From an optimization exercise on the open Yosys and OpenROAD flow, aimed at small area; shortcuts taken in it are not production practice.
At most, simulation tests tie the RTL to the original design; equivalence was not proved.
Not every run is shown, and edits may drop behaviour that the tests do not exercise.
No functional check of the RTL was part of runs 3 to 5.

run_1/met1.png
(2 px per µm) Supply wires on this layer in grey.
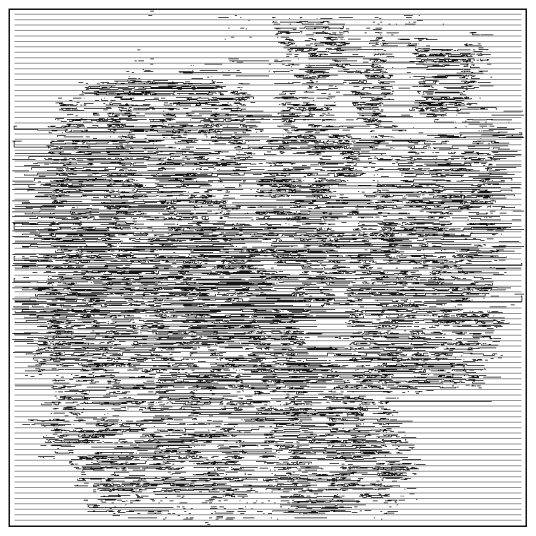
run_1/met2.png
(2 px per µm)
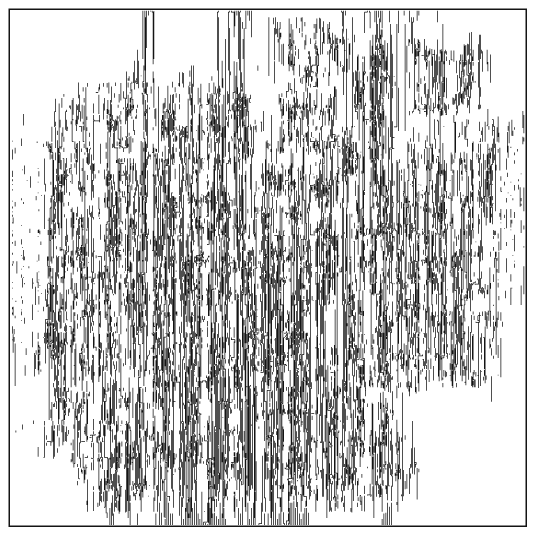
run_1/met3.png
(1.5 px per µm)
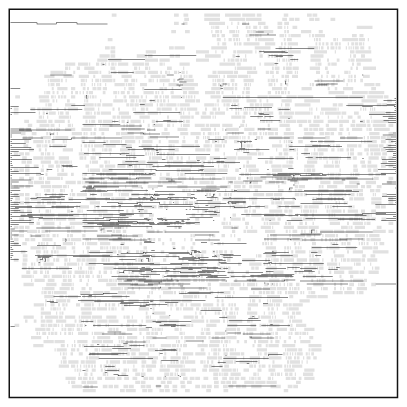
$ cat flow/config.mk
export PLATFORM = sky130hd
export DESIGN_NAME = quadChannelCounter
export DESIGN_NICKNAME = quadChannelCounter
export VERILOG_FILES = /design/flow/design.v
export SDC_FILE = /design/flow/constraint.sdc
export NUM_CORES = 4
export LEC_CHECK = 0
export CAP_MARGIN = 20
export CORE_MARGIN = 2
export CORE_UTILIZATION = 40
export PLACE_DENSITY = 0.6
export SLEW_MARGIN = 20
$ cat flow/constraint.sdc
create_clock -name core_clock -period 10.0 [get_ports {clock50Mhz}]
set_input_delay 2.0000 -clock core_clock [delete_from_list [all_inputs] [get_ports {clock50Mhz}]]
set_output_delay 2.0000 -clock core_clock [all_outputs]
set_load 0.01 [all_outputs]
$ cat flow/design.v
module quadChannelCounter(
	input clock50Mhz,
	input init,
	input key_restart,
	output READ,
	output nCS,
	output nRESET,
	output nLDAC,
	output [1:0]dac_chn_out,
	output [11:0]dac_data_out,
	input  wire [7:0]host_addr,
	input  wire      host_addr_write,
	input  wire [7:0]host_wdata,
	input  wire      host_write,
	input  wire [31:0]host_wdata32,
	input  wire      host_write32,
	input  wire      host_start_step,
	output wire [7:0]host_rdata,
	output wire      stop_step,
	output wire [31:0]time_count,
	output wire [31:0]ch0_count,
	output wire [31:0]ch1_count,
	output wire [31:0]ch2_count,
	output wire [31:0]ch3_count,
	input [3:0]count
);
wire clk = clock50Mhz;
localparam [3:0] C_D0 = 4'd0, C_INIT0 = 4'd1,
                 C_R0 = 4'd2, C_R1 = 4'd3,
                 C_SW0 = 4'd4, C_SW1 = 4'd5,
                 C_S320 = 4'd6, C_S321 = 4'd7,
                 C_AD0 = 4'd8, C_AD1 = 4'd9;
reg [3:0] c_state;
reg [15:0] c_cnt;
reg reset_out;      
reg sw_out;         
reg sw_out32;       
reg [7:0] addr;
reg [7:0] wdata;
reg [15:0] wdata32;
wire c_cnt_nz = |c_cnt;
always @(posedge clk) begin
	case (c_state)
		C_D0: begin
			reset_out <= 1'b0;
			sw_out <= 1'b0;
			sw_out32 <= 1'b0;
			if (host_addr_write)
				c_state <= C_AD0;
			else if (host_write32)
				c_state <= C_S320;
			else if (host_write)
				c_state <= C_SW0;
			else if (!key_restart || (addr == 8'h01 && wdata == 8'h02))
				c_state <= C_R0;
		end
		C_INIT0: begin
			addr <= 8'h00;
			c_state <= C_D0;
		end
		C_R0: begin
			c_cnt <= 16'd50000;
			c_state <= C_R1;
		end
		C_SW0, C_S320, C_AD0: begin
			c_cnt <= 16'd20;
			c_state <= c_state + 4'd1;
		end
		C_R1, C_SW1, C_S321, C_AD1: begin
			if (c_cnt_nz) begin
				c_cnt <= c_cnt - 16'd1;
				case (c_state)
					C_R1: begin addr <= 8'h00; reset_out <= 1'b1; end
					C_SW1: begin sw_out <= 1'b1; wdata <= host_wdata; end
					C_S321: begin sw_out32 <= 1'b1; wdata32 <= host_wdata32[15:0]; end
					default: addr <= host_addr;
				endcase
			end else
				c_state <= C_D0;
		end
		default: c_state <= C_D0;
	endcase
	if (init) begin
		c_state <= C_INIT0;
		reset_out <= 1'b0;
		sw_out <= 1'b0;
		sw_out32 <= 1'b0;
		addr <= 8'h00;
		wdata <= 8'h00;
	end
end
reg [7:0] d_ram0;           
reg [7:0] d_ram1;           
reg [7:0] d_ram2;           
reg [63:0] d_ramx;          
reg [1:0] ch;
reg [7:0] d_dout;
wire d_reset = reset_out | d_ram0[0];
reg [1:0] ch_dec;
always @* begin
	case (d_ram2[7:4])
		4'b0100: ch_dec = 2'b01;
		4'b0010: ch_dec = 2'b10;
		4'b0001: ch_dec = 2'b11;
		default: ch_dec = 2'b00;
	endcase
end
wire a_47 = addr == 8'h47;
wire w32 = sw_out32 & a_47;
integer i;
always @(posedge clk) begin
	if (sw_out) begin
		for (i = 0; i < 8; i = i + 1)
			if (addr == 8'h02 + i)
				d_ramx[i*8 +: 8] <= wdata;
		if (addr == 8'h23) d_ram0 <= wdata;
		if (addr == 8'h24) d_ram1 <= wdata;
		if (addr == 8'h25) d_ram2 <= wdata;
	end
	if (w32) begin
		d_ram1 <= wdata32[7:0];
		d_ram2 <= wdata32[15:8];
	end
	if ((sw_out && addr == 8'h25) || w32)
		ch <= ch_dec;
	case (addr)
		8'h02: d_dout <= d_ramx[7:0];
		8'h03: d_dout <= d_ramx[15:8];
		8'h04: d_dout <= d_ramx[23:16];
		8'h05: d_dout <= d_ramx[31:24];
		8'h06: d_dout <= d_ramx[39:32];
		8'h07: d_dout <= d_ramx[47:40];
		8'h08: d_dout <= d_ramx[55:48];
		8'h09: d_dout <= d_ramx[63:56];
		8'h23: d_dout <= d_ram0;
		8'h24, 8'h47: d_dout <= d_ram1;
		8'h25, 8'h48: d_dout <= d_ram2;
		default: ;
	endcase
	if (d_reset) begin
		d_ram0 <= 8'h00;
		d_ram1 <= 8'h00;
		d_ram2 <= 8'h88;
	end
	if (init) begin
		d_ram0 <= 8'h00;
		d_ram1 <= 8'h00;
		d_ram2 <= 8'h88;
		d_ramx <= 64'd0;
		ch <= 2'b00;
		d_dout <= 8'h00;
	end
end
assign dac_chn_out = ch;
assign dac_data_out = {d_ram2[3:0], d_ram1};
localparam [3:0] S_INIT = 4'd0, S_IDLE = 4'd1, S_RESET0 = 4'd2, S_RESET1 = 4'd3,
                 S_FIN0 = 4'd4, S_FIN1 = 4'd5, S_WRITE0 = 4'd6, S_WRITE1 = 4'd7,
                 S_WRITE2 = 4'd8, S_WRITE3 = 4'd9, S_DLY0 = 4'd10, S_DLY1 = 4'd11;
reg [3:0] s_state;
reg [3:0] s_cnt;
reg s_read;           
reg s_ncs;
reg s_nreset;
reg start_counter;
wire s_cnt_nz = |s_cnt;
always @(posedge clk) begin
	if (d_reset) s_state <= S_RESET0;
	case (s_state)
		S_INIT: begin
			s_read <= 1'b1;
			s_ncs <= 1'b1;
			s_nreset <= 1'b1;
			s_state <= S_IDLE;
		end
		S_IDLE: begin
			if (host_start_step) s_state <= S_FIN0;
			else if (sw_out) s_state <= S_DLY0;
			else s_state <= S_IDLE;
		end
		S_FIN0: begin
			s_cnt <= 4'd5;
			start_counter <= 1'b1;
			s_state <= S_FIN1;
		end
		S_FIN1: begin
			if (d_reset) start_counter <= 1'b0;
			if (s_cnt_nz) s_cnt <= s_cnt - 4'd1;
			else begin
				start_counter <= 1'b0;
				s_state <= S_IDLE;
			end
		end
		S_RESET0: begin
			s_nreset <= 1'b0;
			s_cnt <= 4'd3;
			s_state <= S_RESET1;
		end
		S_RESET1: begin
			if (s_cnt_nz) s_cnt <= s_cnt - 4'd1;
			else s_state <= S_INIT;
		end
		S_DLY0: begin
			s_cnt <= 4'd10;
			s_state <= S_DLY1;
		end
		S_DLY1: begin
			if (s_cnt_nz) s_cnt <= s_cnt - 4'd1;
			else s_state <= S_WRITE0;
		end
		S_WRITE0: begin
			s_read <= 1'b0;
			s_cnt <= 4'd3;
			s_state <= S_WRITE1;
		end
		S_WRITE1: begin
			if (s_cnt_nz) s_cnt <= s_cnt - 4'd1;
			else begin
				s_cnt <= 4'd3;
				s_ncs <= 1'b0;
				s_state <= S_WRITE2;
			end
		end
		S_WRITE2: begin
			if (s_cnt_nz) s_cnt <= s_cnt - 4'd1;
			else begin
				s_cnt <= 4'd4;
				s_ncs <= 1'b1;
				s_state <= S_WRITE3;
			end
		end
		S_WRITE3: begin
			if (s_cnt_nz) s_cnt <= s_cnt - 4'd1;
			else begin
				s_read <= 1'b1;
				s_state <= host_start_step ? S_FIN0 : S_IDLE;
			end
		end
		default: s_state <= S_IDLE;
	endcase
	if (init) begin
		s_state <= S_INIT;
		s_read <= 1'b1;
		s_ncs <= 1'b1;
		s_nreset <= 1'b1;
		start_counter <= 1'b0;
	end
end
assign READ = s_read;
assign nLDAC = s_read;
assign nCS = s_ncs;
assign nRESET = s_nreset;
localparam [2:0] K_INIT = 3'd0, K_IDLE = 3'd1, K_WRITE = 3'd2, K_COUNT = 3'd3,
                 K_DELAY = 3'd4, K_END = 3'd5;
reg [2:0] k_state;
reg [7:0] k_ram0;             
reg [7:0] k_ram1;             
reg [159:0] k_res;            
reg [13:0] sec;
reg [7:0] secTime;
reg stop;
reg k_reset;
reg [7:0] k_dout;
reg [3:0] sig_s1, sig_s2;
wire [3:0] rise = sig_s1 & ~sig_s2;
reg [31:0] cnt0, cnt1, cnt2, cnt3, cnt_time;
always @(posedge clk) begin
	sig_s1 <= count;
	sig_s2 <= sig_s1;
	if (init) begin
		sig_s1 <= 4'b0000;
		sig_s2 <= 4'b0000;
	end
end
wire k_clr = k_reset | init;
always @(posedge clk) begin
	if (k_clr) cnt0 <= 32'd0;
	else if (rise[0] & k_ram0[7]) cnt0 <= cnt0 + 32'd1;
	if (k_clr) cnt1 <= 32'd0;
	else if (rise[1] & k_ram0[6]) cnt1 <= cnt1 + 32'd1;
	if (k_clr) cnt2 <= 32'd0;
	else if (rise[2] & k_ram0[5]) cnt2 <= cnt2 + 32'd1;
	if (k_clr) cnt3 <= 32'd0;
	else if (rise[3] & k_ram0[4]) cnt3 <= cnt3 + 32'd1;
	if (k_clr) cnt_time <= 32'd0;
	else if (rise[0]) cnt_time <= cnt_time + 32'd1;
end
wire k_R = reset_out | k_ram0[0];
wire sec_8 = sec[3] & ~sec[0];
wire sec_9 = sec[3] & sec[0];
wire sec_100 = sec[6] & sec[5] & sec[2];
wire sec_9999 = sec[13] & sec[10] & sec[9] & sec[8] & sec[3] & sec[2] & sec[1] & sec[0];
wire k_inrange = (addr >= 8'h26) && (addr <= 8'h3b);
always @(posedge clk) begin
	case (k_state)
		K_INIT: begin
			k_ram0 <= 8'h00;
			k_ram1 <= 8'h00;
			k_res <= 160'd0;
			sec <= 14'd0;
			secTime <= 8'd0;
			stop <= 1'b0;
			k_state <= K_IDLE;
		end
		K_IDLE: begin
			if (sw_out) k_state <= K_WRITE;
			else if (start_counter) k_state <= K_DELAY;
			else if (k_R) k_state <= K_INIT;
			case (addr)
				8'h26: k_dout <= k_ram0;
				8'h27: k_dout <= k_ram1;
				8'h28: k_dout <= k_res[7:0];
				8'h29: k_dout <= k_res[15:8];
				8'h2a: k_dout <= k_res[23:16];
				8'h2b: k_dout <= k_res[31:24];
				8'h2c: k_dout <= k_res[39:32];
				8'h2d: k_dout <= k_res[47:40];
				8'h2e: k_dout <= k_res[55:48];
				8'h2f: k_dout <= k_res[63:56];
				8'h30: k_dout <= k_res[71:64];
				8'h31: k_dout <= k_res[79:72];
				8'h32: k_dout <= k_res[87:80];
				8'h33: k_dout <= k_res[95:88];
				8'h34: k_dout <= k_res[103:96];
				8'h35: k_dout <= k_res[111:104];
				8'h36: k_dout <= k_res[119:112];
				8'h37: k_dout <= k_res[127:120];
				8'h38: k_dout <= k_res[135:128];
				8'h39: k_dout <= k_res[143:136];
				8'h3a: k_dout <= k_res[151:144];
				8'h3b: k_dout <= k_res[159:152];
				default: ;
			endcase
		end
		K_WRITE: begin
			if (addr == 8'h26) k_ram0 <= wdata;
			if (addr == 8'h27) k_ram1 <= wdata;
			for (i = 0; i < 20; i = i + 1)
				if (addr == 8'h28 + i)
					k_res[i*8 +: 8] <= wdata;
			k_state <= K_IDLE;
		end
		K_DELAY: begin
			if (sec_8) k_reset <= 1'b1;
			if (sec_9) begin
				k_reset <= 1'b0;
				sec <= 14'd0;
				secTime <= k_ram1;
				k_state <= K_COUNT;
			end else begin
				sec <= sec + 14'd1;
				if (k_R) k_state <= K_INIT;
			end
		end
		K_COUNT: begin
			if (|secTime) begin
				if (sec_9999) begin
					secTime <= secTime - 8'd1;
					sec <= 14'd0;
				end else
					sec <= sec + 14'd1;
				if (k_R) k_state <= K_INIT;
			end else begin
				stop <= 1'b1;
				k_res <= {cnt3, cnt2, cnt1, cnt_time, cnt0};
				k_state <= K_END;
			end
		end
		K_END: begin
			if (sec_100) begin
				stop <= 1'b0;
				sec <= 14'd0;
				k_state <= K_IDLE;
			end else begin
				sec <= sec + 14'd1;
				if (k_R) k_state <= K_INIT;
			end
		end
		default: ;
	endcase
	if (init) begin
		k_state <= K_INIT;
		k_ram0 <= 8'h00;
		k_ram1 <= 8'h00;
		k_res <= 160'd0;
		sec <= 14'd0;
		secTime <= 8'd0;
		stop <= 1'b0;
		k_reset <= 1'b0;
		k_dout <= 8'h00;
	end
end
assign stop_step = stop;
assign ch0_count = k_res[31:0];
assign time_count = k_res[63:32];
assign ch1_count = k_res[95:64];
assign ch2_count = k_res[127:96];
assign ch3_count = k_res[159:128];
reg [7:0] rdata;
always @* begin
	case (addr)
		8'h00: rdata = 8'h10;
		8'h02, 8'h03, 8'h04, 8'h05, 8'h06, 8'h07, 8'h08, 8'h09,
		8'h23, 8'h24, 8'h25, 8'h47, 8'h48: rdata = d_dout;
		default: rdata = k_inrange ? k_dout : 8'h00;
	endcase
end
assign host_rdata = rdata;
endmodule
$ cat flow/run.sh
#!/bin/bash
# synth_recipe.tcl (not shown) runs the flow's synth.tcl, then flattens the netlist and writes it again
# the make line also repeats each setting of config.mk as NAME=value (left out here)
make -C /OpenROAD-flow-scripts/flow DESIGN_CONFIG=/design/flow/config.mk WORK_HOME=/design/flow/orfs CLKGATE_MAP_FILE= SYNTH_SCRIPT=/design/flow/synth_recipe.tcl finish
==> results.yml, run 1 <==
critical_path:
  r2r_slack_ns: 6.28
  max_stage_delay_ns: 0.63
  worst_r2r_path_depth: 7
  arrival_ns: 4.39
  path_cells: "buf_4, nand3b_1, o32a_1, nor4_4, or4b_1, a22oi_1, o21ai_1, clkdlybuf4s50_1"
  reg2reg_to: "k_dout[2]$_SDFFE_PP0P_"
  cp.required_ns: 8.00
  start_kind: "register"
  crit_family: "simple AND/OR/NAND/NOR gates"
  cp-end-kind: "output pin"
  setup.worst_path.class: "reg -> out"
  critPathMaxFanout: 48
  crit_buf_inv: 2
  cp_slowest_cell: "buf_4"
  r2r-start: "addr[0]$_SDFFE_PP0P_"
grt:
  grt_overflow: 0
  grt_pass1_wl_um: 139000
  grt_pass1_vias: 21900
  track_usage_pct: 27.1
  grt_max_degree: 97
  antenna_found_initial: 3
clock_network:
  insertion_delay_ns: 0.65
  cts_inserted_buffers: 60
  cts_root_buffer: "clkbuf_16"
  clk_transition_reported_paths_ns: 0.06
  cts_buffer_depth: 3
  holdBufCountCts: 0
  cts_tree: "done"
  post-cts-setup-buffers: 0
  clock_sinks: 544
  post_cts_resized: 0
  ctsHtreeMaxLevel: 2
die:
  die_h_um: 258
  num_rows: 93
  start_util_pct: 40.2
  ios: 246
  die-area_mm2: 0.0665
  die_x_um: 258
  core_mm2: 0.0641
detailed_routing:
  ant_nets: 0
  dr.first_iter.drc_count: 2318
  post-route-drc-count: 0
  drt_first_pass_iters: 7
  avgViaCountPerCell: 5.93
  routedWlPerCell_um: 23.4
sta:
  timing.final.crit_share_pct: 63.9
  setup-tns-final_ns: 0
  layout_setup_ws_ns: 3.61
  worstMarginPinSlew_ns: 1.11
  timing.fmax_mhz: 156
  slew_viol_final: 0
  finalClockSkew_ns: 0.0376
  hold_ws_ns: 0.453
  timing.slew.headroom_pct: 25.7
  setup_violations: 0
  finalHoldViolCount: 0
  period_minus_slack_ns: 6.39
  rsz0062_at_grt: "false"
status:
  status: "complete, no violations"
synth:
  ys_seq_elements: 544
  postSynthAreaPerCell_um2: 8.57
  yosysTopAreaCell: "dfxtp_1"
  yosys_most_used_dff: "dfxtp_1"
  synth_warnings: 1
  synthArstFlopShare_pct: 0
  syn-num-nets: 3080
  seq_area_frac_synth_pct: 43.7
  synth_area_leaders: "dfxtp_1, nor2_1, a21oi_1"
  synth.top_cell.area_share_pct: 39.5
  synth_edf_count: 36
  yosysUniqueCellTypes: 95
  synthCells: 3007
  netlist_area_mm2: 0.0258
cells_and_area:
  drive_gt1_share_pct: 7.07
  seq_area_mm2: 0.0113
  most-common-layout-cells: "dfxtp_1, nor2_1, a21oi_1"
  fin_area_mm2: 0.0304
  nFillCells: 6092
  fin_cells: 4008
  area_delta_synth_final_pct: 17.9
  postLayoutCoreUtil_pct: 47.4
  fin_nets: 3175
  multi_input_area_mm2: 0.0134
  layout_commonest_cell: "dfxtp_1"
place:
  dp.cells: 3895
  pre_cts_ws_ns: 4.29
  dp_hpwl_um: 64200
  port_buffers: 229
  place_area_mm2: 0.0283
  routabilityCongestion: 0.935
hold_path:
  hp-class: "reg -> reg"
  worstHoldEndpoint: "d_ramx[41]$_SDFFE_PP0P_"
  min-delay-start: "d_ramx[41]$_SDFFE_PP0P_"
  whs_path_depth: 2
flow_run:
  max_cap_viol_count: 0
Notes on met1.png above:
- wire length on this layer: 39.8 mm
- longest straight run: 88.8 µm
- share of all routed wire: 43%
- main direction: horizontal
- nets with wire on the layer: 2,964

Notes on met2.png above:
- nets with wire on the layer: 2,613
- share of all routed wire: 45%
- wire length on this layer: 42.0 mm
- main direction: vertical

Notes on met3.png above:
- share of all routed wire: 8.5%
- longest straight run: 94.8 µm
met3 GRT Util: 5.29%
vias: 23,700
routed wire length: 93,600 µm

-- run 1: synth_stat cells (18+ instances only) --
cell and count:
a211oi_1 182, a21oi_1 279, a22o_1 23, a22oi_1 57, and3_1 39, and4_1 18, buf_2 49, buf_4 32
clkbuf_1 136, dfxtp_1 508, edfxtp_1 36, inv_1 34, mux2i_1 83, nand2_1 200, nand3_1 144, nand4_1 50
nor2_1 502, nor2b_1 25, nor3_1 42, o21ai_0 80, o22ai_1 18, or3_1 26, xnor2_1 65, xor2_1 97
-- run 1: cell families (layout without fill, tap and decap cells) --
logic type	after synthesis	in the layout	synth area share [%]
buffers and inverters	258	403	4.61
AND/OR/NAND/NOR	1145	1145	21.1
multiplexers	100	100	4.05
XOR/XNOR	162	162	5.51
flip-flops	544	544	43.7
AO/OA/AOI/OAI	784	784	20.4
other	0	1	0
adder cells (fa/ha/maj)	14	14	0.680
-- run 1: worst min-delay path, cell delays in order (launching register included) --
cell,delay [ns]
dfxtp_1,0.31
nand2_1,0.05
a21oi_1,0.05
-- run 1: flip-flops by register name (all words and copies together) (netlist names), 14 cells and up --
signal,flops
k_res,160
d_ramx,64
cnt0,32
cnt1,32
cnt2,32
cnt3,32
cnt_time,32
c_cnt,16
wdata32,16
sec,14
-- run 1: routing by layer --
metal	vias to the layer above	GRT usage (%)	wire length, µm
met5	-	0	24
met4	4	10.5	3740
met3	205	5.29	7990
met2	1010	42.9	42000
met1	11500	36.5	39800
li1	11000	-	-
-- run 1: cell type report --
type	count	area share [%]
clock inverters	24	0.799
repair buffers	256	8.23
diodes	1	0.00823
inverters	35	0.432
multi-input cells	2205	44.0
clock buffers	88	5.99
flip-flops and latches	544	37.0
well taps	855	3.52
-- run 1: how the worst max path moves through the flow --
stage                              start             to  slack, ns  cells past startpoint
finish              addr[0]$_SDFFE_PP0P_  host_rdata[4]       3.61                      8
global route        addr[0]$_SDFFE_PP0P_  host_rdata[4]       3.40                      8
CTS                 addr[0]$_SDFFE_PP0P_  host_rdata[4]       3.64                      8
floorplan           addr[5]$_SDFFE_PP0P_  host_rdata[0]       6.02                      8
detailed placement  addr[0]$_SDFFE_PP0P_  host_rdata[4]       4.29                      8
global placement    addr[0]$_SDFFE_PP0P_  host_rdata[4]       4.33                      8
run_1/met4.png
(1.5 px per µm) Supply wires on this layer in grey.
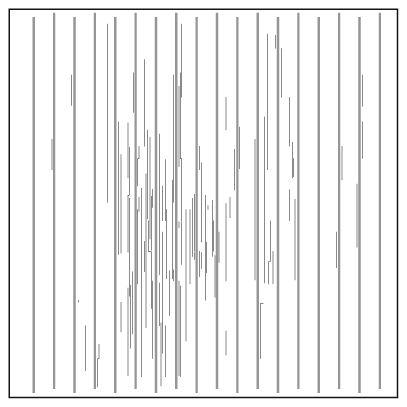

==> run 1 -> run 2 <==
--- a/flow/config.mk
+++ b/flow/config.mk
@@ -10,2 +10,3 @@
 export CORE_UTILIZATION = 40
+export CTS_BUF_LIST = sky130_fd_sc_hd__clkbuf_4
 export PLACE_DENSITY = 0.6
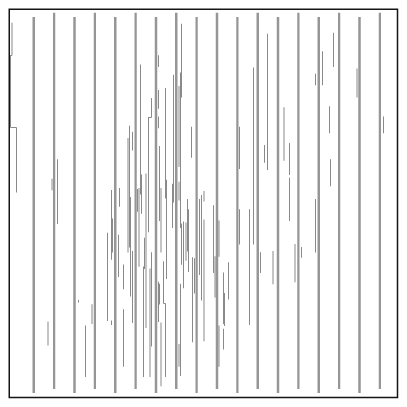
run_2/met4.png
(1.5 px per µm) Supply wires on this layer in grey.
- nets with wire on the layer: 66
- share of all routed wire: 3.7%
- wire length on this layer: 3,520 µm
- main direction: vertical

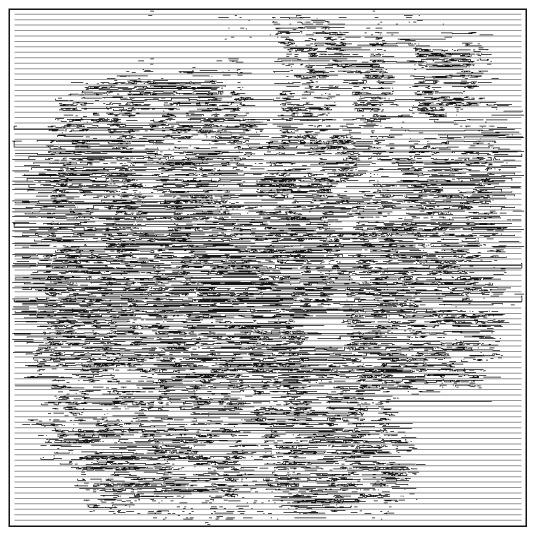
run_2/met1.png
(2 px per µm) Supply wires on this layer in grey.
- longest straight run: 60.3 µm
- nets with wire on the layer: 3,049
- main direction: horizontal
met1 usage: 36.5%
routed wire length: 94,500 µm
vias: 24,400

==> run 2 against run 1 <==
  * Still clean
  * Routed wire length rose by 0.95%
  * Clock skew up 0.033 ns
  * Final cell count rose by 3.8%
  * Via count rose by 2.9%
  * Fmax decreased by 6.0%
  * Flip-flop and latch count unchanged
  * Critical path type unchanged
  * Critical endpoint unchanged
  * Highest routed layer unchanged
==> results.yml, run 2 <==
cells_and_area:
  fin_nets: 3267
  layout_commonest_cell: "dfxtp_1"
  reg_top3: "k_res x160, d_ramx x64"
  largest-register: "k_res"
  nFillCells: 6168
  largest_reg_flops: 160
  most-common-layout-cells: "dfxtp_1, nor2_1, a21oi_1"
  drive_gt1_share_pct: 11.0
  area_delta_synth_final_pct: 17.7
synth:
  yosysUniqueCellTypes: 95
  yosys_most_used_dff: "dfxtp_1"
  netlist_area_mm2: 0.0258
  synthCells: 3007
  synth_area_leaders: "dfxtp_1, nor2_1, a21oi_1"
  seq_area_frac_synth_pct: 43.7
  synthArstFlopShare_pct: 0
  postSynthAreaPerCell_um2: 8.57
  synthTopCellsByCount: "dfxtp_1, nor2_1, a21oi_1"
  yosysTopAreaCell: "dfxtp_1"
  synth.top_cell.area_share_pct: 39.5
  syn-num-nets: 3080
  yosysMostFrequentCell: "dfxtp_1"
  synth_warnings: 1
  synth_edf_count: 36
  ys_seq_elements: 544
hold_path:
  min-delay-start: "d_ramx[41]$_SDFFE_PP0P_"
  hp-class: "reg -> reg"
detailed_routing:
  post-route-drc-count: 0
  avgViaCountPerCell: 5.87
  routedWlPerCell_um: 22.7
  ant_nets: 0
  dr.first_iter.drc_count: 2299
  drt_first_pass_iters: 6
sta:
  worstMarginPinSlew_ns: 1.09
  period_minus_slack_ns: 6.80
  hold_ws_ns: 0.454
  slew_viol_final: 0
  timing.final.crit_share_pct: 68.0
  timing.fmax_mhz: 147
  rsz0062_at_grt: "false"
  finalHoldViolCount: 0
  setup_violations: 0
  finalClockSkew_ns: 0.0708
  timing.slew.headroom_pct: 25.5
clock_network:
  cts_tree: "done"
  holdBufCountCts: 0
  ctsHtreeMaxLevel: 4
  cts_root_buffer: "clkbuf_4"
  insertion_delay_ns: 1.03
  clk_transition_reported_paths_ns: 0.06
  post_cts_resized: 0
  post-cts-setup-buffers: 0
  cts_buffer_depth: 3
  clock_sinks: 544
  cts_inserted_buffers: 152
critical_path:
  cp-end-kind: "output pin"
  cp.required_ns: 8.00
  r2r-start: "addr[0]$_SDFFE_PP0P_"
  setup.worst_path.class: "reg -> out"
  critPathMaxFanout: 48
  start_kind: "register"
  arrival_ns: 4.80
grt:
  grt_overflow: 0
  antenna_found_initial: 4
  top_usage_layer: "met2"
  grt_max_degree: 97
  track_usage_pct: 27.7
  grt_pass1_wl_um: 140000
  grtUsageMet2_pct: 42.8
  gr-usage-met3_pct: 7.26
  grt_pass1_vias: 22600
die:
  core_mm2: 0.0641
  start_util_pct: 40.2
  num_rows: 93
place:
  dp_hpwl_um: 64200
  routabilityCongestion: 0.935
  port_buffers: 229
status:
  status: "complete, no violations"
flow_run:
  max_cap_viol_count: 0
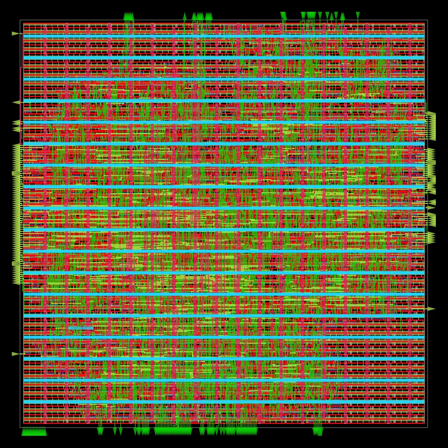
run_2/layout.png
die area: 0.0665 mm²
io pins: 246
Die Width: 258 µm
Layout Utilization: 47.3%
non-filler cells, final: 4,162

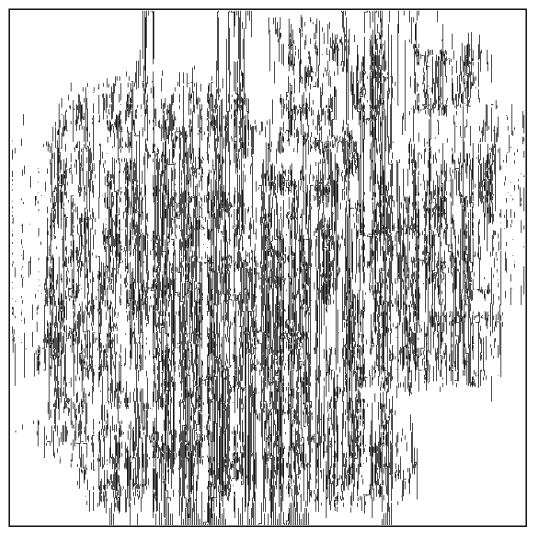
run_2/met2.png
(2 px per µm)
- nets with wire on the layer: 2,705
- longest straight run: 112 µm

[run 2: per-stage QoR]
step,worst slack [ns],instance area (µm²),instances
after CTS,3.14,30300,4159
after global routing,2.94,30300,4161
after global placement,4.33,28300,3895
after detailed placement,4.29,28300,3895
final,3.20,30300,4162
after floorplan,6.02,25800,3007
[run 2: kinds of logic (layout without fill, tap and decap cells)]
kind of cell               after synthesis  in the layout  share of synthesized area, %
muxes                                  100            100                          4.05
and+or+nand+nor                       1145           1145                          21.1
xor gates and xnor gates               162            162                          5.51
AOI/OAI and AO/OA                      784            784                          20.4
other                                    0              3                             0
buffers and inverters                  258            555                          4.61
DFF                                    544            544                          43.7
adders and majority gates               14             14                         0.680
[run 2: path summary, 6_finish.rpt]
kind | end | slack, ns | depth (start not counted)
worst max-delay path | host_rdata[4] | 3.20 | 8
worst min register to register | d_ramx[41]$_SDFFE_PP0P_ | 0.45 | 2
worst min-delay path | d_ramx[41]$_SDFFE_PP0P_ | 0.45 | 2
worst max register to register | k_dout[2]$_SDFFE_PP0P_ | 6.16 | 7
[run 2: area by class of cell]
cell class                      count  area, µm²  area share, %
Tap cell                          855       1070           3.53
Timing Repair Buffer              256       2500           8.24
Multi-Input combinational cell   2205      13400           44.1
Clock inverter                     37        290          0.957
Clock buffer                      227       1700           5.62
Sequential cell                   544      11300           37.1
Inverter                           35        131          0.433
Antenna cell                        3       7.51         0.0248
[run 2: critical path: stages, from the launching register on]
cell and delay, ns:
dfxtp_2 0.54, buf_4 0.65, nand3b_1 0.18, o32a_1 0.36
nor4_4 0.50, or4b_1 0.57, a22oi_1 0.18, o21ai_1 0.18
clkdlybuf4s50_1 0.60
[run 2: per-layer routing]
layer	wire length [µm]	vias up
li1	-	11300
met1	40200	11800
met2	42700	1091
met3	8130	199
met4	3520	2
met5	13	-
run_2/met3.png
(1.5 px per µm)
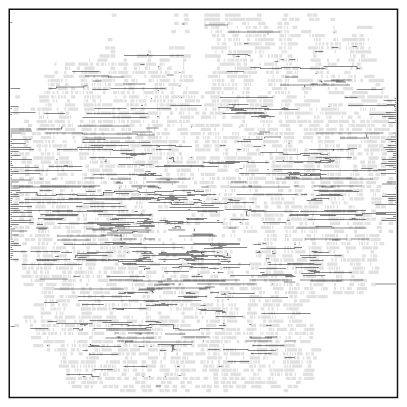

==> run 2 -> run 3 <==
--- a/flow/design.v
+++ b/flow/design.v
@@ -274,13 +274,19 @@
 wire k_clr = k_reset | init;
+function automatic [31:0] count32(input [31:0] q, input en, input clr);
+	integer b;
+	reg t;
+	begin
+		t = en;
+		for (b = 0; b < 32; b = b + 1) begin
+			count32[b] = ~clr & (q[b] ^ t);
+			t = t & q[b];
+		end
+	end
+endfunction
 always @(posedge clk) begin
-	if (k_clr) cnt0 <= 32'd0;
-	else if (rise[0] & k_ram0[7]) cnt0 <= cnt0 + 32'd1;
-	if (k_clr) cnt1 <= 32'd0;
-	else if (rise[1] & k_ram0[6]) cnt1 <= cnt1 + 32'd1;
-	if (k_clr) cnt2 <= 32'd0;
-	else if (rise[2] & k_ram0[5]) cnt2 <= cnt2 + 32'd1;
-	if (k_clr) cnt3 <= 32'd0;
-	else if (rise[3] & k_ram0[4]) cnt3 <= cnt3 + 32'd1;
-	if (k_clr) cnt_time <= 32'd0;
-	else if (rise[0]) cnt_time <= cnt_time + 32'd1;
+	cnt0 <= count32(cnt0, rise[0] & k_ram0[7], k_clr);
+	cnt1 <= count32(cnt1, rise[1] & k_ram0[6], k_clr);
+	cnt2 <= count32(cnt2, rise[2] & k_ram0[5], k_clr);
+	cnt3 <= count32(cnt3, rise[3] & k_ram0[4], k_clr);
+	cnt_time <= count32(cnt_time, rise[0], k_clr);
 end
==> flow/flow/run.sh (new file) <==
#!/bin/bash
# Standard ORFS layout with two changes: port buffers use the smallest buffer
# cell, and clock-tree synthesis uses clkbuf_8 clusters without dummy loads.
set -euo pipefail
cd "$(dirname "$0")/.."
CTS="-sink_clustering_enable -repair_clock_nets -dont_use_dummy_load"
CTS="$CTS -buf_list sky130_fd_sc_hd__clkbuf_8"
CTS="$CTS -sink_clustering_size 24 -sink_clustering_max_diameter 50"
bash standard.sh \
	"BUFFER_PORTS_ARGS=-buffer_cell sky130_fd_sc_hd__buf_1" \
	"CTS_ARGS=$CTS" \
	finish > standard_make.log 2>&1
==> flow/standard.sh (new file) <==
#!/bin/bash
# synth_recipe.tcl (not shown) runs the flow's synth.tcl, then flattens the netlist and writes it again
# the make line also repeats each setting of config.mk as NAME=value (left out here)
make -C /OpenROAD-flow-scripts/flow DESIGN_CONFIG=/design/flow/config.mk WORK_HOME=/design/flow/orfs CLKGATE_MAP_FILE= SYNTH_SCRIPT=/design/flow/synth_recipe.tcl "${@:-finish}"
--- a/flow/config.mk
+++ b/flow/config.mk
@@ -9,5 +9,4 @@
 export CORE_MARGIN = 2
-export CORE_UTILIZATION = 40
-export CTS_BUF_LIST = sky130_fd_sc_hd__clkbuf_4
-export PLACE_DENSITY = 0.6
+export CORE_UTILIZATION = 50
+export PLACE_DENSITY = 0.65
 export SLEW_MARGIN = 20
removed: flow/run.sh
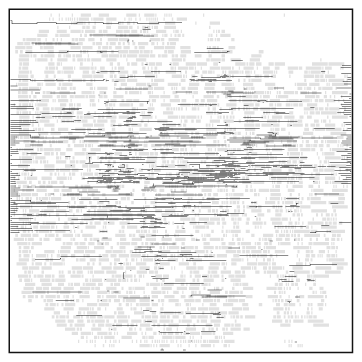
run_3/met3.png
(1.5 px per µm)
- share of all routed wire: 8.5%
- wire length on this layer: 6,980 µm
- longest straight run: 86.7 µm
- main direction: horizontal

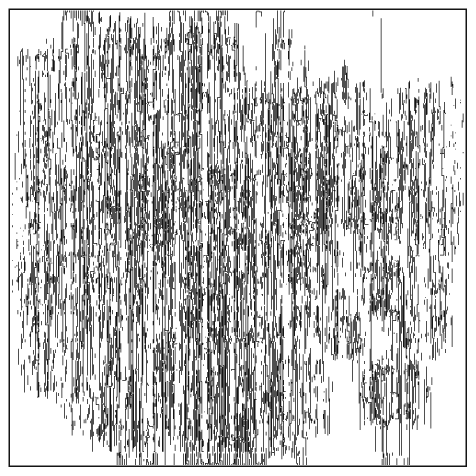
run_3/met2.png
(2 px per µm)
- share of all routed wire: 45%
- wire length on this layer: 37.0 mm

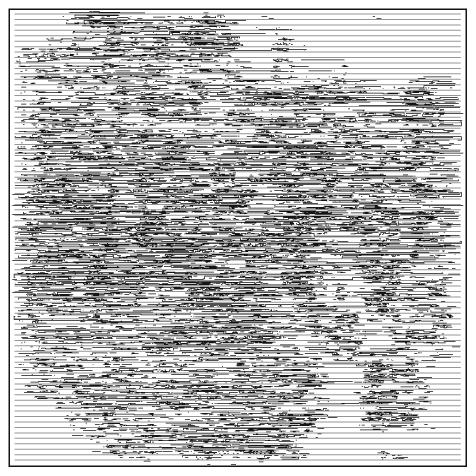
run_3/met1.png
(2 px per µm) Supply wires on this layer in grey.
- longest straight run: 56.6 µm
- share of all routed wire: 41%
- wire length on this layer: 33.9 mm
- nets with wire on the layer: 2,834
- main direction: horizontal

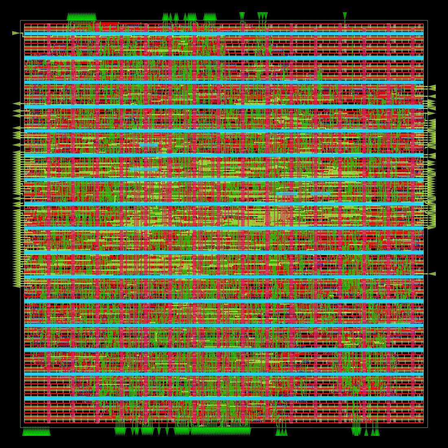
run_3/layout.png
Post-Layout Inst Area: 0.0269 mm²
die area: 0.0519 mm²
routed wire length: 82,100 µm
non-filler cells, final: 3,509
Layout Utilization: 54.2%

==> run 3 against run 2 <==
  * Critical path depth up 27
  * Register-to-register slack worse by 2.8 ns
  * Still clean
  * Flip-flop and latch count unchanged
  * Critical endpoint is now cnt0[31]$_DFF_P_
  * Count of clock-buffer cells in the layout down 172
  * Sequential share of layout area up 4.6 points
  * Die area down 22%
  * Hold slack better by 0.0028 ns
  * First-iteration DRC count up 0.65%
==> results.yml, run 3 <==
flow_run:
  max_cap_viol_count: 0
grt:
  grt_pass1_wl_um: 124000
  grt_max_degree: 137
  antenna_found_initial: 4
  grt_overflow: 0
  track_usage_pct: 30.5
  grt_pass1_vias: 20200
clock_network:
  cts_root_buffer: "clkbuf_8"
  insertion_delay_ns: 0.73
  ctsHtreeMaxLevel: 2
  clk_transition_reported_paths_ns: 0.08
  holdBufCountCts: 0
  post_cts_resized: 0
  cts_inserted_buffers: 55
  clock_sinks: 544
  post-cts-setup-buffers: 0
  cts_tree: "done"
  cts_buffer_depth: 3
detailed_routing:
  avgViaCountPerCell: 6.16
  drt_first_pass_iters: 7
  post-route-drc-count: 0
  routedWlPerCell_um: 23.4
  dr.first_iter.drc_count: 2314
  vias: 21600
  ant_nets: 0
sta:
  worstMarginPinSlew_ns: 1.15
  finalClockSkew_ns: 0.101
  period_minus_slack_ns: 6.66
  hold_ws_ns: 0.457
  rsz0062_at_grt: "false"
  setup_violations: 0
  timing.fmax_mhz: 150
  timing.final.crit_share_pct: 66.6
  timing.slew.headroom_pct: 21.0
  finalHoldViolCount: 0
  setup-tns-final_ns: 0
  slew_viol_final: 0
critical_path:
  cp_slowest_cell: "dfxtp_1"
  arrival_ns: 7.24
  setup.worst_path.class: "reg -> reg"
  cp-end-kind: "register"
  critPathMaxFanout: 2
  max_stage_delay_ns: 0.31
  path_common_cell: "ha_1"
  cp.required_ns: 10.58
  start_kind: "register"
cells_and_area:
  fin_nets: 3062
  largest-register: "k_res"
  area_delta_synth_final_pct: 7.64
  largest_reg_flops: 160
  antenna_cells: 0
  most-common-layout-cells: "dfxtp_1, nor2_1, a21oi_1"
  drive_gt1_share_pct: 6.17
  reg_top3: "k_res x160, d_ramx x64"
  layout_commonest_cell: "dfxtp_1"
synth:
  synth_warnings: 1
  postSynthAreaPerCell_um2: 9.17
  yosysUniqueCellTypes: 88
  synth.top_cell.area_share_pct: 40.6
  synthArstFlopShare_pct: 0
  yosys_most_used_dff: "dfxtp_1"
  netlist_area_mm2: 0.0250
  synth_edf_count: 36
  synthTopCellsByCount: "dfxtp_1, nor2_1, a21oi_1"
  syn-num-nets: 2952
  synthCells: 2729
  yosysTopAreaCell: "dfxtp_1"
  ys_seq_elements: 544
  yosysMostFrequentCell: "dfxtp_1"
  seq_area_frac_synth_pct: 44.9
  synth_area_leaders: "dfxtp_1, ha_1, a211oi_1"
die:
  ios: 246
  die_x_um: 228
  num_rows: 82
  core_mm2: 0.0498
  die_h_um: 228
  start_util_pct: 50.3
place:
  place_area_mm2: 0.0262
  routabilityCongestion: 0.936
  dp_hpwl_um: 55000
  port_buffers: 229
hold_path:
  hp-class: "reg -> reg"
status:
  status: "complete, no violations"
## run 3: cell types whose count changed after synthesis, sizes merged, moves of 19 or more
cell   before  now
nor2      503  340
and2       10  167
ha         14  164
xor2       97   14
nand3     146   74
nand2     201  148
xnor2      65   19
nand4      51   17
and3       39   15
a21oi     300  280
or3        26    7
## run 3: stage by stage
stage | std cells | worst slack [ns]
after floorplan | 2729 | 3.82
after global placement | 3454 | 3.44
after detailed placement | 3454 | 3.37
after CTS | 3509 | 3.35
after global routing | 3509 | 3.06
final | 3509 | 3.34
## run 3: worst paths after layout
| path | startpoint | to | slack, ns | cells past startpoint |
|---|---|---|---|---|
| min reg2reg | d_ramx[46]$_SDFFE_PP0P_ | d_ramx[46]$_SDFFE_PP0P_ | 0.46 | 2 |
| max | sig_s1[0]$_SDFF_PP0_ | cnt0[31]$_DFF_P_ | 3.34 | 35 |
| min | d_ramx[46]$_SDFFE_PP0P_ | d_ramx[46]$_SDFFE_PP0P_ | 0.46 | 2 |
| max reg2reg | sig_s1[0]$_SDFF_PP0_ | cnt0[31]$_DFF_P_ | 3.34 | 35 |
## run 3: cell families (layout without fill, tap and decap cells)
family,after synthesis,in the layout,synth area share (%)
mux,99,99,4.10
simple gates,912,912,18.1
fa+ha+maj,164,164,8.20
flops,544,544,44.9
xor+xnor,33,33,1.15
compound gates,739,739,19.5
buf+inv,238,346,3.99
## run 3: layout make-up
type / count / area (µm²)
well taps: 672 / 841
repair buffers: 270 / 1170
inverters: 21 / 78.8
multi-input cells: 1947 / 12800
flip-flops and latches: 544 / 11300
clock buffers: 55 / 757
fillers: 4624 / 22800
## run 3: worst max-delay path, delay by kind of cell, from the launching register on
family	cells	cell delay, ns
xor gates and xnor gates	1	0.16
adders and majority gates	31	5.69
DFF	1	0.31
and+or+nand+nor	3	0.35
## run 3: metal layers
metal | global-route usage [%] | up-vias | share of wire [%]
met1 | 40.0 | 10400 | 41
met2 | 48.3 | 925 | 45
met5 | 0.0919 | - | 0.050
met3 | 6.33 | 234 | 8.5
li1 | - | 10000 | -
met4 | 14.1 | 8 | 5.2
run_3/met4.png
(1.5 px per µm) Supply wires on this layer in grey.
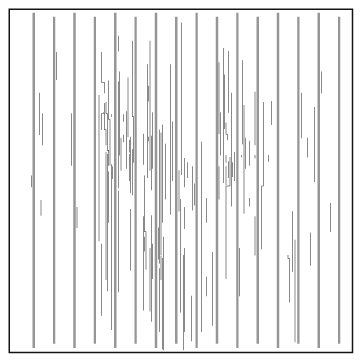

## Run 4: files that changed since run 3, shown whole
==> flow/design.v <==
module quadChannelCounter(
	input clock50Mhz,
	input init,
	input key_restart,
	output READ,
	output nCS,
	output nRESET,
	output nLDAC,
	output [1:0]dac_chn_out,
	output [11:0]dac_data_out,
	input  wire [7:0]host_addr,
	input  wire      host_addr_write,
	input  wire [7:0]host_wdata,
	input  wire      host_write,
	input  wire [31:0]host_wdata32,
	input  wire      host_write32,
	input  wire      host_start_step,
	output wire [7:0]host_rdata,
	output wire      stop_step,
	output wire [31:0]time_count,
	output wire [31:0]ch0_count,
	output wire [31:0]ch1_count,
	output wire [31:0]ch2_count,
	output wire [31:0]ch3_count,
	input [3:0]count
);
wire clk = clock50Mhz;
localparam [3:0] C_D0 = 4'd0, C_INIT0 = 4'd1,
                 C_R0 = 4'd2, C_R1 = 4'd3,
                 C_SW0 = 4'd4, C_SW1 = 4'd5,
                 C_S320 = 4'd6, C_S321 = 4'd7,
                 C_AD0 = 4'd8, C_AD1 = 4'd9;
reg [3:0] c_state;
reg [15:0] c_cnt;
reg reset_out;      
reg sw_out;         
reg sw_out32;       
reg [7:0] addr;
reg [7:0] wdata;
reg [15:0] wdata32;
wire c_cnt_nz = |c_cnt;
wire c_r1 = c_state == C_R1;
wire c_sw1 = c_state == C_SW1;
wire c_s321 = c_state == C_S321;
wire c_ad1 = c_state == C_AD1;
wire c_init0 = c_state == C_INIT0;
always @(posedge clk) begin
	case (c_state)
		C_D0: begin
			reset_out <= 1'b0;
			sw_out <= 1'b0;
			sw_out32 <= 1'b0;
			if (host_addr_write)
				c_state <= C_AD0;
			else if (host_write32)
				c_state <= C_S320;
			else if (host_write)
				c_state <= C_SW0;
			else if (!key_restart || (addr == 8'h01 && wdata == 8'h02))
				c_state <= C_R0;
		end
		C_INIT0: c_state <= C_D0;
		C_R0: begin
			c_cnt <= 16'd50000;
			c_state <= C_R1;
		end
		C_SW0, C_S320, C_AD0: begin
			c_cnt <= 16'd20;
			c_state <= c_state + 4'd1;
		end
		C_R1, C_SW1, C_S321, C_AD1: begin
			if (c_cnt_nz) begin
				c_cnt <= c_cnt - 16'd1;
				if (c_r1) reset_out <= 1'b1;
				if (c_sw1) sw_out <= 1'b1;
				if (c_s321) sw_out32 <= 1'b1;
			end else
				c_state <= C_D0;
		end
		default: c_state <= C_D0;
	endcase
	if (init) begin
		c_state <= C_INIT0;
		reset_out <= 1'b0;
		sw_out <= 1'b0;
		sw_out32 <= 1'b0;
	end
end
always @(posedge clk) begin
	if (init | c_init0 | ((c_r1 | c_ad1) & c_cnt_nz))
		addr <= host_addr & {8{c_ad1 & ~init}};
	if (init | (c_sw1 & c_cnt_nz))
		wdata <= host_wdata & {8{~init}};
	if (c_s321 & c_cnt_nz)
		wdata32 <= host_wdata32[15:0];
end
reg [7:0] d_ram0;           
reg [7:0] d_ram1;           
reg [7:0] d_ram2;           
reg [63:0] d_ramx;          
reg [1:0] ch;
reg [7:0] d_dout;
wire d_reset = reset_out | d_ram0[0];
reg [1:0] ch_dec;
always @* begin
	case (d_ram2[7:4])
		4'b0100: ch_dec = 2'b01;
		4'b0010: ch_dec = 2'b10;
		4'b0001: ch_dec = 2'b11;
		default: ch_dec = 2'b00;
	endcase
end
wire a_47 = addr == 8'h47;
wire w32 = sw_out32 & a_47;
wire d_clr = d_reset | init;
wire [7:0] d_wd = wdata & {8{~d_clr}};
wire d_range = (addr >= 8'h02 && addr <= 8'h09) || (addr >= 8'h23 && addr <= 8'h25) ||
               addr == 8'h47 || addr == 8'h48;
wire k_range = (addr >= 8'h26) && (addr <= 8'h3b);
reg [7:0] rd;
integer i;
always @(posedge clk) begin
	for (i = 0; i < 8; i = i + 1)
		if (init | (sw_out & (addr == 8'h02 + i)))
			d_ramx[i*8 +: 8] <= wdata & {8{~init}};
	if (d_clr | (sw_out & (addr == 8'h23)))
		d_ram0 <= d_wd;
	if (d_clr | (sw_out & (addr == 8'h24)) | w32)
		d_ram1 <= d_clr ? 8'h00 : w32 ? wdata32[7:0] : wdata;
	if (d_clr | (sw_out & (addr == 8'h25)) | w32)
		d_ram2 <= d_clr ? 8'h88 : w32 ? wdata32[15:8] : wdata;
	if (init | (sw_out & (addr == 8'h25)) | w32)
		ch <= ch_dec & {2{~init}};
	if (init | d_range)
		d_dout <= rd & {8{~init}};
end
assign dac_chn_out = ch;
assign dac_data_out = {d_ram2[3:0], d_ram1};
localparam [3:0] S_INIT = 4'd0, S_IDLE = 4'd1, S_RESET0 = 4'd2, S_RESET1 = 4'd3,
                 S_FIN0 = 4'd4, S_FIN1 = 4'd5, S_WRITE0 = 4'd6, S_WRITE1 = 4'd7,
                 S_WRITE2 = 4'd8, S_WRITE3 = 4'd9, S_DLY0 = 4'd10, S_DLY1 = 4'd11;
reg [3:0] s_state;
reg [3:0] s_cnt;
reg s_read;           
reg s_ncs;
reg s_nreset;
reg start_counter;
wire s_cnt_nz = |s_cnt;
always @(posedge clk) begin
	if (d_reset) s_state <= S_RESET0;
	case (s_state)
		S_INIT: begin
			s_read <= 1'b1;
			s_ncs <= 1'b1;
			s_nreset <= 1'b1;
			s_state <= S_IDLE;
		end
		S_IDLE: begin
			if (host_start_step) s_state <= S_FIN0;
			else if (sw_out) s_state <= S_DLY0;
			else s_state <= S_IDLE;
		end
		S_FIN0: begin
			s_cnt <= 4'd5;
			start_counter <= 1'b1;
			s_state <= S_FIN1;
		end
		S_FIN1: begin
			if (d_reset) start_counter <= 1'b0;
			if (s_cnt_nz) s_cnt <= s_cnt - 4'd1;
			else begin
				start_counter <= 1'b0;
				s_state <= S_IDLE;
			end
		end
		S_RESET0: begin
			s_nreset <= 1'b0;
			s_cnt <= 4'd3;
			s_state <= S_RESET1;
		end
		S_RESET1: begin
			if (s_cnt_nz) s_cnt <= s_cnt - 4'd1;
			else s_state <= S_INIT;
		end
		S_DLY0: begin
			s_cnt <= 4'd10;
			s_state <= S_DLY1;
		end
		S_DLY1: begin
			if (s_cnt_nz) s_cnt <= s_cnt - 4'd1;
			else s_state <= S_WRITE0;
		end
		S_WRITE0: begin
			s_read <= 1'b0;
			s_cnt <= 4'd3;
			s_state <= S_WRITE1;
		end
		S_WRITE1: begin
			if (s_cnt_nz) s_cnt <= s_cnt - 4'd1;
			else begin
				s_cnt <= 4'd3;
				s_ncs <= 1'b0;
				s_state <= S_WRITE2;
			end
		end
		S_WRITE2: begin
			if (s_cnt_nz) s_cnt <= s_cnt - 4'd1;
			else begin
				s_cnt <= 4'd4;
				s_ncs <= 1'b1;
				s_state <= S_WRITE3;
			end
		end
		S_WRITE3: begin
			if (s_cnt_nz) s_cnt <= s_cnt - 4'd1;
			else begin
				s_read <= 1'b1;
				s_state <= host_start_step ? S_FIN0 : S_IDLE;
			end
		end
		default: s_state <= S_IDLE;
	endcase
	if (init) begin
		s_state <= S_INIT;
		s_read <= 1'b1;
		s_ncs <= 1'b1;
		s_nreset <= 1'b1;
		start_counter <= 1'b0;
	end
end
assign READ = s_read;
assign nLDAC = s_read;
assign nCS = s_ncs;
assign nRESET = s_nreset;
localparam [2:0] K_INIT = 3'd0, K_IDLE = 3'd1, K_WRITE = 3'd2, K_COUNT = 3'd3,
                 K_DELAY = 3'd4, K_END = 3'd5;
reg [2:0] k_state;
reg [7:0] k_ram0;             
reg [7:0] k_ram1;             
reg [159:0] k_res;            
reg [13:0] sec;
reg [7:0] secTime;
reg stop;
reg k_reset;
reg [7:0] k_dout;
reg [3:0] sig_s1, sig_s2;
wire [3:0] rise = sig_s1 & ~sig_s2;
reg [31:0] cnt0, cnt1, cnt2, cnt3, cnt_time;
always @(posedge clk) begin
	sig_s1 <= count;
	sig_s2 <= sig_s1;
	if (init) begin
		sig_s1 <= 4'b0000;
		sig_s2 <= 4'b0000;
	end
end
wire k_clr = k_reset | init;
function automatic [31:0] count32(input [31:0] q, input en, input clr);
	integer b;
	reg t;
	begin
		t = en;
		for (b = 0; b < 32; b = b + 1) begin
			count32[b] = ~clr & (q[b] ^ t);
			t = t & q[b];
		end
	end
endfunction
always @(posedge clk) begin
	cnt0 <= count32(cnt0, rise[0] & k_ram0[7], k_clr);
	cnt1 <= count32(cnt1, rise[1] & k_ram0[6], k_clr);
	cnt2 <= count32(cnt2, rise[2] & k_ram0[5], k_clr);
	cnt3 <= count32(cnt3, rise[3] & k_ram0[4], k_clr);
	cnt_time <= count32(cnt_time, rise[0], k_clr);
end
wire k_R = reset_out | k_ram0[0];
wire sec_8 = sec[3] & ~sec[0];
wire sec_9 = sec[3] & sec[0];
wire sec_100 = sec[6] & sec[5] & sec[2];
wire sec_9999 = sec[13] & sec[10] & sec[9] & sec[8] & sec[3] & sec[2] & sec[1] & sec[0];
wire k_init = k_state == K_INIT;
wire k_rclr = init | k_init;
wire k_wr = k_state == K_WRITE;
wire k_copy = (k_state == K_COUNT) & ~(|secTime) & ~init;
wire [7:0] k_wd = wdata & {8{~k_rclr}};
wire [159:0] k_cnt = {cnt3, cnt2, cnt1, cnt_time, cnt0};
always @(posedge clk) begin
	if (k_rclr | (k_wr & (addr == 8'h26)))
		k_ram0 <= k_wd;
	if (k_rclr | (k_wr & (addr == 8'h27)))
		k_ram1 <= k_wd;
	for (i = 0; i < 20; i = i + 1)
		if (k_rclr | k_copy | (k_wr & (addr == 8'h28 + i)))
			k_res[i*8 +: 8] <= k_copy ? k_cnt[i*8 +: 8] : k_wd;
	if (init | ((k_state == K_IDLE) & k_range))
		k_dout <= rd & {8{~init}};
end
always @(posedge clk) begin
	case (k_state)
		K_INIT: begin
			sec <= 14'd0;
			secTime <= 8'd0;
			stop <= 1'b0;
			k_state <= K_IDLE;
		end
		K_IDLE: begin
			if (sw_out) k_state <= K_WRITE;
			else if (start_counter) k_state <= K_DELAY;
			else if (k_R) k_state <= K_INIT;
		end
		K_WRITE: k_state <= K_IDLE;
		K_DELAY: begin
			if (sec_8) k_reset <= 1'b1;
			if (sec_9) begin
				k_reset <= 1'b0;
				sec <= 14'd0;
				secTime <= k_ram1;
				k_state <= K_COUNT;
			end else begin
				sec <= sec + 14'd1;
				if (k_R) k_state <= K_INIT;
			end
		end
		K_COUNT: begin
			if (|secTime) begin
				if (sec_9999) begin
					secTime <= secTime - 8'd1;
					sec <= 14'd0;
				end else
					sec <= sec + 14'd1;
				if (k_R) k_state <= K_INIT;
			end else begin
				stop <= 1'b1;
				k_state <= K_END;
			end
		end
		K_END: begin
			if (sec_100) begin
				stop <= 1'b0;
				sec <= 14'd0;
				k_state <= K_IDLE;
			end else begin
				sec <= sec + 14'd1;
				if (k_R) k_state <= K_INIT;
			end
		end
		default: ;
	endcase
	if (init) begin
		k_state <= K_INIT;
		stop <= 1'b0;
		k_reset <= 1'b0;
	end
end
assign stop_step = stop;
assign ch0_count = k_res[31:0];
assign time_count = k_res[63:32];
assign ch1_count = k_res[95:64];
assign ch2_count = k_res[127:96];
assign ch3_count = k_res[159:128];
always @* begin
	case (addr)
		8'h02: rd = d_ramx[7:0];
		8'h03: rd = d_ramx[15:8];
		8'h04: rd = d_ramx[23:16];
		8'h05: rd = d_ramx[31:24];
		8'h06: rd = d_ramx[39:32];
		8'h07: rd = d_ramx[47:40];
		8'h08: rd = d_ramx[55:48];
		8'h09: rd = d_ramx[63:56];
		8'h23: rd = d_ram0;
		8'h24, 8'h47: rd = d_ram1;
		8'h25, 8'h48: rd = d_ram2;
		8'h26: rd = k_ram0;
		8'h27: rd = k_ram1;
		default: rd = k_res[(addr[4:0] - 5'd8)*8 +: 8];
	endcase
end
reg [7:0] rdata;
always @* begin
	if (addr == 8'h00) rdata = 8'h10;
	else if (d_range) rdata = d_dout;
	else if (k_range) rdata = k_dout;
	else rdata = 8'h00;
end
assign host_rdata = rdata;
endmodule
==> flow/flow/run.sh <==
#!/bin/bash
# Standard ORFS layout with two changes: port buffers use the smallest buffer
# cell, and clock-tree synthesis uses clkbuf_4 clusters without dummy loads.
set -euo pipefail
cd "$(dirname "$0")/.."
CTS="-sink_clustering_enable -repair_clock_nets -dont_use_dummy_load"
CTS="$CTS -buf_list sky130_fd_sc_hd__clkbuf_4"
CTS="$CTS -sink_clustering_size 10 -sink_clustering_max_diameter 30"
bash standard.sh \
	"BUFFER_PORTS_ARGS=-buffer_cell sky130_fd_sc_hd__buf_1" \
	"CTS_ARGS=$CTS" \
	finish > standard_make.log 2>&1
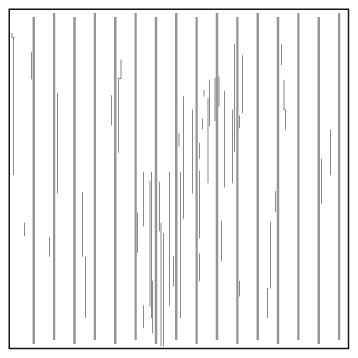
run_4/met4.png
(1.5 px per µm) Supply wires on this layer in grey.
- share of all routed wire: 2.8%
- wire length on this layer: 1,880 µm
- main direction: vertical
- longest straight run: 97.2 µm
routed wire length: 67,600 µm
vias: 16,900

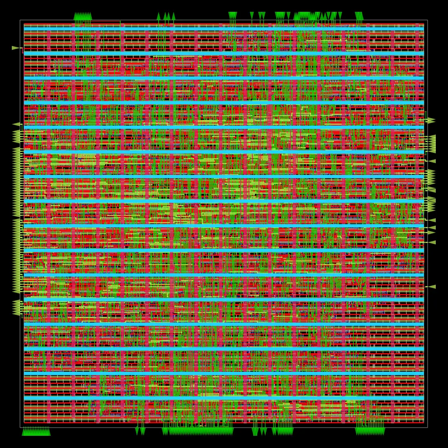
run_4/layout.png
Post-Layout Inst Area: 0.0268 mm²
die area: 0.0507 mm²
Rows: 81
Die Ht: 225 µm
non-filler cells, final: 2,817

==> run 4 against run 3 <==
  * Core utilization grew 0.96 points
  * Register-to-register slack worse by 0.08 ns
  * Clock skew is 0.024 ns higher
  * Non-clock buffer count rose by 1
  * Largest cell class is now flip-flops and latches
==> results.yml, run 4 <==
grt:
  gr-usage-met3_pct: 6.27
  antenna_found_initial: 1
  grt_max_degree: 136
  grt_pass1_wl_um: 100000
  grt_overflow: 0
  track_usage_pct: 26.7
  top_usage_layer: "met2"
  grt_pass1_vias: 16500
cells_and_area:
  seq_area_mm2: 0.0145
  fin_nets: 2415
  most-common-layout-cells: "edfxtp_1, buf_1, dfxtp_1"
  nFillCells: 4165
  largest-register: "k_res"
  layout_commonest_cell: "edfxtp_1"
  largest_reg_flops: 160
  drive_gt1_share_pct: 10.4
  reg_top3: "k_res x160, d_ramx x64"
  postLayoutCoreUtil_pct: 55.1
  area_delta_synth_final_pct: 9.58
  multi_input_area_mm2: 0.00943
synth:
  postSynthAreaPerCell_um2: 12.7
  seq_area_frac_synth_pct: 59.1
  synth.top_cell.area_share_pct: 43.7
  synthArstFlopShare_pct: 0
  ys_seq_elements: 544
  synthTopCellsByCount: "edfxtp_1, dfxtp_1, a21o_1"
  synth_edf_count: 356
  synthCells: 1928
  syn-num-nets: 2152
  yosysUniqueCellTypes: 76
  synth_warnings: 1
  yosys_most_used_dff: "edfxtp_1"
  yosysMostFrequentCell: "edfxtp_1"
  synth_area_leaders: "edfxtp_1, dfxtp_1, ha_1"
  yosysTopAreaCell: "edfxtp_1"
  netlist_area_mm2: 0.0245
place:
  port_buffers: 229
  dp_hpwl_um: 46900
  routabilityCongestion: 0.926
critical_path:
  arrival_ns: 7.47
  start_kind: "register"
  cp_slowest_cell: "edfxtp_1"
  cp-end-kind: "register"
  critical_path.endpoint: "cnt2[31]$_DFF_P_"
  path_common_cell: "ha_1"
  critPathMaxFanout: 2
  reg2reg_to: "cnt2[31]$_DFF_P_"
  r2r-start: "k_ram0[5]$_DFFE_PP_"
  r2r_slack_ns: 3.26
  cp.required_ns: 10.73
  critPathLaunch: "k_ram0[5]$_DFFE_PP_"
  setup.worst_path.class: "reg -> reg"
  worst_r2r_path_depth: 35
  max_stage_delay_ns: 0.40
detailed_routing:
  post-route-drc-count: 0
  avgViaCountPerCell: 5.98
  routedWlPerCell_um: 24.0
  drt_first_pass_iters: 5
  ant_nets: 0
  dr.first_iter.drc_count: 1685
clock_network:
  clock_sinks: 544
  cts_inserted_buffers: 112
  cts_buffer_depth: 3
  post_cts_resized: 0
  cts_tree: "done"
  post-cts-setup-buffers: 0
  cts_root_buffer: "clkbuf_4"
  ctsHtreeMaxLevel: 3
  insertion_delay_ns: 0.93
  holdBufCountCts: 0
  clk_transition_reported_paths_ns: 0.09
hold_path:
  min-delay-start: "cnt3[4]$_DFF_P_"
  hp-class: "reg -> reg"
sta:
  timing.fmax_mhz: 148
  timing.slew.headroom_pct: 25.7
  worstMarginPinSlew_ns: 1.11
  slew_viol_final: 0
  finalHoldViolCount: 0
  period_minus_slack_ns: 6.74
  timing.final.crit_share_pct: 67.4
  finalClockSkew_ns: 0.125
  setup_violations: 0
  rsz0062_at_grt: "false"
  setup-tns-final_ns: 0
flow_run:
  max_cap_viol_count: 0
die:
  start_util_pct: 50.3
  core_mm2: 0.0486
  die_x_um: 225
  ios: 246
status:
  status: "complete, no violations"
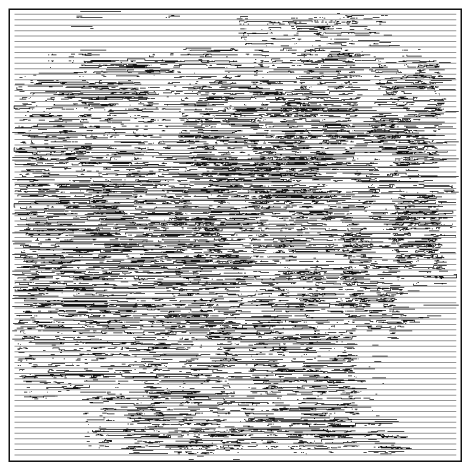
run_4/met1.png
(2 px per µm) Supply wires on this layer in grey.
- wire length on this layer: 28.2 mm
- nets with wire on the layer: 2,247
- share of all routed wire: 42%
met1 usage: 36.2%

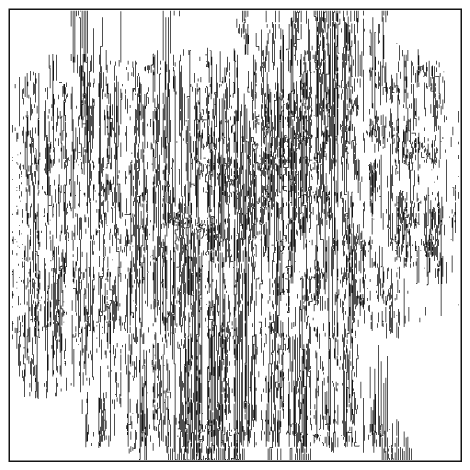
run_4/met2.png
(2 px per µm)
- longest straight run: 91.5 µm
- nets with wire on the layer: 2,121
- main direction: vertical
- wire length on this layer: 31.8 mm
met2 Use GR: 42.6%

## run 4: through the flow
stage	setup slack (ns)	hold slack, ns	cells	instance area, µm²
3_5_place_dp	3.31	0.450	2699	25900
4_1_cts	3.23	0.465	2811	26800
3_3_place_gp	3.43	0.447	2699	25900
5_1_grt	2.96	0.482	2813	26800
6_report	3.26	0.466	2817	26800
2_1_floorplan	3.82	0.430	1928	24500
## run 4: area by class of cell
cell class | count | share of cell area (%)
Antenna cell | 6 | 0.0560
Clock buffer | 112 | 3.14
Inverter | 30 | 0.420
Multi-Input combinational cell | 1232 | 35.2
Sequential cell | 544 | 53.9
Tap cell | 622 | 2.90
Timing Repair Buffer | 271 | 4.40
## run 4: logic make-up after synthesis
family / synth area share [%]
AND/OR/NAND/NOR: 11.6
adder cells (fa/ha/maj): 8.44
multiplexers: 4.31
XOR/XNOR: 1.40
AO/OA/AOI/OAI: 12.6
buffers and inverters: 2.65
flip-flops: 59.1
## run 4: routing by layer
layer / vias up / share of wire (%) / wire [µm]
met5: - / 0 / 0
met4: 0 / 2.8 / 1880
met3: 120 / 8.5 / 5780
met2: 749 / 47 / 31800
met1: 8322 / 42 / 28100
li1: 7666 / - / -
## run 4: worst min-delay path by stage
| stage | end | slack, ns | depth (start not counted) |
|---|---|---|---|
| 2_1_floorplan | sig_s2[0]$_SDFF_PP0_ | 0.43 | 1 |
| 6_report | k_res[132]$_DFFE_PP_ | 0.47 | 1 |
| 3_3_place_gp | sig_s2[0]$_SDFF_PP0_ | 0.45 | 1 |
| 4_1_cts | k_res[132]$_DFFE_PP_ | 0.47 | 1 |
| 5_1_grt | k_res[132]$_DFFE_PP_ | 0.48 | 1 |
| 3_5_place_dp | sig_s2[0]$_SDFF_PP0_ | 0.45 | 1 |
## run 4: critical path, delay by kind of cell, from the launching register on
kind	cells	cell delay [ns]
xor+xnor	1	0.16
fa+ha+maj	31	5.77
flops	1	0.40
simple gates	3	0.23
run_4/met3.png
(1.5 px per µm)
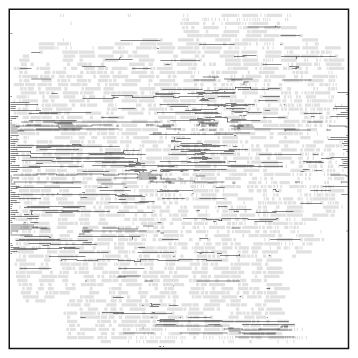

==> run 4 -> run 5 <==
--- a/flow/flow/run.sh
+++ b/flow/flow/run.sh
@@ -7,3 +7,3 @@
 CTS="$CTS -buf_list sky130_fd_sc_hd__clkbuf_4"
-CTS="$CTS -sink_clustering_size 10 -sink_clustering_max_diameter 30"
+CTS="$CTS -sink_clustering_size 12 -sink_clustering_max_diameter 35"
 bash standard.sh \
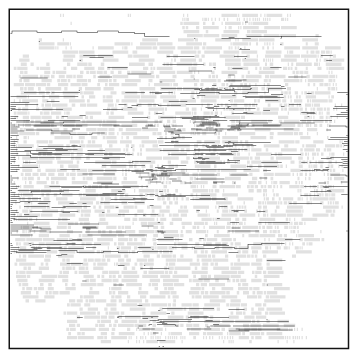
run_5/met3.png
(1.5 px per µm)
- longest straight run: 85.6 µm
- wire length on this layer: 5,710 µm
met3 GRT Util: 5.91%
vias: 16,900
routed wire length: 67,700 µm

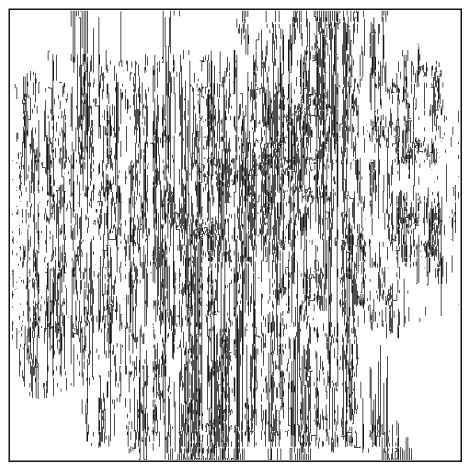
run_5/met2.png
(2 px per µm)
- longest straight run: 94.7 µm
- main direction: vertical
- wire length on this layer: 31.6 mm
- nets with wire on the layer: 2,103
- share of all routed wire: 47%

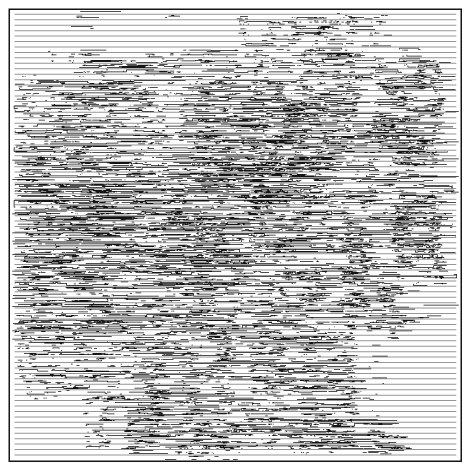
run_5/met1.png
(2 px per µm) Supply wires on this layer in grey.
- share of all routed wire: 42%
- nets with wire on the layer: 2,225
- longest straight run: 91.5 µm
- wire length on this layer: 28.1 mm
- main direction: horizontal
met1 usage: 36.4%

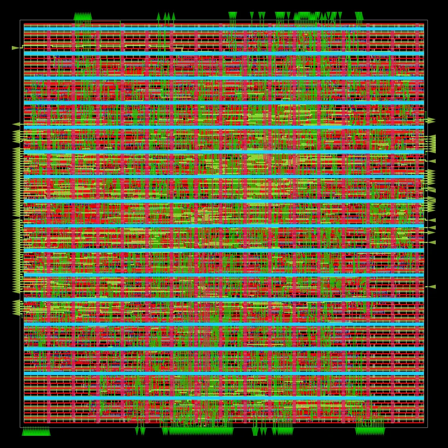
run_5/layout.png
non-filler cells, final: 2,802
Die Width: 225 µm

==> run 5 against run 4 <==
  * Largest cell class unchanged
  * Clock skew grew 0.0099 ns
  * Global-route usage is essentially flat
  * Area after synthesis did not move
  * Worst setup slack gained 0.021 ns
  * Critical endpoint unchanged
  * Routed wire length hardly changed
  * Critical path depth did not move
  * Die area is the same
  * First-iteration DRC count grew 2.2%
  * Synthesized cell count unchanged
==> results.yml, run 5 <==
cells_and_area:
  layout_commonest_cell: "edfxtp_1"
  drive_gt1_share_pct: 9.84
  largest_reg_flops: 160
  largest-register: "k_res"
  nFillCells: 4180
  most-common-layout-cells: "edfxtp_1, buf_1, dfxtp_1"
  fin_nets: 2401
  area_delta_synth_final_pct: 9.14
  postLayoutCoreUtil_pct: 54.9
  reg_top3: "k_res x160, d_ramx x64"
critical_path:
  arrival_ns: 7.44
  start_kind: "register"
  r2r-start: "k_ram0[5]$_DFFE_PP_"
  worst_r2r_path_depth: 35
  critPathMaxFanout: 2
  r2r_slack_ns: 3.28
  path_common_cell: "ha_1"
  cp.required_ns: 10.72
  reg2reg_to: "cnt2[31]$_DFF_P_"
  max_stage_delay_ns: 0.39
  setup.worst_path.class: "reg -> reg"
  cp_slowest_cell: "edfxtp_1"
  critPathLaunch: "k_ram0[5]$_DFFE_PP_"
  cp-end-kind: "register"
clock_network:
  clk_transition_reported_paths_ns: 0.11
  post-cts-setup-buffers: 0
  clock_sinks: 544
  cts_tree: "done"
  post_cts_resized: 0
  cts_root_buffer: "clkbuf_4"
  cts_inserted_buffers: 98
  holdBufCountCts: 0
  ctsHtreeMaxLevel: 3
  cts_buffer_depth: 3
  insertion_delay_ns: 0.89
synth:
  synth_edf_count: 356
  synthTopCellsByCount: "edfxtp_1, dfxtp_1, a21o_1"
  synth_area_leaders: "edfxtp_1, dfxtp_1, ha_1"
  syn-num-nets: 2152
  ys_seq_elements: 544
  synth_top_family_by_area: "compound AO/OA/AOI/OAI gates"
  postSynthAreaPerCell_um2: 12.7
  synth_xor_area_share_pct: 1.40
  synth_mux_area_share_pct: 4.31
  synth_warnings: 1
  yosysMostFrequentCell: "edfxtp_1"
  yosys.area_share.simple_pct: 11.6
  synth_compound_area_share_pct: 12.6
  synthArstFlopShare_pct: 0
  synth.top_cell.area_share_pct: 43.7
  yosys_most_used_dff: "edfxtp_1"
  netlist_area_mm2: 0.0245
  yosysTopAreaCell: "edfxtp_1"
  seq_area_frac_synth_pct: 59.1
  synthCells: 1928
  yosysUniqueCellTypes: 76
  synth_fa_ha_area_share_pct: 8.44
place:
  pre_cts_ws_ns: 3.31
  dp_hpwl_um: 46900
  routabilityCongestion: 0.926
  port_buffers: 229
grt:
  grt_overflow: 0
  track_usage_pct: 26.7
  antenna_found_initial: 3
  grt_max_degree: 136
  grt_pass1_vias: 16500
  grt_pass1_wl_um: 100000
hold_path:
  worstHoldEndpoint: "sig_s2[1]$_SDFF_PP0_"
  whs_path_depth: 1
  min-delay-start: "sig_s1[1]$_SDFF_PP0_"
  hp-class: "reg -> reg"
sta:
  timing.slew.headroom_pct: 25.8
  setup-tns-final_ns: 0
  slew_viol_final: 0
  timing.fmax_mhz: 149
  layout_setup_ws_ns: 3.28
  finalHoldViolCount: 0
  finalClockSkew_ns: 0.135
  worstMarginPinSlew_ns: 1.11
  rsz0062_at_grt: "false"
  timing.final.crit_share_pct: 67.2
  period_minus_slack_ns: 6.72
  setup_violations: 0
die:
  num_rows: 81
  ios: 246
  start_util_pct: 50.3
  core_mm2: 0.0486
  die-area_mm2: 0.0507
status:
  status: "complete, no violations"
detailed_routing:
  dr.first_iter.drc_count: 1722
  ant_nets: 0
  avgViaCountPerCell: 6.03
  drt_first_pass_iters: 5
  post-route-drc-count: 0
  routedWlPerCell_um: 24.2
flow_run:
  max_cap_viol_count: 0
run 5: cell counts after synthesis:
No cell type changed its count.
run 5: layer usage:
metal | vias up | GRT usage (%) | share of wire, % | routed length (µm)
met1 | 8383 | 36.4 | 42 | 28100
met2 | 759 | 42.3 | 47 | 31600
li1 | 7622 | - | - | -
met3 | 144 | 5.91 | 8.4 | 5710
met5 | - | 0 | 0 | 0
met4 | 0 | 9.38 | 3.3 | 2230
run 5: worst max path at each step:
stage | slack, ns | cells past startpoint | to
CTS | 3.27 | 35 | cnt2[31]$_DFF_P_
global placement | 3.43 | 35 | cnt2[31]$_DFF_P_
detailed placement | 3.31 | 35 | cnt2[31]$_DFF_P_
global route | 2.99 | 35 | cnt0[31]$_DFF_P_
finish | 3.28 | 35 | cnt2[31]$_DFF_P_
floorplan | 3.82 | 34 | cnt0[30]$_DFF_P_
run 5: kinds of logic (layout without fill, tap and decap cells):
| logic type | Yosys count | after routing |
|---|---|---|
| AO/OA/AOI/OAI | 438 | 438 |
| XOR/XNOR | 39 | 39 |
| adder cells (fa/ha/maj) | 165 | 165 |
| buffers and inverters | 152 | 399 |
| flip-flops | 544 | 544 |
| multiplexers | 63 | 63 |
| other | 0 | 5 |
| AND/OR/NAND/NOR | 527 | 527 |
run 5: through the flow:
stage | area (µm²) | cells | hold WS (ns)
5_1_grt | 26700 | 2802 | 0.504
4_1_cts | 26700 | 2797 | 0.479
2_1_floorplan | 24500 | 1928 | 0.430
3_3_place_gp | 25900 | 2699 | 0.447
6_report | 26700 | 2802 | 0.478
3_5_place_dp | 25900 | 2699 | 0.450
run 5: final cells by class:
type	count	area, µm²	area share [%]
inverter	30	113	0.422
clock buffer	98	736	2.75
timing repair buffer	271	1180	4.42
sequential	544	14500	54.1
antenna	5	12.5	0.0469
tap	622	778	2.91
multi-input combinational	1232	9430	35.3
run 5: critical path: cells and delay by family (launching register included):
kind,cells,cell delay (ns)
flip-flops,1,0.39
AND/OR/NAND/NOR,3,0.24
XOR/XNOR,1,0.16
adder cells (fa/ha/maj),31,5.77
run_5/met4.png
(1.5 px per µm) Supply wires on this layer in grey.
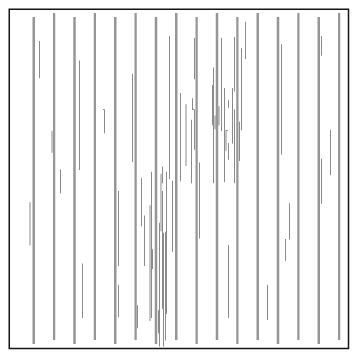

==> run 5 -> run 6 <==
--- a/flow/design.v
+++ b/flow/design.v
@@ -62,13 +62,6 @@
 		C_INIT0: c_state <= C_D0;
-		C_R0: begin
-			c_cnt <= 16'd50000;
-			c_state <= C_R1;
-		end
-		C_SW0, C_S320, C_AD0: begin
-			c_cnt <= 16'd20;
-			c_state <= c_state + 4'd1;
-		end
+		C_R0: c_state <= C_R1;
+		C_SW0, C_S320, C_AD0: c_state <= c_state + 4'd1;
 		C_R1, C_SW1, C_S321, C_AD1: begin
 			if (c_cnt_nz) begin
-				c_cnt <= c_cnt - 16'd1;
 				if (c_r1) reset_out <= 1'b1;
@@ -89,2 +82,10 @@
 always @(posedge clk) begin
+	if (c_state == C_R0)
+		c_cnt <= 16'd50000;
+	else if (c_state == C_SW0 || c_state == C_S320 || c_state == C_AD0)
+		c_cnt <= 16'd20;
+	else
+		c_cnt <= c_cnt - 16'd1;
+end
+always @(posedge clk) begin
 	if (init | c_init0 | ((c_r1 | c_ad1) & c_cnt_nz))
@@ -149,2 +150,13 @@
 always @(posedge clk) begin
+	case (s_state)
+		S_FIN0: s_cnt <= 4'd5;
+		S_RESET0: s_cnt <= 4'd3;
+		S_DLY0: s_cnt <= 4'd10;
+		S_WRITE0: s_cnt <= 4'd3;
+		S_WRITE1: s_cnt <= s_cnt_nz ? s_cnt - 4'd1 : 4'd3;
+		S_WRITE2: s_cnt <= s_cnt_nz ? s_cnt - 4'd1 : 4'd4;
+		default: s_cnt <= s_cnt - 4'd1;
+	endcase
+end
+always @(posedge clk) begin
 	if (d_reset) s_state <= S_RESET0;
@@ -163,3 +175,2 @@
 		S_FIN0: begin
-			s_cnt <= 4'd5;
 			start_counter <= 1'b1;
@@ -169,4 +180,3 @@
 			if (d_reset) start_counter <= 1'b0;
-			if (s_cnt_nz) s_cnt <= s_cnt - 4'd1;
-			else begin
+			if (!s_cnt_nz) begin
 				start_counter <= 1'b0;
@@ -177,3 +187,2 @@
 			s_nreset <= 1'b0;
-			s_cnt <= 4'd3;
 			s_state <= S_RESET1;
@@ -181,7 +190,5 @@
 		S_RESET1: begin
-			if (s_cnt_nz) s_cnt <= s_cnt - 4'd1;
-			else s_state <= S_INIT;
+			if (!s_cnt_nz) s_state <= S_INIT;
 		end
 		S_DLY0: begin
-			s_cnt <= 4'd10;
 			s_state <= S_DLY1;
@@ -189,4 +196,3 @@
 		S_DLY1: begin
-			if (s_cnt_nz) s_cnt <= s_cnt - 4'd1;
-			else s_state <= S_WRITE0;
+			if (!s_cnt_nz) s_state <= S_WRITE0;
 		end
@@ -194,3 +200,2 @@
 			s_read <= 1'b0;
-			s_cnt <= 4'd3;
 			s_state <= S_WRITE1;
@@ -198,6 +203,4 @@
 		S_WRITE1: begin
-			if (s_cnt_nz) s_cnt <= s_cnt - 4'd1;
-			else begin
-				s_cnt <= 4'd3;
-				s_ncs <= 1'b0;
+			if (!s_cnt_nz) begin
+					s_ncs <= 1'b0;
 				s_state <= S_WRITE2;
@@ -206,5 +209,3 @@
 		S_WRITE2: begin
-			if (s_cnt_nz) s_cnt <= s_cnt - 4'd1;
-			else begin
-				s_cnt <= 4'd4;
+			if (!s_cnt_nz) begin
 				s_ncs <= 1'b1;
@@ -214,4 +215,3 @@
 		S_WRITE3: begin
-			if (s_cnt_nz) s_cnt <= s_cnt - 4'd1;
-			else begin
+			if (!s_cnt_nz) begin
 				s_read <= 1'b1;
@@ -297,2 +297,12 @@
 end
+wire sec_run = ((k_state == K_DELAY) & ~sec_9) |
+               ((k_state == K_COUNT) & (|secTime) & ~sec_9999) |
+               ((k_state == K_END) & ~sec_100);
+always @(posedge clk) begin
+	sec <= sec_run ? sec + 14'd1 : 14'd0;
+	if (k_state == K_DELAY)
+		secTime <= k_ram1;
+	else if ((k_state == K_COUNT) & sec_9999)
+		secTime <= secTime - 8'd1;
+end
 always @(posedge clk) begin
@@ -300,4 +310,2 @@
 		K_INIT: begin
-			sec <= 14'd0;
-			secTime <= 8'd0;
 			stop <= 1'b0;
@@ -315,9 +323,5 @@
 				k_reset <= 1'b0;
-				sec <= 14'd0;
-				secTime <= k_ram1;
 				k_state <= K_COUNT;
-			end else begin
-				sec <= sec + 14'd1;
-				if (k_R) k_state <= K_INIT;
-			end
+			end else if (k_R)
+				k_state <= K_INIT;
 		end
@@ -325,7 +329,2 @@
 			if (|secTime) begin
-				if (sec_9999) begin
-					secTime <= secTime - 8'd1;
-					sec <= 14'd0;
-				end else
-					sec <= sec + 14'd1;
 				if (k_R) k_state <= K_INIT;
@@ -339,8 +338,5 @@
 				stop <= 1'b0;
-				sec <= 14'd0;
 				k_state <= K_IDLE;
-			end else begin
-				sec <= sec + 14'd1;
-				if (k_R) k_state <= K_INIT;
-			end
+			end else if (k_R)
+				k_state <= K_INIT;
 		end
--- a/flow/flow/run.sh
+++ b/flow/flow/run.sh
@@ -7,3 +7,3 @@
 CTS="$CTS -buf_list sky130_fd_sc_hd__clkbuf_4"
-CTS="$CTS -sink_clustering_size 12 -sink_clustering_max_diameter 35"
+CTS="$CTS -sink_clustering_size 10 -sink_clustering_max_diameter 30"
 bash standard.sh \
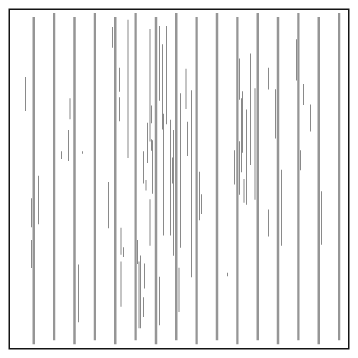
run_6/met4.png
(1.5 px per µm) Supply wires on this layer in grey.
- nets with wire on the layer: 38
- share of all routed wire: 3.2%
- wire length on this layer: 2,180 µm
vias: 17,100
routed wire length: 67,700 µm

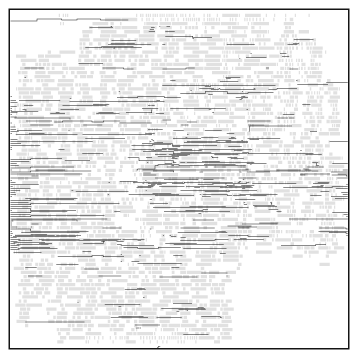
run_6/met3.png
(1.5 px per µm)
- nets with wire on the layer: 260
- longest straight run: 70.8 µm
- wire length on this layer: 5,920 µm
- main direction: horizontal
- share of all routed wire: 8.7%
met3 GRT Util: 6.87%

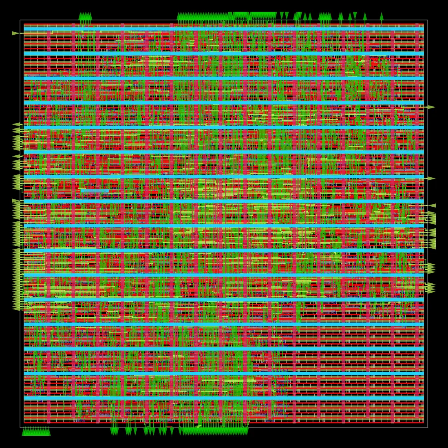
run_6/layout.png
non-filler cells, final: 2,862
Die Width: 225 µm
Post-Layout Inst Area: 0.0268 mm²
Layout Utilization: 55.1%

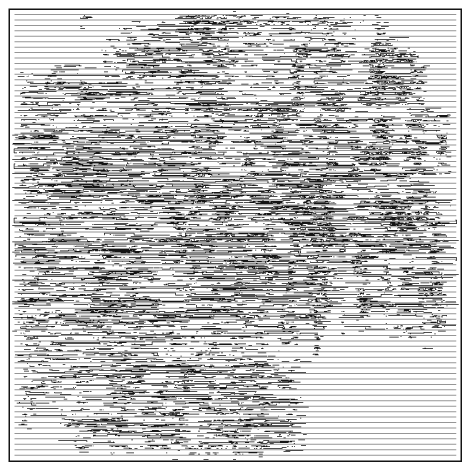
run_6/met1.png
(2 px per µm) Supply wires on this layer in grey.
- main direction: horizontal
- nets with wire on the layer: 2,290
- longest straight run: 56.6 µm
- share of all routed wire: 39%
met1 usage: 33.5%

==> run 6 against run 5 <==
  * Still clean
  * Die area hardly changed
  * Worst setup slack worse by 0.043 ns
  * Non-clock buffer count up 2
  * Count of clock-buffer cells in the layout grew 15
  * Final cell count grew 2.1%
  * Via count is 0.95% higher
  * First-iteration DRC count fell by 7.4%
==> results.yml, run 6 <==
critical_path:
  setup.worst_path.class: "reg -> reg"
  start_kind: "register"
  critPathMaxFanout: 2
  cp-end-kind: "register"
  max_stage_delay_ns: 0.48
  cp.required_ns: 10.76
  crit_cells: 34
  worst_r2r_path_depth: 34
  reg2reg_to: "cnt0[31]$_DFF_P_"
  crit_buf_inv: 0
  arrival_ns: 7.52
  critPathLaunch: "k_ram0[7]$_DFFE_PP_"
  path_common_cell: "ha_1"
  critical_path.endpoint: "cnt0[31]$_DFF_P_"
  r2r-start: "k_ram0[7]$_DFFE_PP_"
  cp_slowest_cell: "edfxtp_1"
  crit_family: "adder cells"
  r2r_slack_ns: 3.24
detailed_routing:
  avgViaCountPerCell: 5.96
  ant_nets: 0
  routedWlPerCell_um: 23.7
  dr.first_iter.drc_count: 1595
  drt_first_pass_iters: 9
  post-route-drc-count: 0
grt:
  antenna_found_initial: 3
  grt_overflow: 0
  track_usage_pct: 26.6
  grt_pass1_vias: 16800
  grt_pass1_wl_um: 100000
  grt_max_degree: 98
sta:
  finalClockSkew_ns: 0.102
  setup_violations: 0
  hold_ws_ns: 0.460
  slew_viol_final: 0
  timing.fmax_mhz: 148
  period_minus_slack_ns: 6.76
  setup-tns-final_ns: 0
  timing.slew.headroom_pct: 22.4
  rsz0062_at_grt: "false"
  layout_setup_ws_ns: 3.24
  timing.final.crit_share_pct: 67.6
  worstMarginPinSlew_ns: 1.15
  finalHoldViolCount: 0
synth:
  synthCells: 1982
  yosysTopAreaCell: "edfxtp_1"
  ys_seq_elements: 544
  yosysUniqueCellTypes: 83
  synth.top_cell.area_share_pct: 39.5
  synthTopCellsByCount: "edfxtp_1, dfxtp_1, and2_1"
  synth_edf_count: 322
  postSynthAreaPerCell_um2: 12.4
  yosysMostFrequentCell: "edfxtp_1"
  synth_area_leaders: "edfxtp_1, dfxtp_1, ha_1"
  synth_warnings: 1
  yosys_most_used_dff: "edfxtp_1"
  netlist_area_mm2: 0.0245
  seq_area_frac_synth_pct: 57.6
  syn-num-nets: 2206
  synthArstFlopShare_pct: 0
cells_and_area:
  largest-register: "k_res"
  reg_top3: "k_res x160, d_ramx x64"
  layout_commonest_cell: "edfxtp_1"
  most-common-layout-cells: "edfxtp_1, buf_1, dfxtp_1"
  area_delta_synth_final_pct: 9.48
  largest_reg_flops: 160
  fin_nets: 2464
  drive_gt1_share_pct: 10.6
clock_network:
  post_cts_resized: 0
  post-cts-setup-buffers: 0
  cts_root_buffer: "clkbuf_4"
  cts_inserted_buffers: 113
  cts_buffer_depth: 3
  insertion_delay_ns: 0.89
  cts_tree: "done"
  clk_transition_reported_paths_ns: 0.09
  holdBufCountCts: 0
  clock_sinks: 544
  ctsHtreeMaxLevel: 3
hold_path:
  hp-class: "reg -> reg"
die:
  ios: 246
  core_mm2: 0.0486
  num_rows: 81
  die-area_mm2: 0.0508
  start_util_pct: 50.3
place:
  routabilityCongestion: 0.906
  port_buffers: 229
  pre_cts_ws_ns: 3.24
  dp_hpwl_um: 47400
flow_run:
  max_cap_viol_count: 0
status:
  status: "complete, no violations"
==> run 6: changes by cell type after synthesis, sizes merged, moves of 11 or more <==
| cell | previous run | this run |
|---|---|---|
| dfxtp | 188 | 222 |
| edfxtp | 356 | 322 |
| nand3 | 22 | 43 |
| nand2 | 87 | 105 |
| nand3b | 3 | 19 |
| nand2b | 20 | 8 |
| a221oi | 14 | 3 |
==> run 6: worst register-to-register path: cells and delay by family (launching register included) <==
kind / cells / cell delay, ns
adder cells (fa/ha/maj): 31 / 5.78
AND/OR/NAND/NOR: 2 / 0.25
XOR/XNOR: 1 / 0.13
flip-flops: 1 / 0.48
==> run 6: stage by stage <==
| step | instances | area (µm²) |
|---|---|---|
| finish | 2862 | 26800 |
| CTS | 2860 | 26800 |
| global route | 2862 | 26800 |
| floorplan | 1982 | 24500 |
| detailed placement | 2747 | 25900 |
| global placement | 2747 | 25900 |
==> run 6: kinds of logic (layout without fill, tap and decap cells) <==
group	Yosys count	count (layout)	synth area share (%)
other cells	0	2	0
simple gates	589	589	13.2
compound gates	415	415	11.9
mux	61	61	4.44
fa+ha+maj	165	165	8.43
buf+inv	170	426	3.04
flops	544	544	57.6
xor+xnor	38	38	1.36
==> run 6: routing by layer <==
metal / track usage, % / vias to the layer above / part of all wire (%)
met2: 44.3 / 736 / 49
met1: 33.5 / 8391 / 39
met4: 9.85 / 2 / 3.2
met3: 6.87 / 141 / 8.7
met5: 0 / - / 0.019
li1: - / 7798 / -
==> run 6: how the worst min path moves through the flow <==
stage	startpoint	end	depth (start not counted)
floorplan	c_cnt[0]$_SDFF_PP0_	c_cnt[0]$_SDFF_PP0_	1
global placement	c_cnt[0]$_SDFF_PP0_	c_cnt[0]$_SDFF_PP0_	1
detailed placement	sig_s1[0]$_SDFF_PP0_	sig_s2[0]$_SDFF_PP0_	1
CTS	sig_s1[0]$_SDFF_PP0_	sig_s2[0]$_SDFF_PP0_	1
global route	sig_s1[3]$_SDFF_PP0_	sig_s2[3]$_SDFF_PP0_	1
finish	sig_s1[0]$_SDFF_PP0_	sig_s2[0]$_SDFF_PP0_	1
==> run 6: area by class of cell <==
type,count,area (µm²)
fill,4239,21800
sequential,544,14100
multi-input combinational,1268,9720
timing repair buffer,273,1190
clock buffer,113,848
tap,622,778
inverter,40,150
antenna,2,5.00
run_6/met2.png
(2 px per µm)
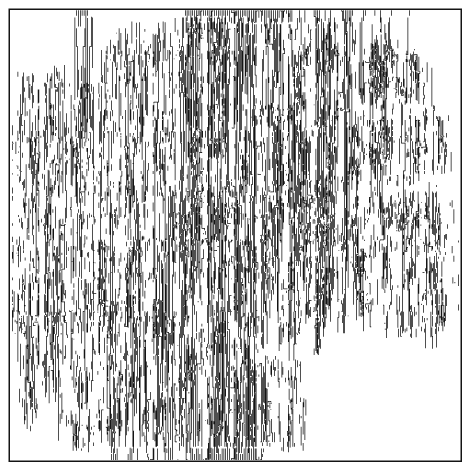

==> run 6 -> run 7 <==
==> flow/flow/run.sh (replaced) <==
#!/bin/bash
# Layout flow: the standard ORFS layout (standard.sh) with three changes.
# 1. Synthesis runs synth_recipe.tcl behind the prelude flow/area_synth.tcl:
#    adders are left to ABC and ABC maps for area (flow/area.abc).
# 2. Port buffers use the smallest buffer cell, buf_1.
# 3. Clock-tree synthesis uses clkbuf_4 clusters and no dummy loads.
# Each tool's log is under orfs/logs/; make's output goes to standard_make.log.
set -euo pipefail
cd "$(dirname "$0")/.."
W=$PWD
{
	echo "set ::my_area_abc $W/flow/area.abc"
	cat flow/area_synth.tcl
	cat synth_recipe.tcl
} > area_synth_recipe.tcl
CTS="-sink_clustering_enable -repair_clock_nets -dont_use_dummy_load"
CTS="$CTS -buf_list sky130_fd_sc_hd__clkbuf_4"
CTS="$CTS -sink_clustering_size 10 -sink_clustering_max_diameter 30"
bash standard.sh \
	"SYNTH_SCRIPT=$W/area_synth_recipe.tcl" \
	"BUFFER_PORTS_ARGS=-buffer_cell sky130_fd_sc_hd__buf_1" \
	"CTS_ARGS=$CTS" \
	finish > standard_make.log 2>&1
==> flow/flow/area.abc (new file) <==
&get -n
&st
&dch -f
&nf -R 1000 -p -C 32 -F 8
&st
&dch -f
&nf -R 1000 -p -C 32 -F 8
&put
topo
==> flow/flow/area_synth.tcl (new file) <==
# Prelude to the standard flow's synthesis script (synth_recipe.tcl), which run.sh puts in
# front of it. Two changes to the standard synthesis, both after the registers
# are mapped, so the registers, their names and their cell types stay the same:
# - no half/full-adder extraction: ABC maps the adders with the other logic;
# - ABC runs an area-oriented script (flow/area.abc) instead of the speed one.
set ::env(ADDER_MAP_FILE) ""
proc abc {args} {
	set i [lsearch -exact $args -script]
	if {$i >= 0} {
		lset args [expr {$i + 1}] $::my_area_abc
	}
	yosys abc {*}$args
}
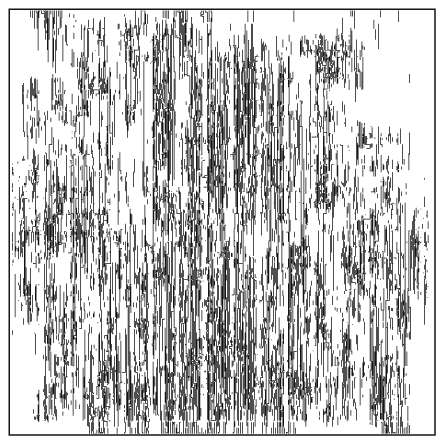
run_7/met2.png
(2 px per µm)
- wire length on this layer: 29.7 mm
- longest straight run: 81.6 µm
- main direction: vertical

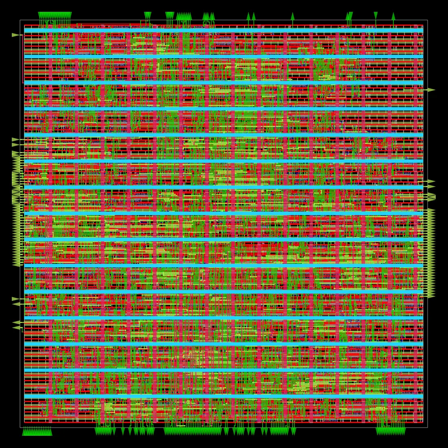
run_7/layout.png
Die Width: 212 µm
Die Ht: 212 µm
Layout Utilization: 57.2%

==> run 7 against run 6 <==
  * Count of clock-buffer cells in the layout fell by 4
  * Sequential share of layout area rose by 4.9 points
  * Register-to-register slack gained 0.62 ns
  * Final cell count down 2.1%
  * Core utilization up 2.0 points
==> results.yml, run 7 <==
clock_network:
  ctsHtreeMaxLevel: 3
  clock_sinks: 544
  cts_buffer_depth: 3
  holdBufCountCts: 0
  insertion_delay_ns: 0.86
  post-cts-setup-buffers: 0
  post_cts_resized: 0
  clk_transition_reported_paths_ns: 0.08
  cts_root_buffer: "clkbuf_4"
  cts_inserted_buffers: 109
  cts_tree: "done"
synth:
  synth_compound_area_share_pct: 19.9
  seq_area_frac_synth_pct: 65.1
  synthTopCellsByCount: "edfxtp_1, dfxtp_1, a21oi_1"
  yosys.area_share.simple_pct: 13.8
  synthCells: 1833
  synth.top_cell.area_share_pct: 44.6
  syn-num-nets: 1892
  netlist_area_mm2: 0.0217
  synth_edf_count: 322
  synth_fa_ha_area_share_pct: 0
  synth_top_family_by_area: "compound AO/OA/AOI/OAI gates"
  yosysMostFrequentCell: "edfxtp_1"
  synthArstFlopShare_pct: 0
  ys_seq_elements: 544
  synth_warnings: 1
  yosys_most_used_dff: "edfxtp_1"
  yosysTopAreaCell: "edfxtp_1"
  synth_mux_area_share_pct: 0
  yosysUniqueCellTypes: 52
  postSynthAreaPerCell_um2: 11.8
  synth_area_leaders: "edfxtp_1, dfxtp_1, a21o_1"
  synth_xor_area_share_pct: 0.889
sta:
  finalClockSkew_ns: 0.0783
  timing.fmax_mhz: 163
  timing.slew.headroom_pct: 25.0
  setup_violations: 0
  period_minus_slack_ns: 6.15
  setup-tns-final_ns: 0
  worstMarginPinSlew_ns: 1.12
  finalHoldViolCount: 0
  rsz0062_at_grt: "false"
  slew_viol_final: 0
  timing.final.crit_share_pct: 61.5
die:
  ios: 246
  start_util_pct: 50.5
  core_mm2: 0.0429
  die-area_mm2: 0.0450
  num_rows: 76
grt:
  grt_pass1_wl_um: 96900
  grt_max_degree: 104
  track_usage_pct: 28.9
  grt_pass1_vias: 16000
  grt_overflow: 0
  antenna_found_initial: 2
cells_and_area:
  area_delta_synth_final_pct: 13.1
  drive_gt1_share_pct: 7.96
  layout_commonest_cell: "edfxtp_1"
  largest_reg_flops: 160
  fin_nets: 2273
  nFillCells: 3718
  fin_cells: 2802
  reg_top3: "k_res x160, d_ramx x64"
  most-common-layout-cells: "edfxtp_1, buf_1, dfxtp_1"
  largest-register: "k_res"
place:
  routabilityCongestion: 0.878
  port_buffers: 229
  dp.cells: 2688
  dp_hpwl_um: 44100
hold_path:
  min-delay-start: "s_nreset$_SDFFE_PP1P_"
  hp-class: "reg -> reg"
critical_path:
  setup.worst_path.class: "reg -> reg"
  r2r-start: "sig_s1[0]$_SDFF_PP0_"
  critPathLaunch: "sig_s1[0]$_SDFF_PP0_"
  start_kind: "register"
  arrival_ns: 6.86
  cp-end-kind: "register"
  critPathMaxFanout: 6
  cp.required_ns: 10.71
status:
  status: "complete, no violations"
detailed_routing:
  dr.first_iter.drc_count: 2128
  drt_first_pass_iters: 6
  ant_nets: 0
  routedWlPerCell_um: 23.6
  avgViaCountPerCell: 6.20
  post-route-drc-count: 0
flow_run:
  max_cap_viol_count: 0
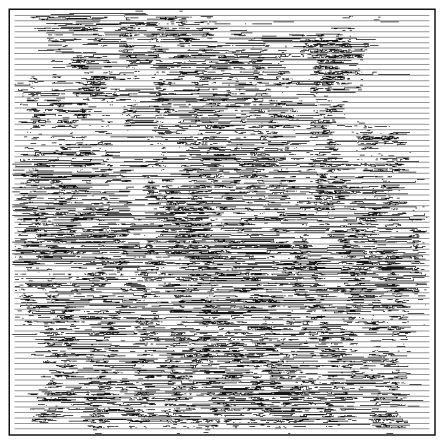
run_7/met1.png
(2 px per µm) Supply wires on this layer in grey.
- main direction: horizontal
- wire length on this layer: 27.6 mm
- share of all routed wire: 42%
met1 usage: 41.1%
vias: 17,400
routed wire length: 66,000 µm

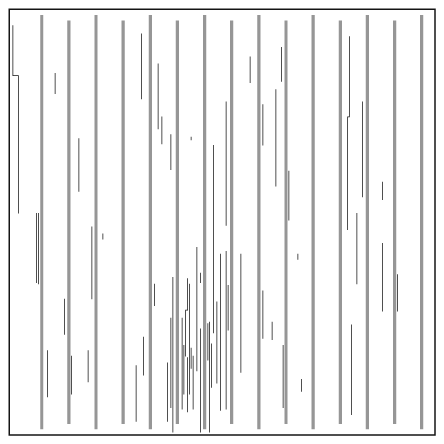
run_7/met4.png
(2 px per µm) Supply wires on this layer in grey.
- main direction: vertical
- nets with wire on the layer: 39
- longest straight run: 93.8 µm

-- run 7: changes by cell type after synthesis, sizes merged, moves of 59 or more --
cell | previous run | this run
ha | 165 | 0
nor3 | 20 | 82
a21oi | 63 | 189
clkbuf | 75 | 0
o21ai | 69 | 156
and2 | 171 | 68
and3 | 4 | 63
-- run 7: critical path, stage by stage (launching register included) --
cell and delay [ns]:
dfxtp_1 0.32, nor2b_1 0.50, and3_1 0.28, and2_0 0.26, and3_1 0.23, and2_0 0.24, and3_1 0.23, and2_0 0.25
and3_1 0.22, and2_0 0.28, and3_1 0.24, and2_0 0.25, and3_1 0.23, and2_0 0.25, and3_1 0.25, and2_0 0.26
and3_1 0.25, and2_0 0.26, and3_1 0.22, and2_0 0.24, and3_1 0.22, and2_0 0.25, and3_1 0.19, nor3_1 0.05
-- run 7: cells by family after synthesis --
family / after synthesis
compound gates: 668
flops: 544
simple gates: 589
xor+xnor: 22
buf+inv: 10
-- run 7: area by class of cell --
| type | instances | area [µm²] | share of cell area [%] |
|---|---|---|---|
| flip-flops and latches | 544 | 14100 | 57.6 |
| repair buffers | 275 | 1200 | 4.91 |
| well taps | 585 | 732 | 2.99 |
| inverters | 5 | 18.8 | 0.0766 |
| diodes | 5 | 12.5 | 0.0510 |
| clock buffers | 109 | 818 | 3.34 |
| multi-input cells | 1279 | 7610 | 31.1 |
-- run 7: path summary, 6_finish.rpt --
path / endpoint / slack, ns / cells past startpoint
worst max register to register: cnt_time[31]$_DFF_P_ / 3.85 / 23
worst min-delay path: s_nreset$_SDFFE_PP1P_ / 0.44 / 2
worst max-delay path: cnt_time[31]$_DFF_P_ / 3.85 / 23
worst min register to register: s_nreset$_SDFFE_PP1P_ / 0.44 / 2
-- run 7: through the flow --
stage	hold WS [ns]	cell area, µm²	worst slack [ns]	util, %
floorplan	0.428	21700	3.01	-
global placement	0.440	23700	4.32	55.2
detailed placement	0.444	23700	3.99	55.2
CTS	0.451	24500	3.94	57.1
global route	0.458	24500	3.31	57.2
finish	0.445	24500	3.85	57.2
-- run 7: per-layer routing --
layer  part of all wire (%)  track usage [%]  vias up
li1                       -                -     7858
met1                     42             41.1     8393
met2                     45             43.7      959
met3                     10             6.29      153
met4                    3.0             10.2        0
met5                      0                0        -
run_7/met3.png
(2 px per µm)
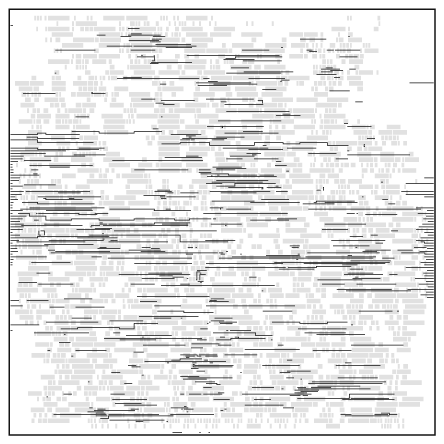

==> run 7 -> run 8 <==
--- a/flow/design.v
+++ b/flow/design.v
@@ -38,4 +38,6 @@
 reg [7:0] addr;
-reg [7:0] wdata;
-reg [15:0] wdata32;
+reg [15:0] wlatch;
+reg wdata_is2;
+wire [7:0] wdata = wlatch[7:0];
+wire [15:0] wdata32 = wlatch;
 wire c_cnt_nz = |c_cnt;
@@ -58,3 +60,3 @@
 				c_state <= C_SW0;
-			else if (!key_restart || (addr == 8'h01 && wdata == 8'h02))
+			else if (!key_restart || (addr == 8'h01 && wdata_is2))
 				c_state <= C_R0;
@@ -93,5 +95,7 @@
 	if (init | (c_sw1 & c_cnt_nz))
-		wdata <= host_wdata & {8{~init}};
+		wdata_is2 <= (host_wdata == 8'h02) & ~init;
+	if (c_sw1 & c_cnt_nz)
+		wlatch[7:0] <= host_wdata;
 	if (c_s321 & c_cnt_nz)
-		wdata32 <= host_wdata32[15:0];
+		wlatch <= host_wdata32[15:0];
 end
@@ -147,4 +151,4 @@
 reg s_nreset;
-reg start_counter;
 wire s_cnt_nz = |s_cnt;
+wire start_counter = s_state == S_FIN1;
 always @(posedge clk) begin
@@ -175,3 +179,2 @@
 		S_FIN0: begin
-			start_counter <= 1'b1;
 			s_state <= S_FIN1;
@@ -179,5 +182,3 @@
 		S_FIN1: begin
-			if (d_reset) start_counter <= 1'b0;
 			if (!s_cnt_nz) begin
-				start_counter <= 1'b0;
 				s_state <= S_IDLE;
@@ -227,3 +228,2 @@
 		s_nreset <= 1'b1;
-		start_counter <= 1'b0;
 	end
@@ -243,3 +243,2 @@
 reg stop;
-reg k_reset;
 reg [7:0] k_dout;
@@ -251,8 +250,8 @@
 	sig_s2 <= sig_s1;
-	if (init) begin
-		sig_s1 <= 4'b0000;
-		sig_s2 <= 4'b0000;
-	end
 end
-wire k_clr = k_reset | init;
+wire k_R = reset_out | k_ram0[0];
+wire sec_9 = sec[3] & sec[0];
+wire sec_100 = sec[6] & sec[5] & sec[2];
+wire sec_9999 = sec[13] & sec[10] & sec[9] & sec[8] & sec[3] & sec[2] & sec[1] & sec[0];
+wire k_clr = (k_state == K_DELAY) & sec_9;
 function automatic [31:0] count32(input [31:0] q, input en, input clr);
@@ -275,7 +274,2 @@
 end
-wire k_R = reset_out | k_ram0[0];
-wire sec_8 = sec[3] & ~sec[0];
-wire sec_9 = sec[3] & sec[0];
-wire sec_100 = sec[6] & sec[5] & sec[2];
-wire sec_9999 = sec[13] & sec[10] & sec[9] & sec[8] & sec[3] & sec[2] & sec[1] & sec[0];
 wire k_init = k_state == K_INIT;
@@ -320,5 +314,3 @@
 		K_DELAY: begin
-			if (sec_8) k_reset <= 1'b1;
 			if (sec_9) begin
-				k_reset <= 1'b0;
 				k_state <= K_COUNT;
@@ -347,3 +339,2 @@
 		stop <= 1'b0;
-		k_reset <= 1'b0;
 	end
--- a/flow/config.mk
+++ b/flow/config.mk
@@ -9,4 +9,4 @@
 export CORE_MARGIN = 2
-export CORE_UTILIZATION = 50
-export PLACE_DENSITY = 0.65
+export CORE_UTILIZATION = 65
+export PLACE_DENSITY = 0.75
 export SLEW_MARGIN = 20
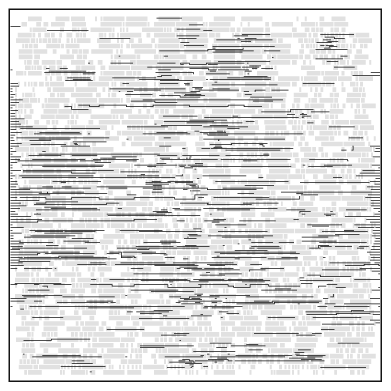
run_8/met3.png
(2 px per µm)
- main direction: horizontal
- longest straight run: 77.3 µm
- share of all routed wire: 13%
- nets with wire on the layer: 414
- wire length on this layer: 7,920 µm

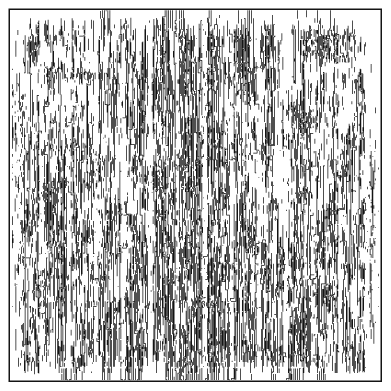
run_8/met2.png
(2 px per µm)
- main direction: vertical
- share of all routed wire: 45%
- nets with wire on the layer: 1,956

==> run 8 against run 7 <==
  * Register-to-register slack about the same
  * Via count down 0.51%
  * Non-clock buffer count down 7
  * Flip-flop and latch count down 9
  * Routed wire length down 7.1%
  * Sequential share of layout area up 0.42 points
==> results.yml, run 8 <==
critical_path:
  r2r-start: "sig_s1[0]$_DFF_P_"
  path_cells: "nor2b_1, and3_1, and2_0, and3_1, and2_0, and3_1, and2_0, and3_1, and2_0, and3_1, and2_0, and3_1, and2_0, and3_1, and2_0, and3_1, and2_0, and3_1, and2_0, and3_1, and2_0, and3_1, xnor2_1, nor2_1"
  setup.worst_path.class: "reg -> reg"
  worst_r2r_path_depth: 24
  r2r_slack_ns: 3.85
  critPathMaxFanout: 5
  reg2reg_to: "cnt0[31]$_DFF_P_"
  cp_slowest_cell: "nor2b_1"
  path_common_cell: "and3_1"
  cp.required_ns: 10.64
  crit_family: "simple AND/OR/NAND/NOR gates"
  cp-end-kind: "register"
  crit_buf_inv: 0
  max_stage_delay_ns: 0.40
  arrival_ns: 6.80
  start_kind: "register"
sta:
  finalClockSkew_ns: 0.122
  timing.fmax_mhz: 163
  worstMarginPinSlew_ns: 1.10
  finalHoldViolCount: 0
  timing.final.crit_share_pct: 61.5
  slew_viol_final: 0
  rsz0062_at_grt: "false"
  period_minus_slack_ns: 6.15
  timing.slew.headroom_pct: 26.7
  setup_violations: 0
  setup-tns-final_ns: 0
  layout_setup_ws_ns: 3.85
detailed_routing:
  routedWlPerCell_um: 23.6
  ant_nets: 0
  drt_first_pass_iters: 9
  dr.first_iter.drc_count: 2378
  post-route-drc-count: 0
  avgViaCountPerCell: 6.65
synth:
  yosys_most_used_dff: "edfxtp_1"
  yosysUniqueCellTypes: 51
  syn-num-nets: 1850
  synthArstFlopShare_pct: 0
  synthTopCellsByCount: "edfxtp_1, dfxtp_1, a21oi_1"
  postSynthAreaPerCell_um2: 11.9
  synth_area_leaders: "edfxtp_1, dfxtp_1, a21o_1"
  synthCells: 1791
  synth_warnings: 1
  seq_area_frac_synth_pct: 64.9
  yosysTopAreaCell: "edfxtp_1"
  synth_edf_count: 315
  synth.top_cell.area_share_pct: 44.3
  yosysMostFrequentCell: "edfxtp_1"
  netlist_area_mm2: 0.0214
  ys_seq_elements: 535
grt:
  grt_overflow: 0
  grt_max_degree: 101
  grt_pass1_wl_um: 90300
  grt_pass1_vias: 15700
  track_usage_pct: 35.3
  antenna_found_initial: 2
flow_run:
  max_cap_viol_count: 0
cells_and_area:
  reg_top3: "k_res x160, d_ramx x64"
  largest-register: "k_res"
  layout_commonest_cell: "edfxtp_1"
  fin_nets: 2214
  area_delta_synth_final_pct: 11.9
  most-common-layout-cells: "edfxtp_1, buf_1, dfxtp_1"
  drive_gt1_share_pct: 7.34
  largest_reg_flops: 160
clock_network:
  holdBufCountCts: 0
  cts_tree: "done"
  post-cts-setup-buffers: 0
  cts_inserted_buffers: 99
  cts_root_buffer: "clkbuf_4"
  ctsHtreeMaxLevel: 3
  clock_sinks: 535
  post_cts_resized: 0
  insertion_delay_ns: 0.83
  cts_buffer_depth: 3
  clk_transition_reported_paths_ns: 0.10
place:
  dp_hpwl_um: 40800
  pre_cts_ws_ns: 4.01
  routabilityCongestion: 0.902
  port_buffers: 229
die:
  die_h_um: 185
  num_rows: 66
  core_mm2: 0.0325
  start_util_pct: 65.8
  die_x_um: 185
  die-area_mm2: 0.0343
  ios: 246
hold_path:
  min-delay-start: "sig_s1[2]$_DFF_P_"
  worstHoldEndpoint: "sig_s2[2]$_DFF_P_"
  whs_path_depth: 0
  hp-class: "reg -> reg"
status:
  status: "complete, no violations"
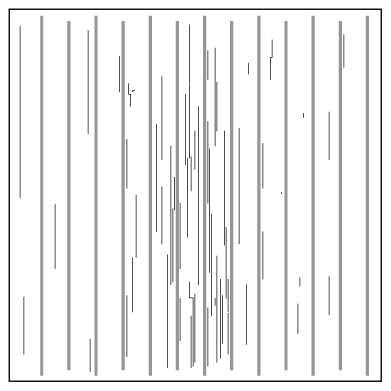
run_8/met4.png
(2 px per µm) Supply wires on this layer in grey.
- share of all routed wire: 3.0%
- wire length on this layer: 1,850 µm
- main direction: vertical
- longest straight run: 89.1 µm
- nets with wire on the layer: 47
routed wire length: 61,400 µm
vias: 17,300

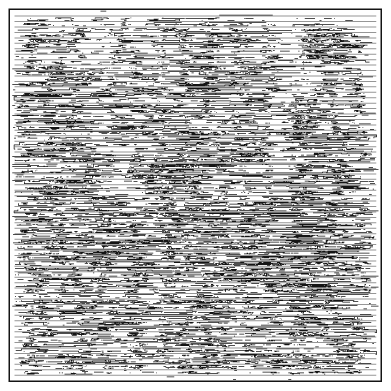
run_8/met1.png
(2 px per µm) Supply wires on this layer in grey.
- share of all routed wire: 39%
- wire length on this layer: 24.1 mm
met1 usage: 51.3%

run 8: cell count changes after synthesis, sizes merged, moves of 8 or more:
cell and change:
nand2 -45, a22oi +36, o21ai -13, nor2 +12, nor2b -12, a311oi +11, a21oi -10, a222oi -10
and2 +9, mux2 +8
run 8: cell type report:
cell class                 count  area, µm²
tap                          442        553
multi-input combinational   1248       7570
clock buffer                  99        743
fill                        2387       8550
sequential                   535      13900
inverter                       3       11.3
timing repair buffer         268       1150
antenna                        1       2.50
run 8: kinds of logic after synthesis:
group / synth area share, %
AND/OR/NAND/NOR: 13.4
flip-flops: 64.9
XOR/XNOR: 0.984
multiplexers: 0.422
buffers and inverters: 0.228
AO/OA/AOI/OAI: 20.1
run 8: worst max path at each step:
stage,depth (start not counted),endpoint,slack (ns),start
6_report,24,cnt0[31]$_DFF_P_,3.85,sig_s1[0]$_DFF_P_
3_5_place_dp,24,cnt0[31]$_DFF_P_,4.01,sig_s1[0]$_DFF_P_
2_1_floorplan,2,k_res[0]$_DFFE_PP_,3.01,init
3_3_place_gp,24,cnt0[31]$_DFF_P_,4.29,sig_s1[0]$_DFF_P_
5_1_grt,24,cnt0[31]$_DFF_P_,3.30,sig_s1[0]$_DFF_P_
4_1_cts,24,cnt0[31]$_DFF_P_,3.94,sig_s1[0]$_DFF_P_
run 8: per-stage QoR:
stage / instances / instance area, µm² / utilization (%) / hold WS (ns)
after floorplan: 1791 / 21400 / - / 0.324
after global placement: 2495 / 23100 / 71.3 / 0.330
after detailed placement: 2495 / 23100 / 71.3 / 0.335
after CTS: 2594 / 23900 / 73.6 / 0.322
after global routing: 2596 / 23900 / 73.6 / 0.347
final: 2596 / 23900 / 73.6 / 0.333
run 8: routing by layer:
metal / global-route usage (%) / vias up / wire [µm]
li1: - / 7704 / -
met1: 51.3 / 8250 / 24100
met2: 53.3 / 1185 / 27500
met3: 7.37 / 133 / 7920
met4: 11.7 / 2 / 1850
met5: 0 / - / 13
run_8/layout.png
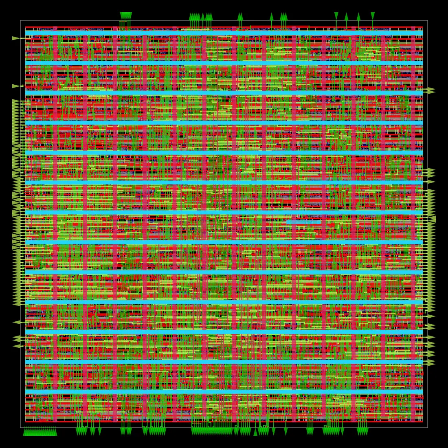

==> run 8 -> run 9 <==
--- a/flow/design.v
+++ b/flow/design.v
@@ -85,7 +85,7 @@
 	if (c_state == C_R0)
-		c_cnt <= 16'd50000;
+		c_cnt <= 16'hc65e;
 	else if (c_state == C_SW0 || c_state == C_S320 || c_state == C_AD0)
-		c_cnt <= 16'd20;
+		c_cnt <= 16'h9b06;
 	else
-		c_cnt <= c_cnt - 16'd1;
+		c_cnt <= {c_cnt[14:0], ~(c_cnt[15] ^ c_cnt[13] ^ c_cnt[12] ^ c_cnt[10])};
 end
--- a/flow/flow/run.sh
+++ b/flow/flow/run.sh
@@ -17,3 +17,3 @@
 CTS="$CTS -buf_list sky130_fd_sc_hd__clkbuf_4"
-CTS="$CTS -sink_clustering_size 10 -sink_clustering_max_diameter 30"
+CTS="$CTS -sink_clustering_size 10 -sink_clustering_max_diameter 40"
 bash standard.sh \
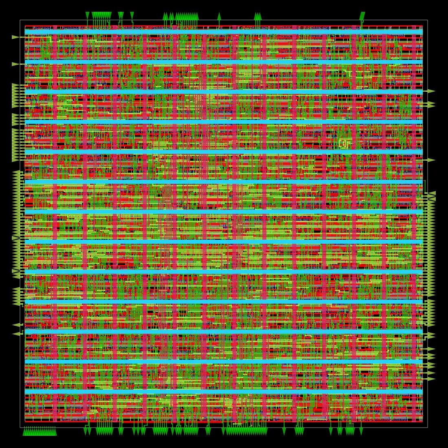
run_9/layout.png
die area: 0.0342 mm²
Die Ht: 185 µm
Die Width: 185 µm

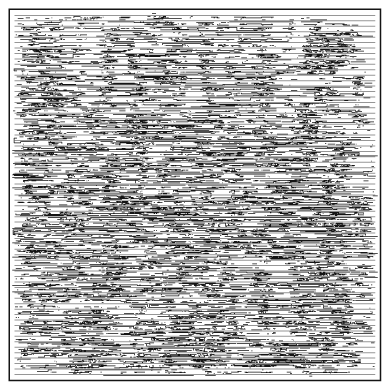
run_9/met1.png
(2 px per µm) Supply wires on this layer in grey.
- wire length on this layer: 23.8 mm
- share of all routed wire: 38%

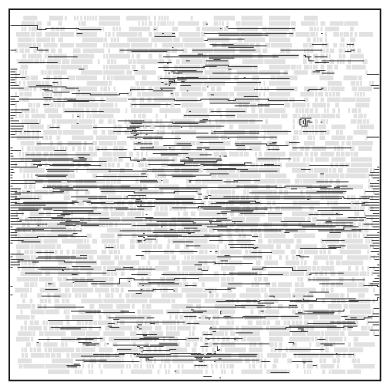
run_9/met3.png
(2 px per µm)
- nets with wire on the layer: 408
- share of all routed wire: 13%
vias: 17,200
routed wire length: 61,900 µm

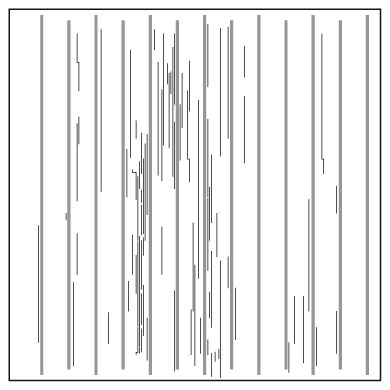
run_9/met4.png
(2 px per µm) Supply wires on this layer in grey.
- main direction: vertical
- longest straight run: 89.1 µm
- wire length on this layer: 2,460 µm
- share of all routed wire: 4.0%

==> run 9 against run 8 <==
  * Still clean
  * Fmax up 0.13%
  * Die area down 0.40%
  * Non-clock buffer count unchanged
  * Critical path depth unchanged
  * Clock skew down 0.064 ns
  * Sequential share of layout area up 0.79 points
  * Critical endpoint unchanged
  * Largest cell class unchanged
  * Highest routed layer is now met4
==> results.yml, run 9 <==
cells_and_area:
  reg_top3: "k_res x160, d_ramx x64"
  nFillCells: 2363
  largest-register: "k_res"
  area_delta_synth_final_pct: 10.8
  fin_nets: 2180
  layout_commonest_cell: "edfxtp_1"
  largest_reg_flops: 160
  drive_gt1_share_pct: 5.99
  most-common-layout-cells: "edfxtp_1, buf_1, dfxtp_1"
synth:
  yosysMostFrequentCell: "edfxtp_1"
  postSynthAreaPerCell_um2: 11.9
  synth.top_cell.area_share_pct: 44.5
  ys_seq_elements: 535
  synth_warnings: 1
  yosysTopAreaCell: "edfxtp_1"
  synth_area_leaders: "edfxtp_1, dfxtp_1, a21o_1"
  seq_area_frac_synth_pct: 65.2
  synthCells: 1787
  netlist_area_mm2: 0.0213
  syn-num-nets: 1846
  synthTopCellsByCount: "edfxtp_1, dfxtp_1, a21o_1"
  synth_edf_count: 315
  synthArstFlopShare_pct: 0
  yosysUniqueCellTypes: 46
  yosys_most_used_dff: "edfxtp_1"
grt:
  grt_max_degree: 101
  grt_pass1_vias: 15800
  grt_overflow: 0
  track_usage_pct: 36.2
  antenna_found_initial: 3
  grt_pass1_wl_um: 91900
detailed_routing:
  avgViaCountPerCell: 6.69
  post-route-drc-count: 0
  dr.first_iter.drc_count: 2357
  routedWlPerCell_um: 24.1
  ant_nets: 0
  drt_first_pass_iters: 7
critical_path:
  critPathMaxFanout: 5
  setup.worst_path.class: "reg -> reg"
  arrival_ns: 6.75
  start_kind: "register"
  worst_r2r_path_depth: 24
  cp.required_ns: 10.61
  r2r_slack_ns: 3.86
  cp-end-kind: "register"
  reg2reg_to: "cnt0[31]$_DFF_P_"
  r2r-start: "sig_s1[0]$_DFF_P_"
die:
  num_rows: 66
  core_mm2: 0.0324
  start_util_pct: 65.7
  ios: 246
place:
  port_buffers: 229
  dp_hpwl_um: 41100
  pre_cts_ws_ns: 4.05
  routabilityCongestion: 0.933
sta:
  setup_violations: 0
  period_minus_slack_ns: 6.14
  rsz0062_at_grt: "false"
  finalClockSkew_ns: 0.0579
  timing.slew.headroom_pct: 23.3
  finalHoldViolCount: 0
  timing.final.crit_share_pct: 61.4
  setup-tns-final_ns: 0
  timing.fmax_mhz: 163
  layout_setup_ws_ns: 3.86
  slew_viol_final: 0
  worstMarginPinSlew_ns: 1.14
clock_network:
  clock_sinks: 535
  holdBufCountCts: 0
  insertion_delay_ns: 0.76
  cts_root_buffer: "clkbuf_4"
  cts_buffer_depth: 3
  post_cts_resized: 0
  cts_tree: "done"
  ctsHtreeMaxLevel: 3
  post-cts-setup-buffers: 0
  clk_transition_reported_paths_ns: 0.11
  cts_inserted_buffers: 69
flow_run:
  max_cap_viol_count: 0
hold_path:
  min-delay-start: "sig_s1[2]$_DFF_P_"
  worstHoldEndpoint: "sig_s2[2]$_DFF_P_"
  hp-class: "reg -> reg"
  whs_path_depth: 0
status:
  status: "complete, no violations"
[run 9: cell count changes in the layout (fill, tap and decap cells not counted), moves of 6 or more]
cell / previous run / this run
a21oi_1: 179 / 163
a22oi_1: 55 / 41
a31oi_1: 13 / 21
and3_1: 63 / 69
clkbuf_4: 99 / 69
nand2_1: 70 / 78
nor2_1: 141 / 147
o21ai_0: 140 / 133
[run 9: worst max path at each step]
stage,end,from,depth (start not counted),slack [ns]
final,cnt0[31]$_DFF_P_,sig_s1[0]$_DFF_P_,24,3.86
after detailed placement,cnt0[31]$_DFF_P_,sig_s1[0]$_DFF_P_,24,4.05
after global routing,cnt0[31]$_DFF_P_,sig_s1[0]$_DFF_P_,24,3.33
after CTS,cnt0[31]$_DFF_P_,sig_s1[0]$_DFF_P_,24,3.98
after global placement,cnt0[31]$_DFF_P_,sig_s1[0]$_DFF_P_,24,4.41
after floorplan,k_res[0]$_DFFE_PP_,init,2,3.01
[run 9: through the flow]
stage	instance area (µm²)	utilization (%)	std cells	hold WS [ns]
2_1_floorplan	21300	-	1787	0.324
3_3_place_gp	23000	71.2	2491	0.327
3_5_place_dp	23000	71.2	2492	0.335
4_1_cts	23600	72.8	2561	0.356
5_1_grt	23600	72.8	2562	0.356
6_report	23600	72.8	2563	0.347
[run 9: critical path, cell delays in order, from the launching register on]
cell and delay, ns:
dfxtp_1 0.34, nor2b_1 0.32, and3_1 0.28, and2_0 0.25
and3_1 0.23, and2_0 0.25, and3_1 0.22, and2_0 0.24
and3_1 0.23, and2_0 0.27, and3_1 0.23, and2_0 0.25
and3_1 0.23, and2_0 0.25, and3_1 0.24, and2_0 0.26
and3_1 0.23, and2_0 0.26, and3_1 0.24, and2_0 0.26
and3_1 0.23, and2_0 0.24, and3_1 0.23, xnor2_1 0.14
nor2_1 0.06
[run 9: logic make-up after synthesis]
logic type | after synthesis | share of synthesized area [%]
AOI/OAI and AO/OA | 642 | 19.7
xor gates and xnor gates | 17 | 0.700
muxes | 8 | 0.423
and+or+nand+nor | 572 | 13.7
buffers and inverters | 13 | 0.318
DFF | 535 | 65.2
[run 9: cell type report]
cell class / instances / area (µm²) / share of cell area, %
clock buffers: 69 / 518 / 2.20
repair buffers: 268 / 1150 / 4.88
flip-flops and latches: 535 / 13900 / 58.8
multi-input cells: 1239 / 7460 / 31.6
diodes: 2 / 5.00 / 0.0212
inverters: 8 / 30.0 / 0.127
well taps: 442 / 553 / 2.35
[run 9: per-layer routing]
layer	global-route usage [%]	vias to the layer above	routed length, µm
met4	15.6	0	2460
li1	-	7622	-
met3	9.36	188	8110
met1	51.3	8196	23800
met5	0	-	0
met2	53.2	1151	27500

[separate check: timing with driven ports]
How much do the figures lean on ideal ports? The routed layouts below were timed once more, with nothing changed but the port constraints.
Step 1, drivers: a clkbuf_16 drives clock50Mhz and a buf_2 each remaining input, both assumed.
Step 2 moves the port delays by t, midway between the first and last clock arrival at a register: inputs arrive t later, outputs are due t later. That takes back most of the time a late clock gives input paths.
Slacks: ideal / step 1 / step 2; pairs: ideal / step 1.
| run | t, ns | setup slack, ns | hold WS [ns] | clock arrival spread, ns |
|---|---|---|---|---|
| run 1 | 0.696 | 3.610 / 3.541 / 4.237 | 0.453 / 0.453 / 0.453 | 0.040 / 0.040 |
| run 2 | 1.051 | 3.200 / 3.138 / 4.190 | 0.454 / 0.454 / 0.454 | 0.071 / 0.071 |
| run 3 | 0.733 | 3.336 / 3.336 / 3.336 | 0.457 / 0.457 / 0.457 | 0.101 / 0.101 |
| run 4 | 0.924 | 3.260 / 3.260 / 3.260 | 0.466 / 0.466 / 0.466 | 0.125 / 0.125 |
| run 5 | 0.877 | 3.281 / 3.281 / 3.281 | 0.478 / 0.478 / 0.478 | 0.135 / 0.135 |
| run 6 | 0.902 | 3.238 / 3.238 / 3.238 | 0.460 / 0.460 / 0.460 | 0.112 / 0.112 |
| run 7 | 0.881 | 3.854 / 3.854 / 3.854 | 0.445 / 0.445 / 0.445 | 0.084 / 0.083 |
| run 8 | 0.824 | 3.849 / 3.849 / 3.849 | 0.333 / 0.333 / 0.333 | 0.122 / 0.122 |
| run 9 | 0.782 | 3.857 / 3.857 / 3.857 | 0.347 / 0.347 / 0.347 | 0.069 / 0.068 |
After both steps every run listed still meets setup and hold.
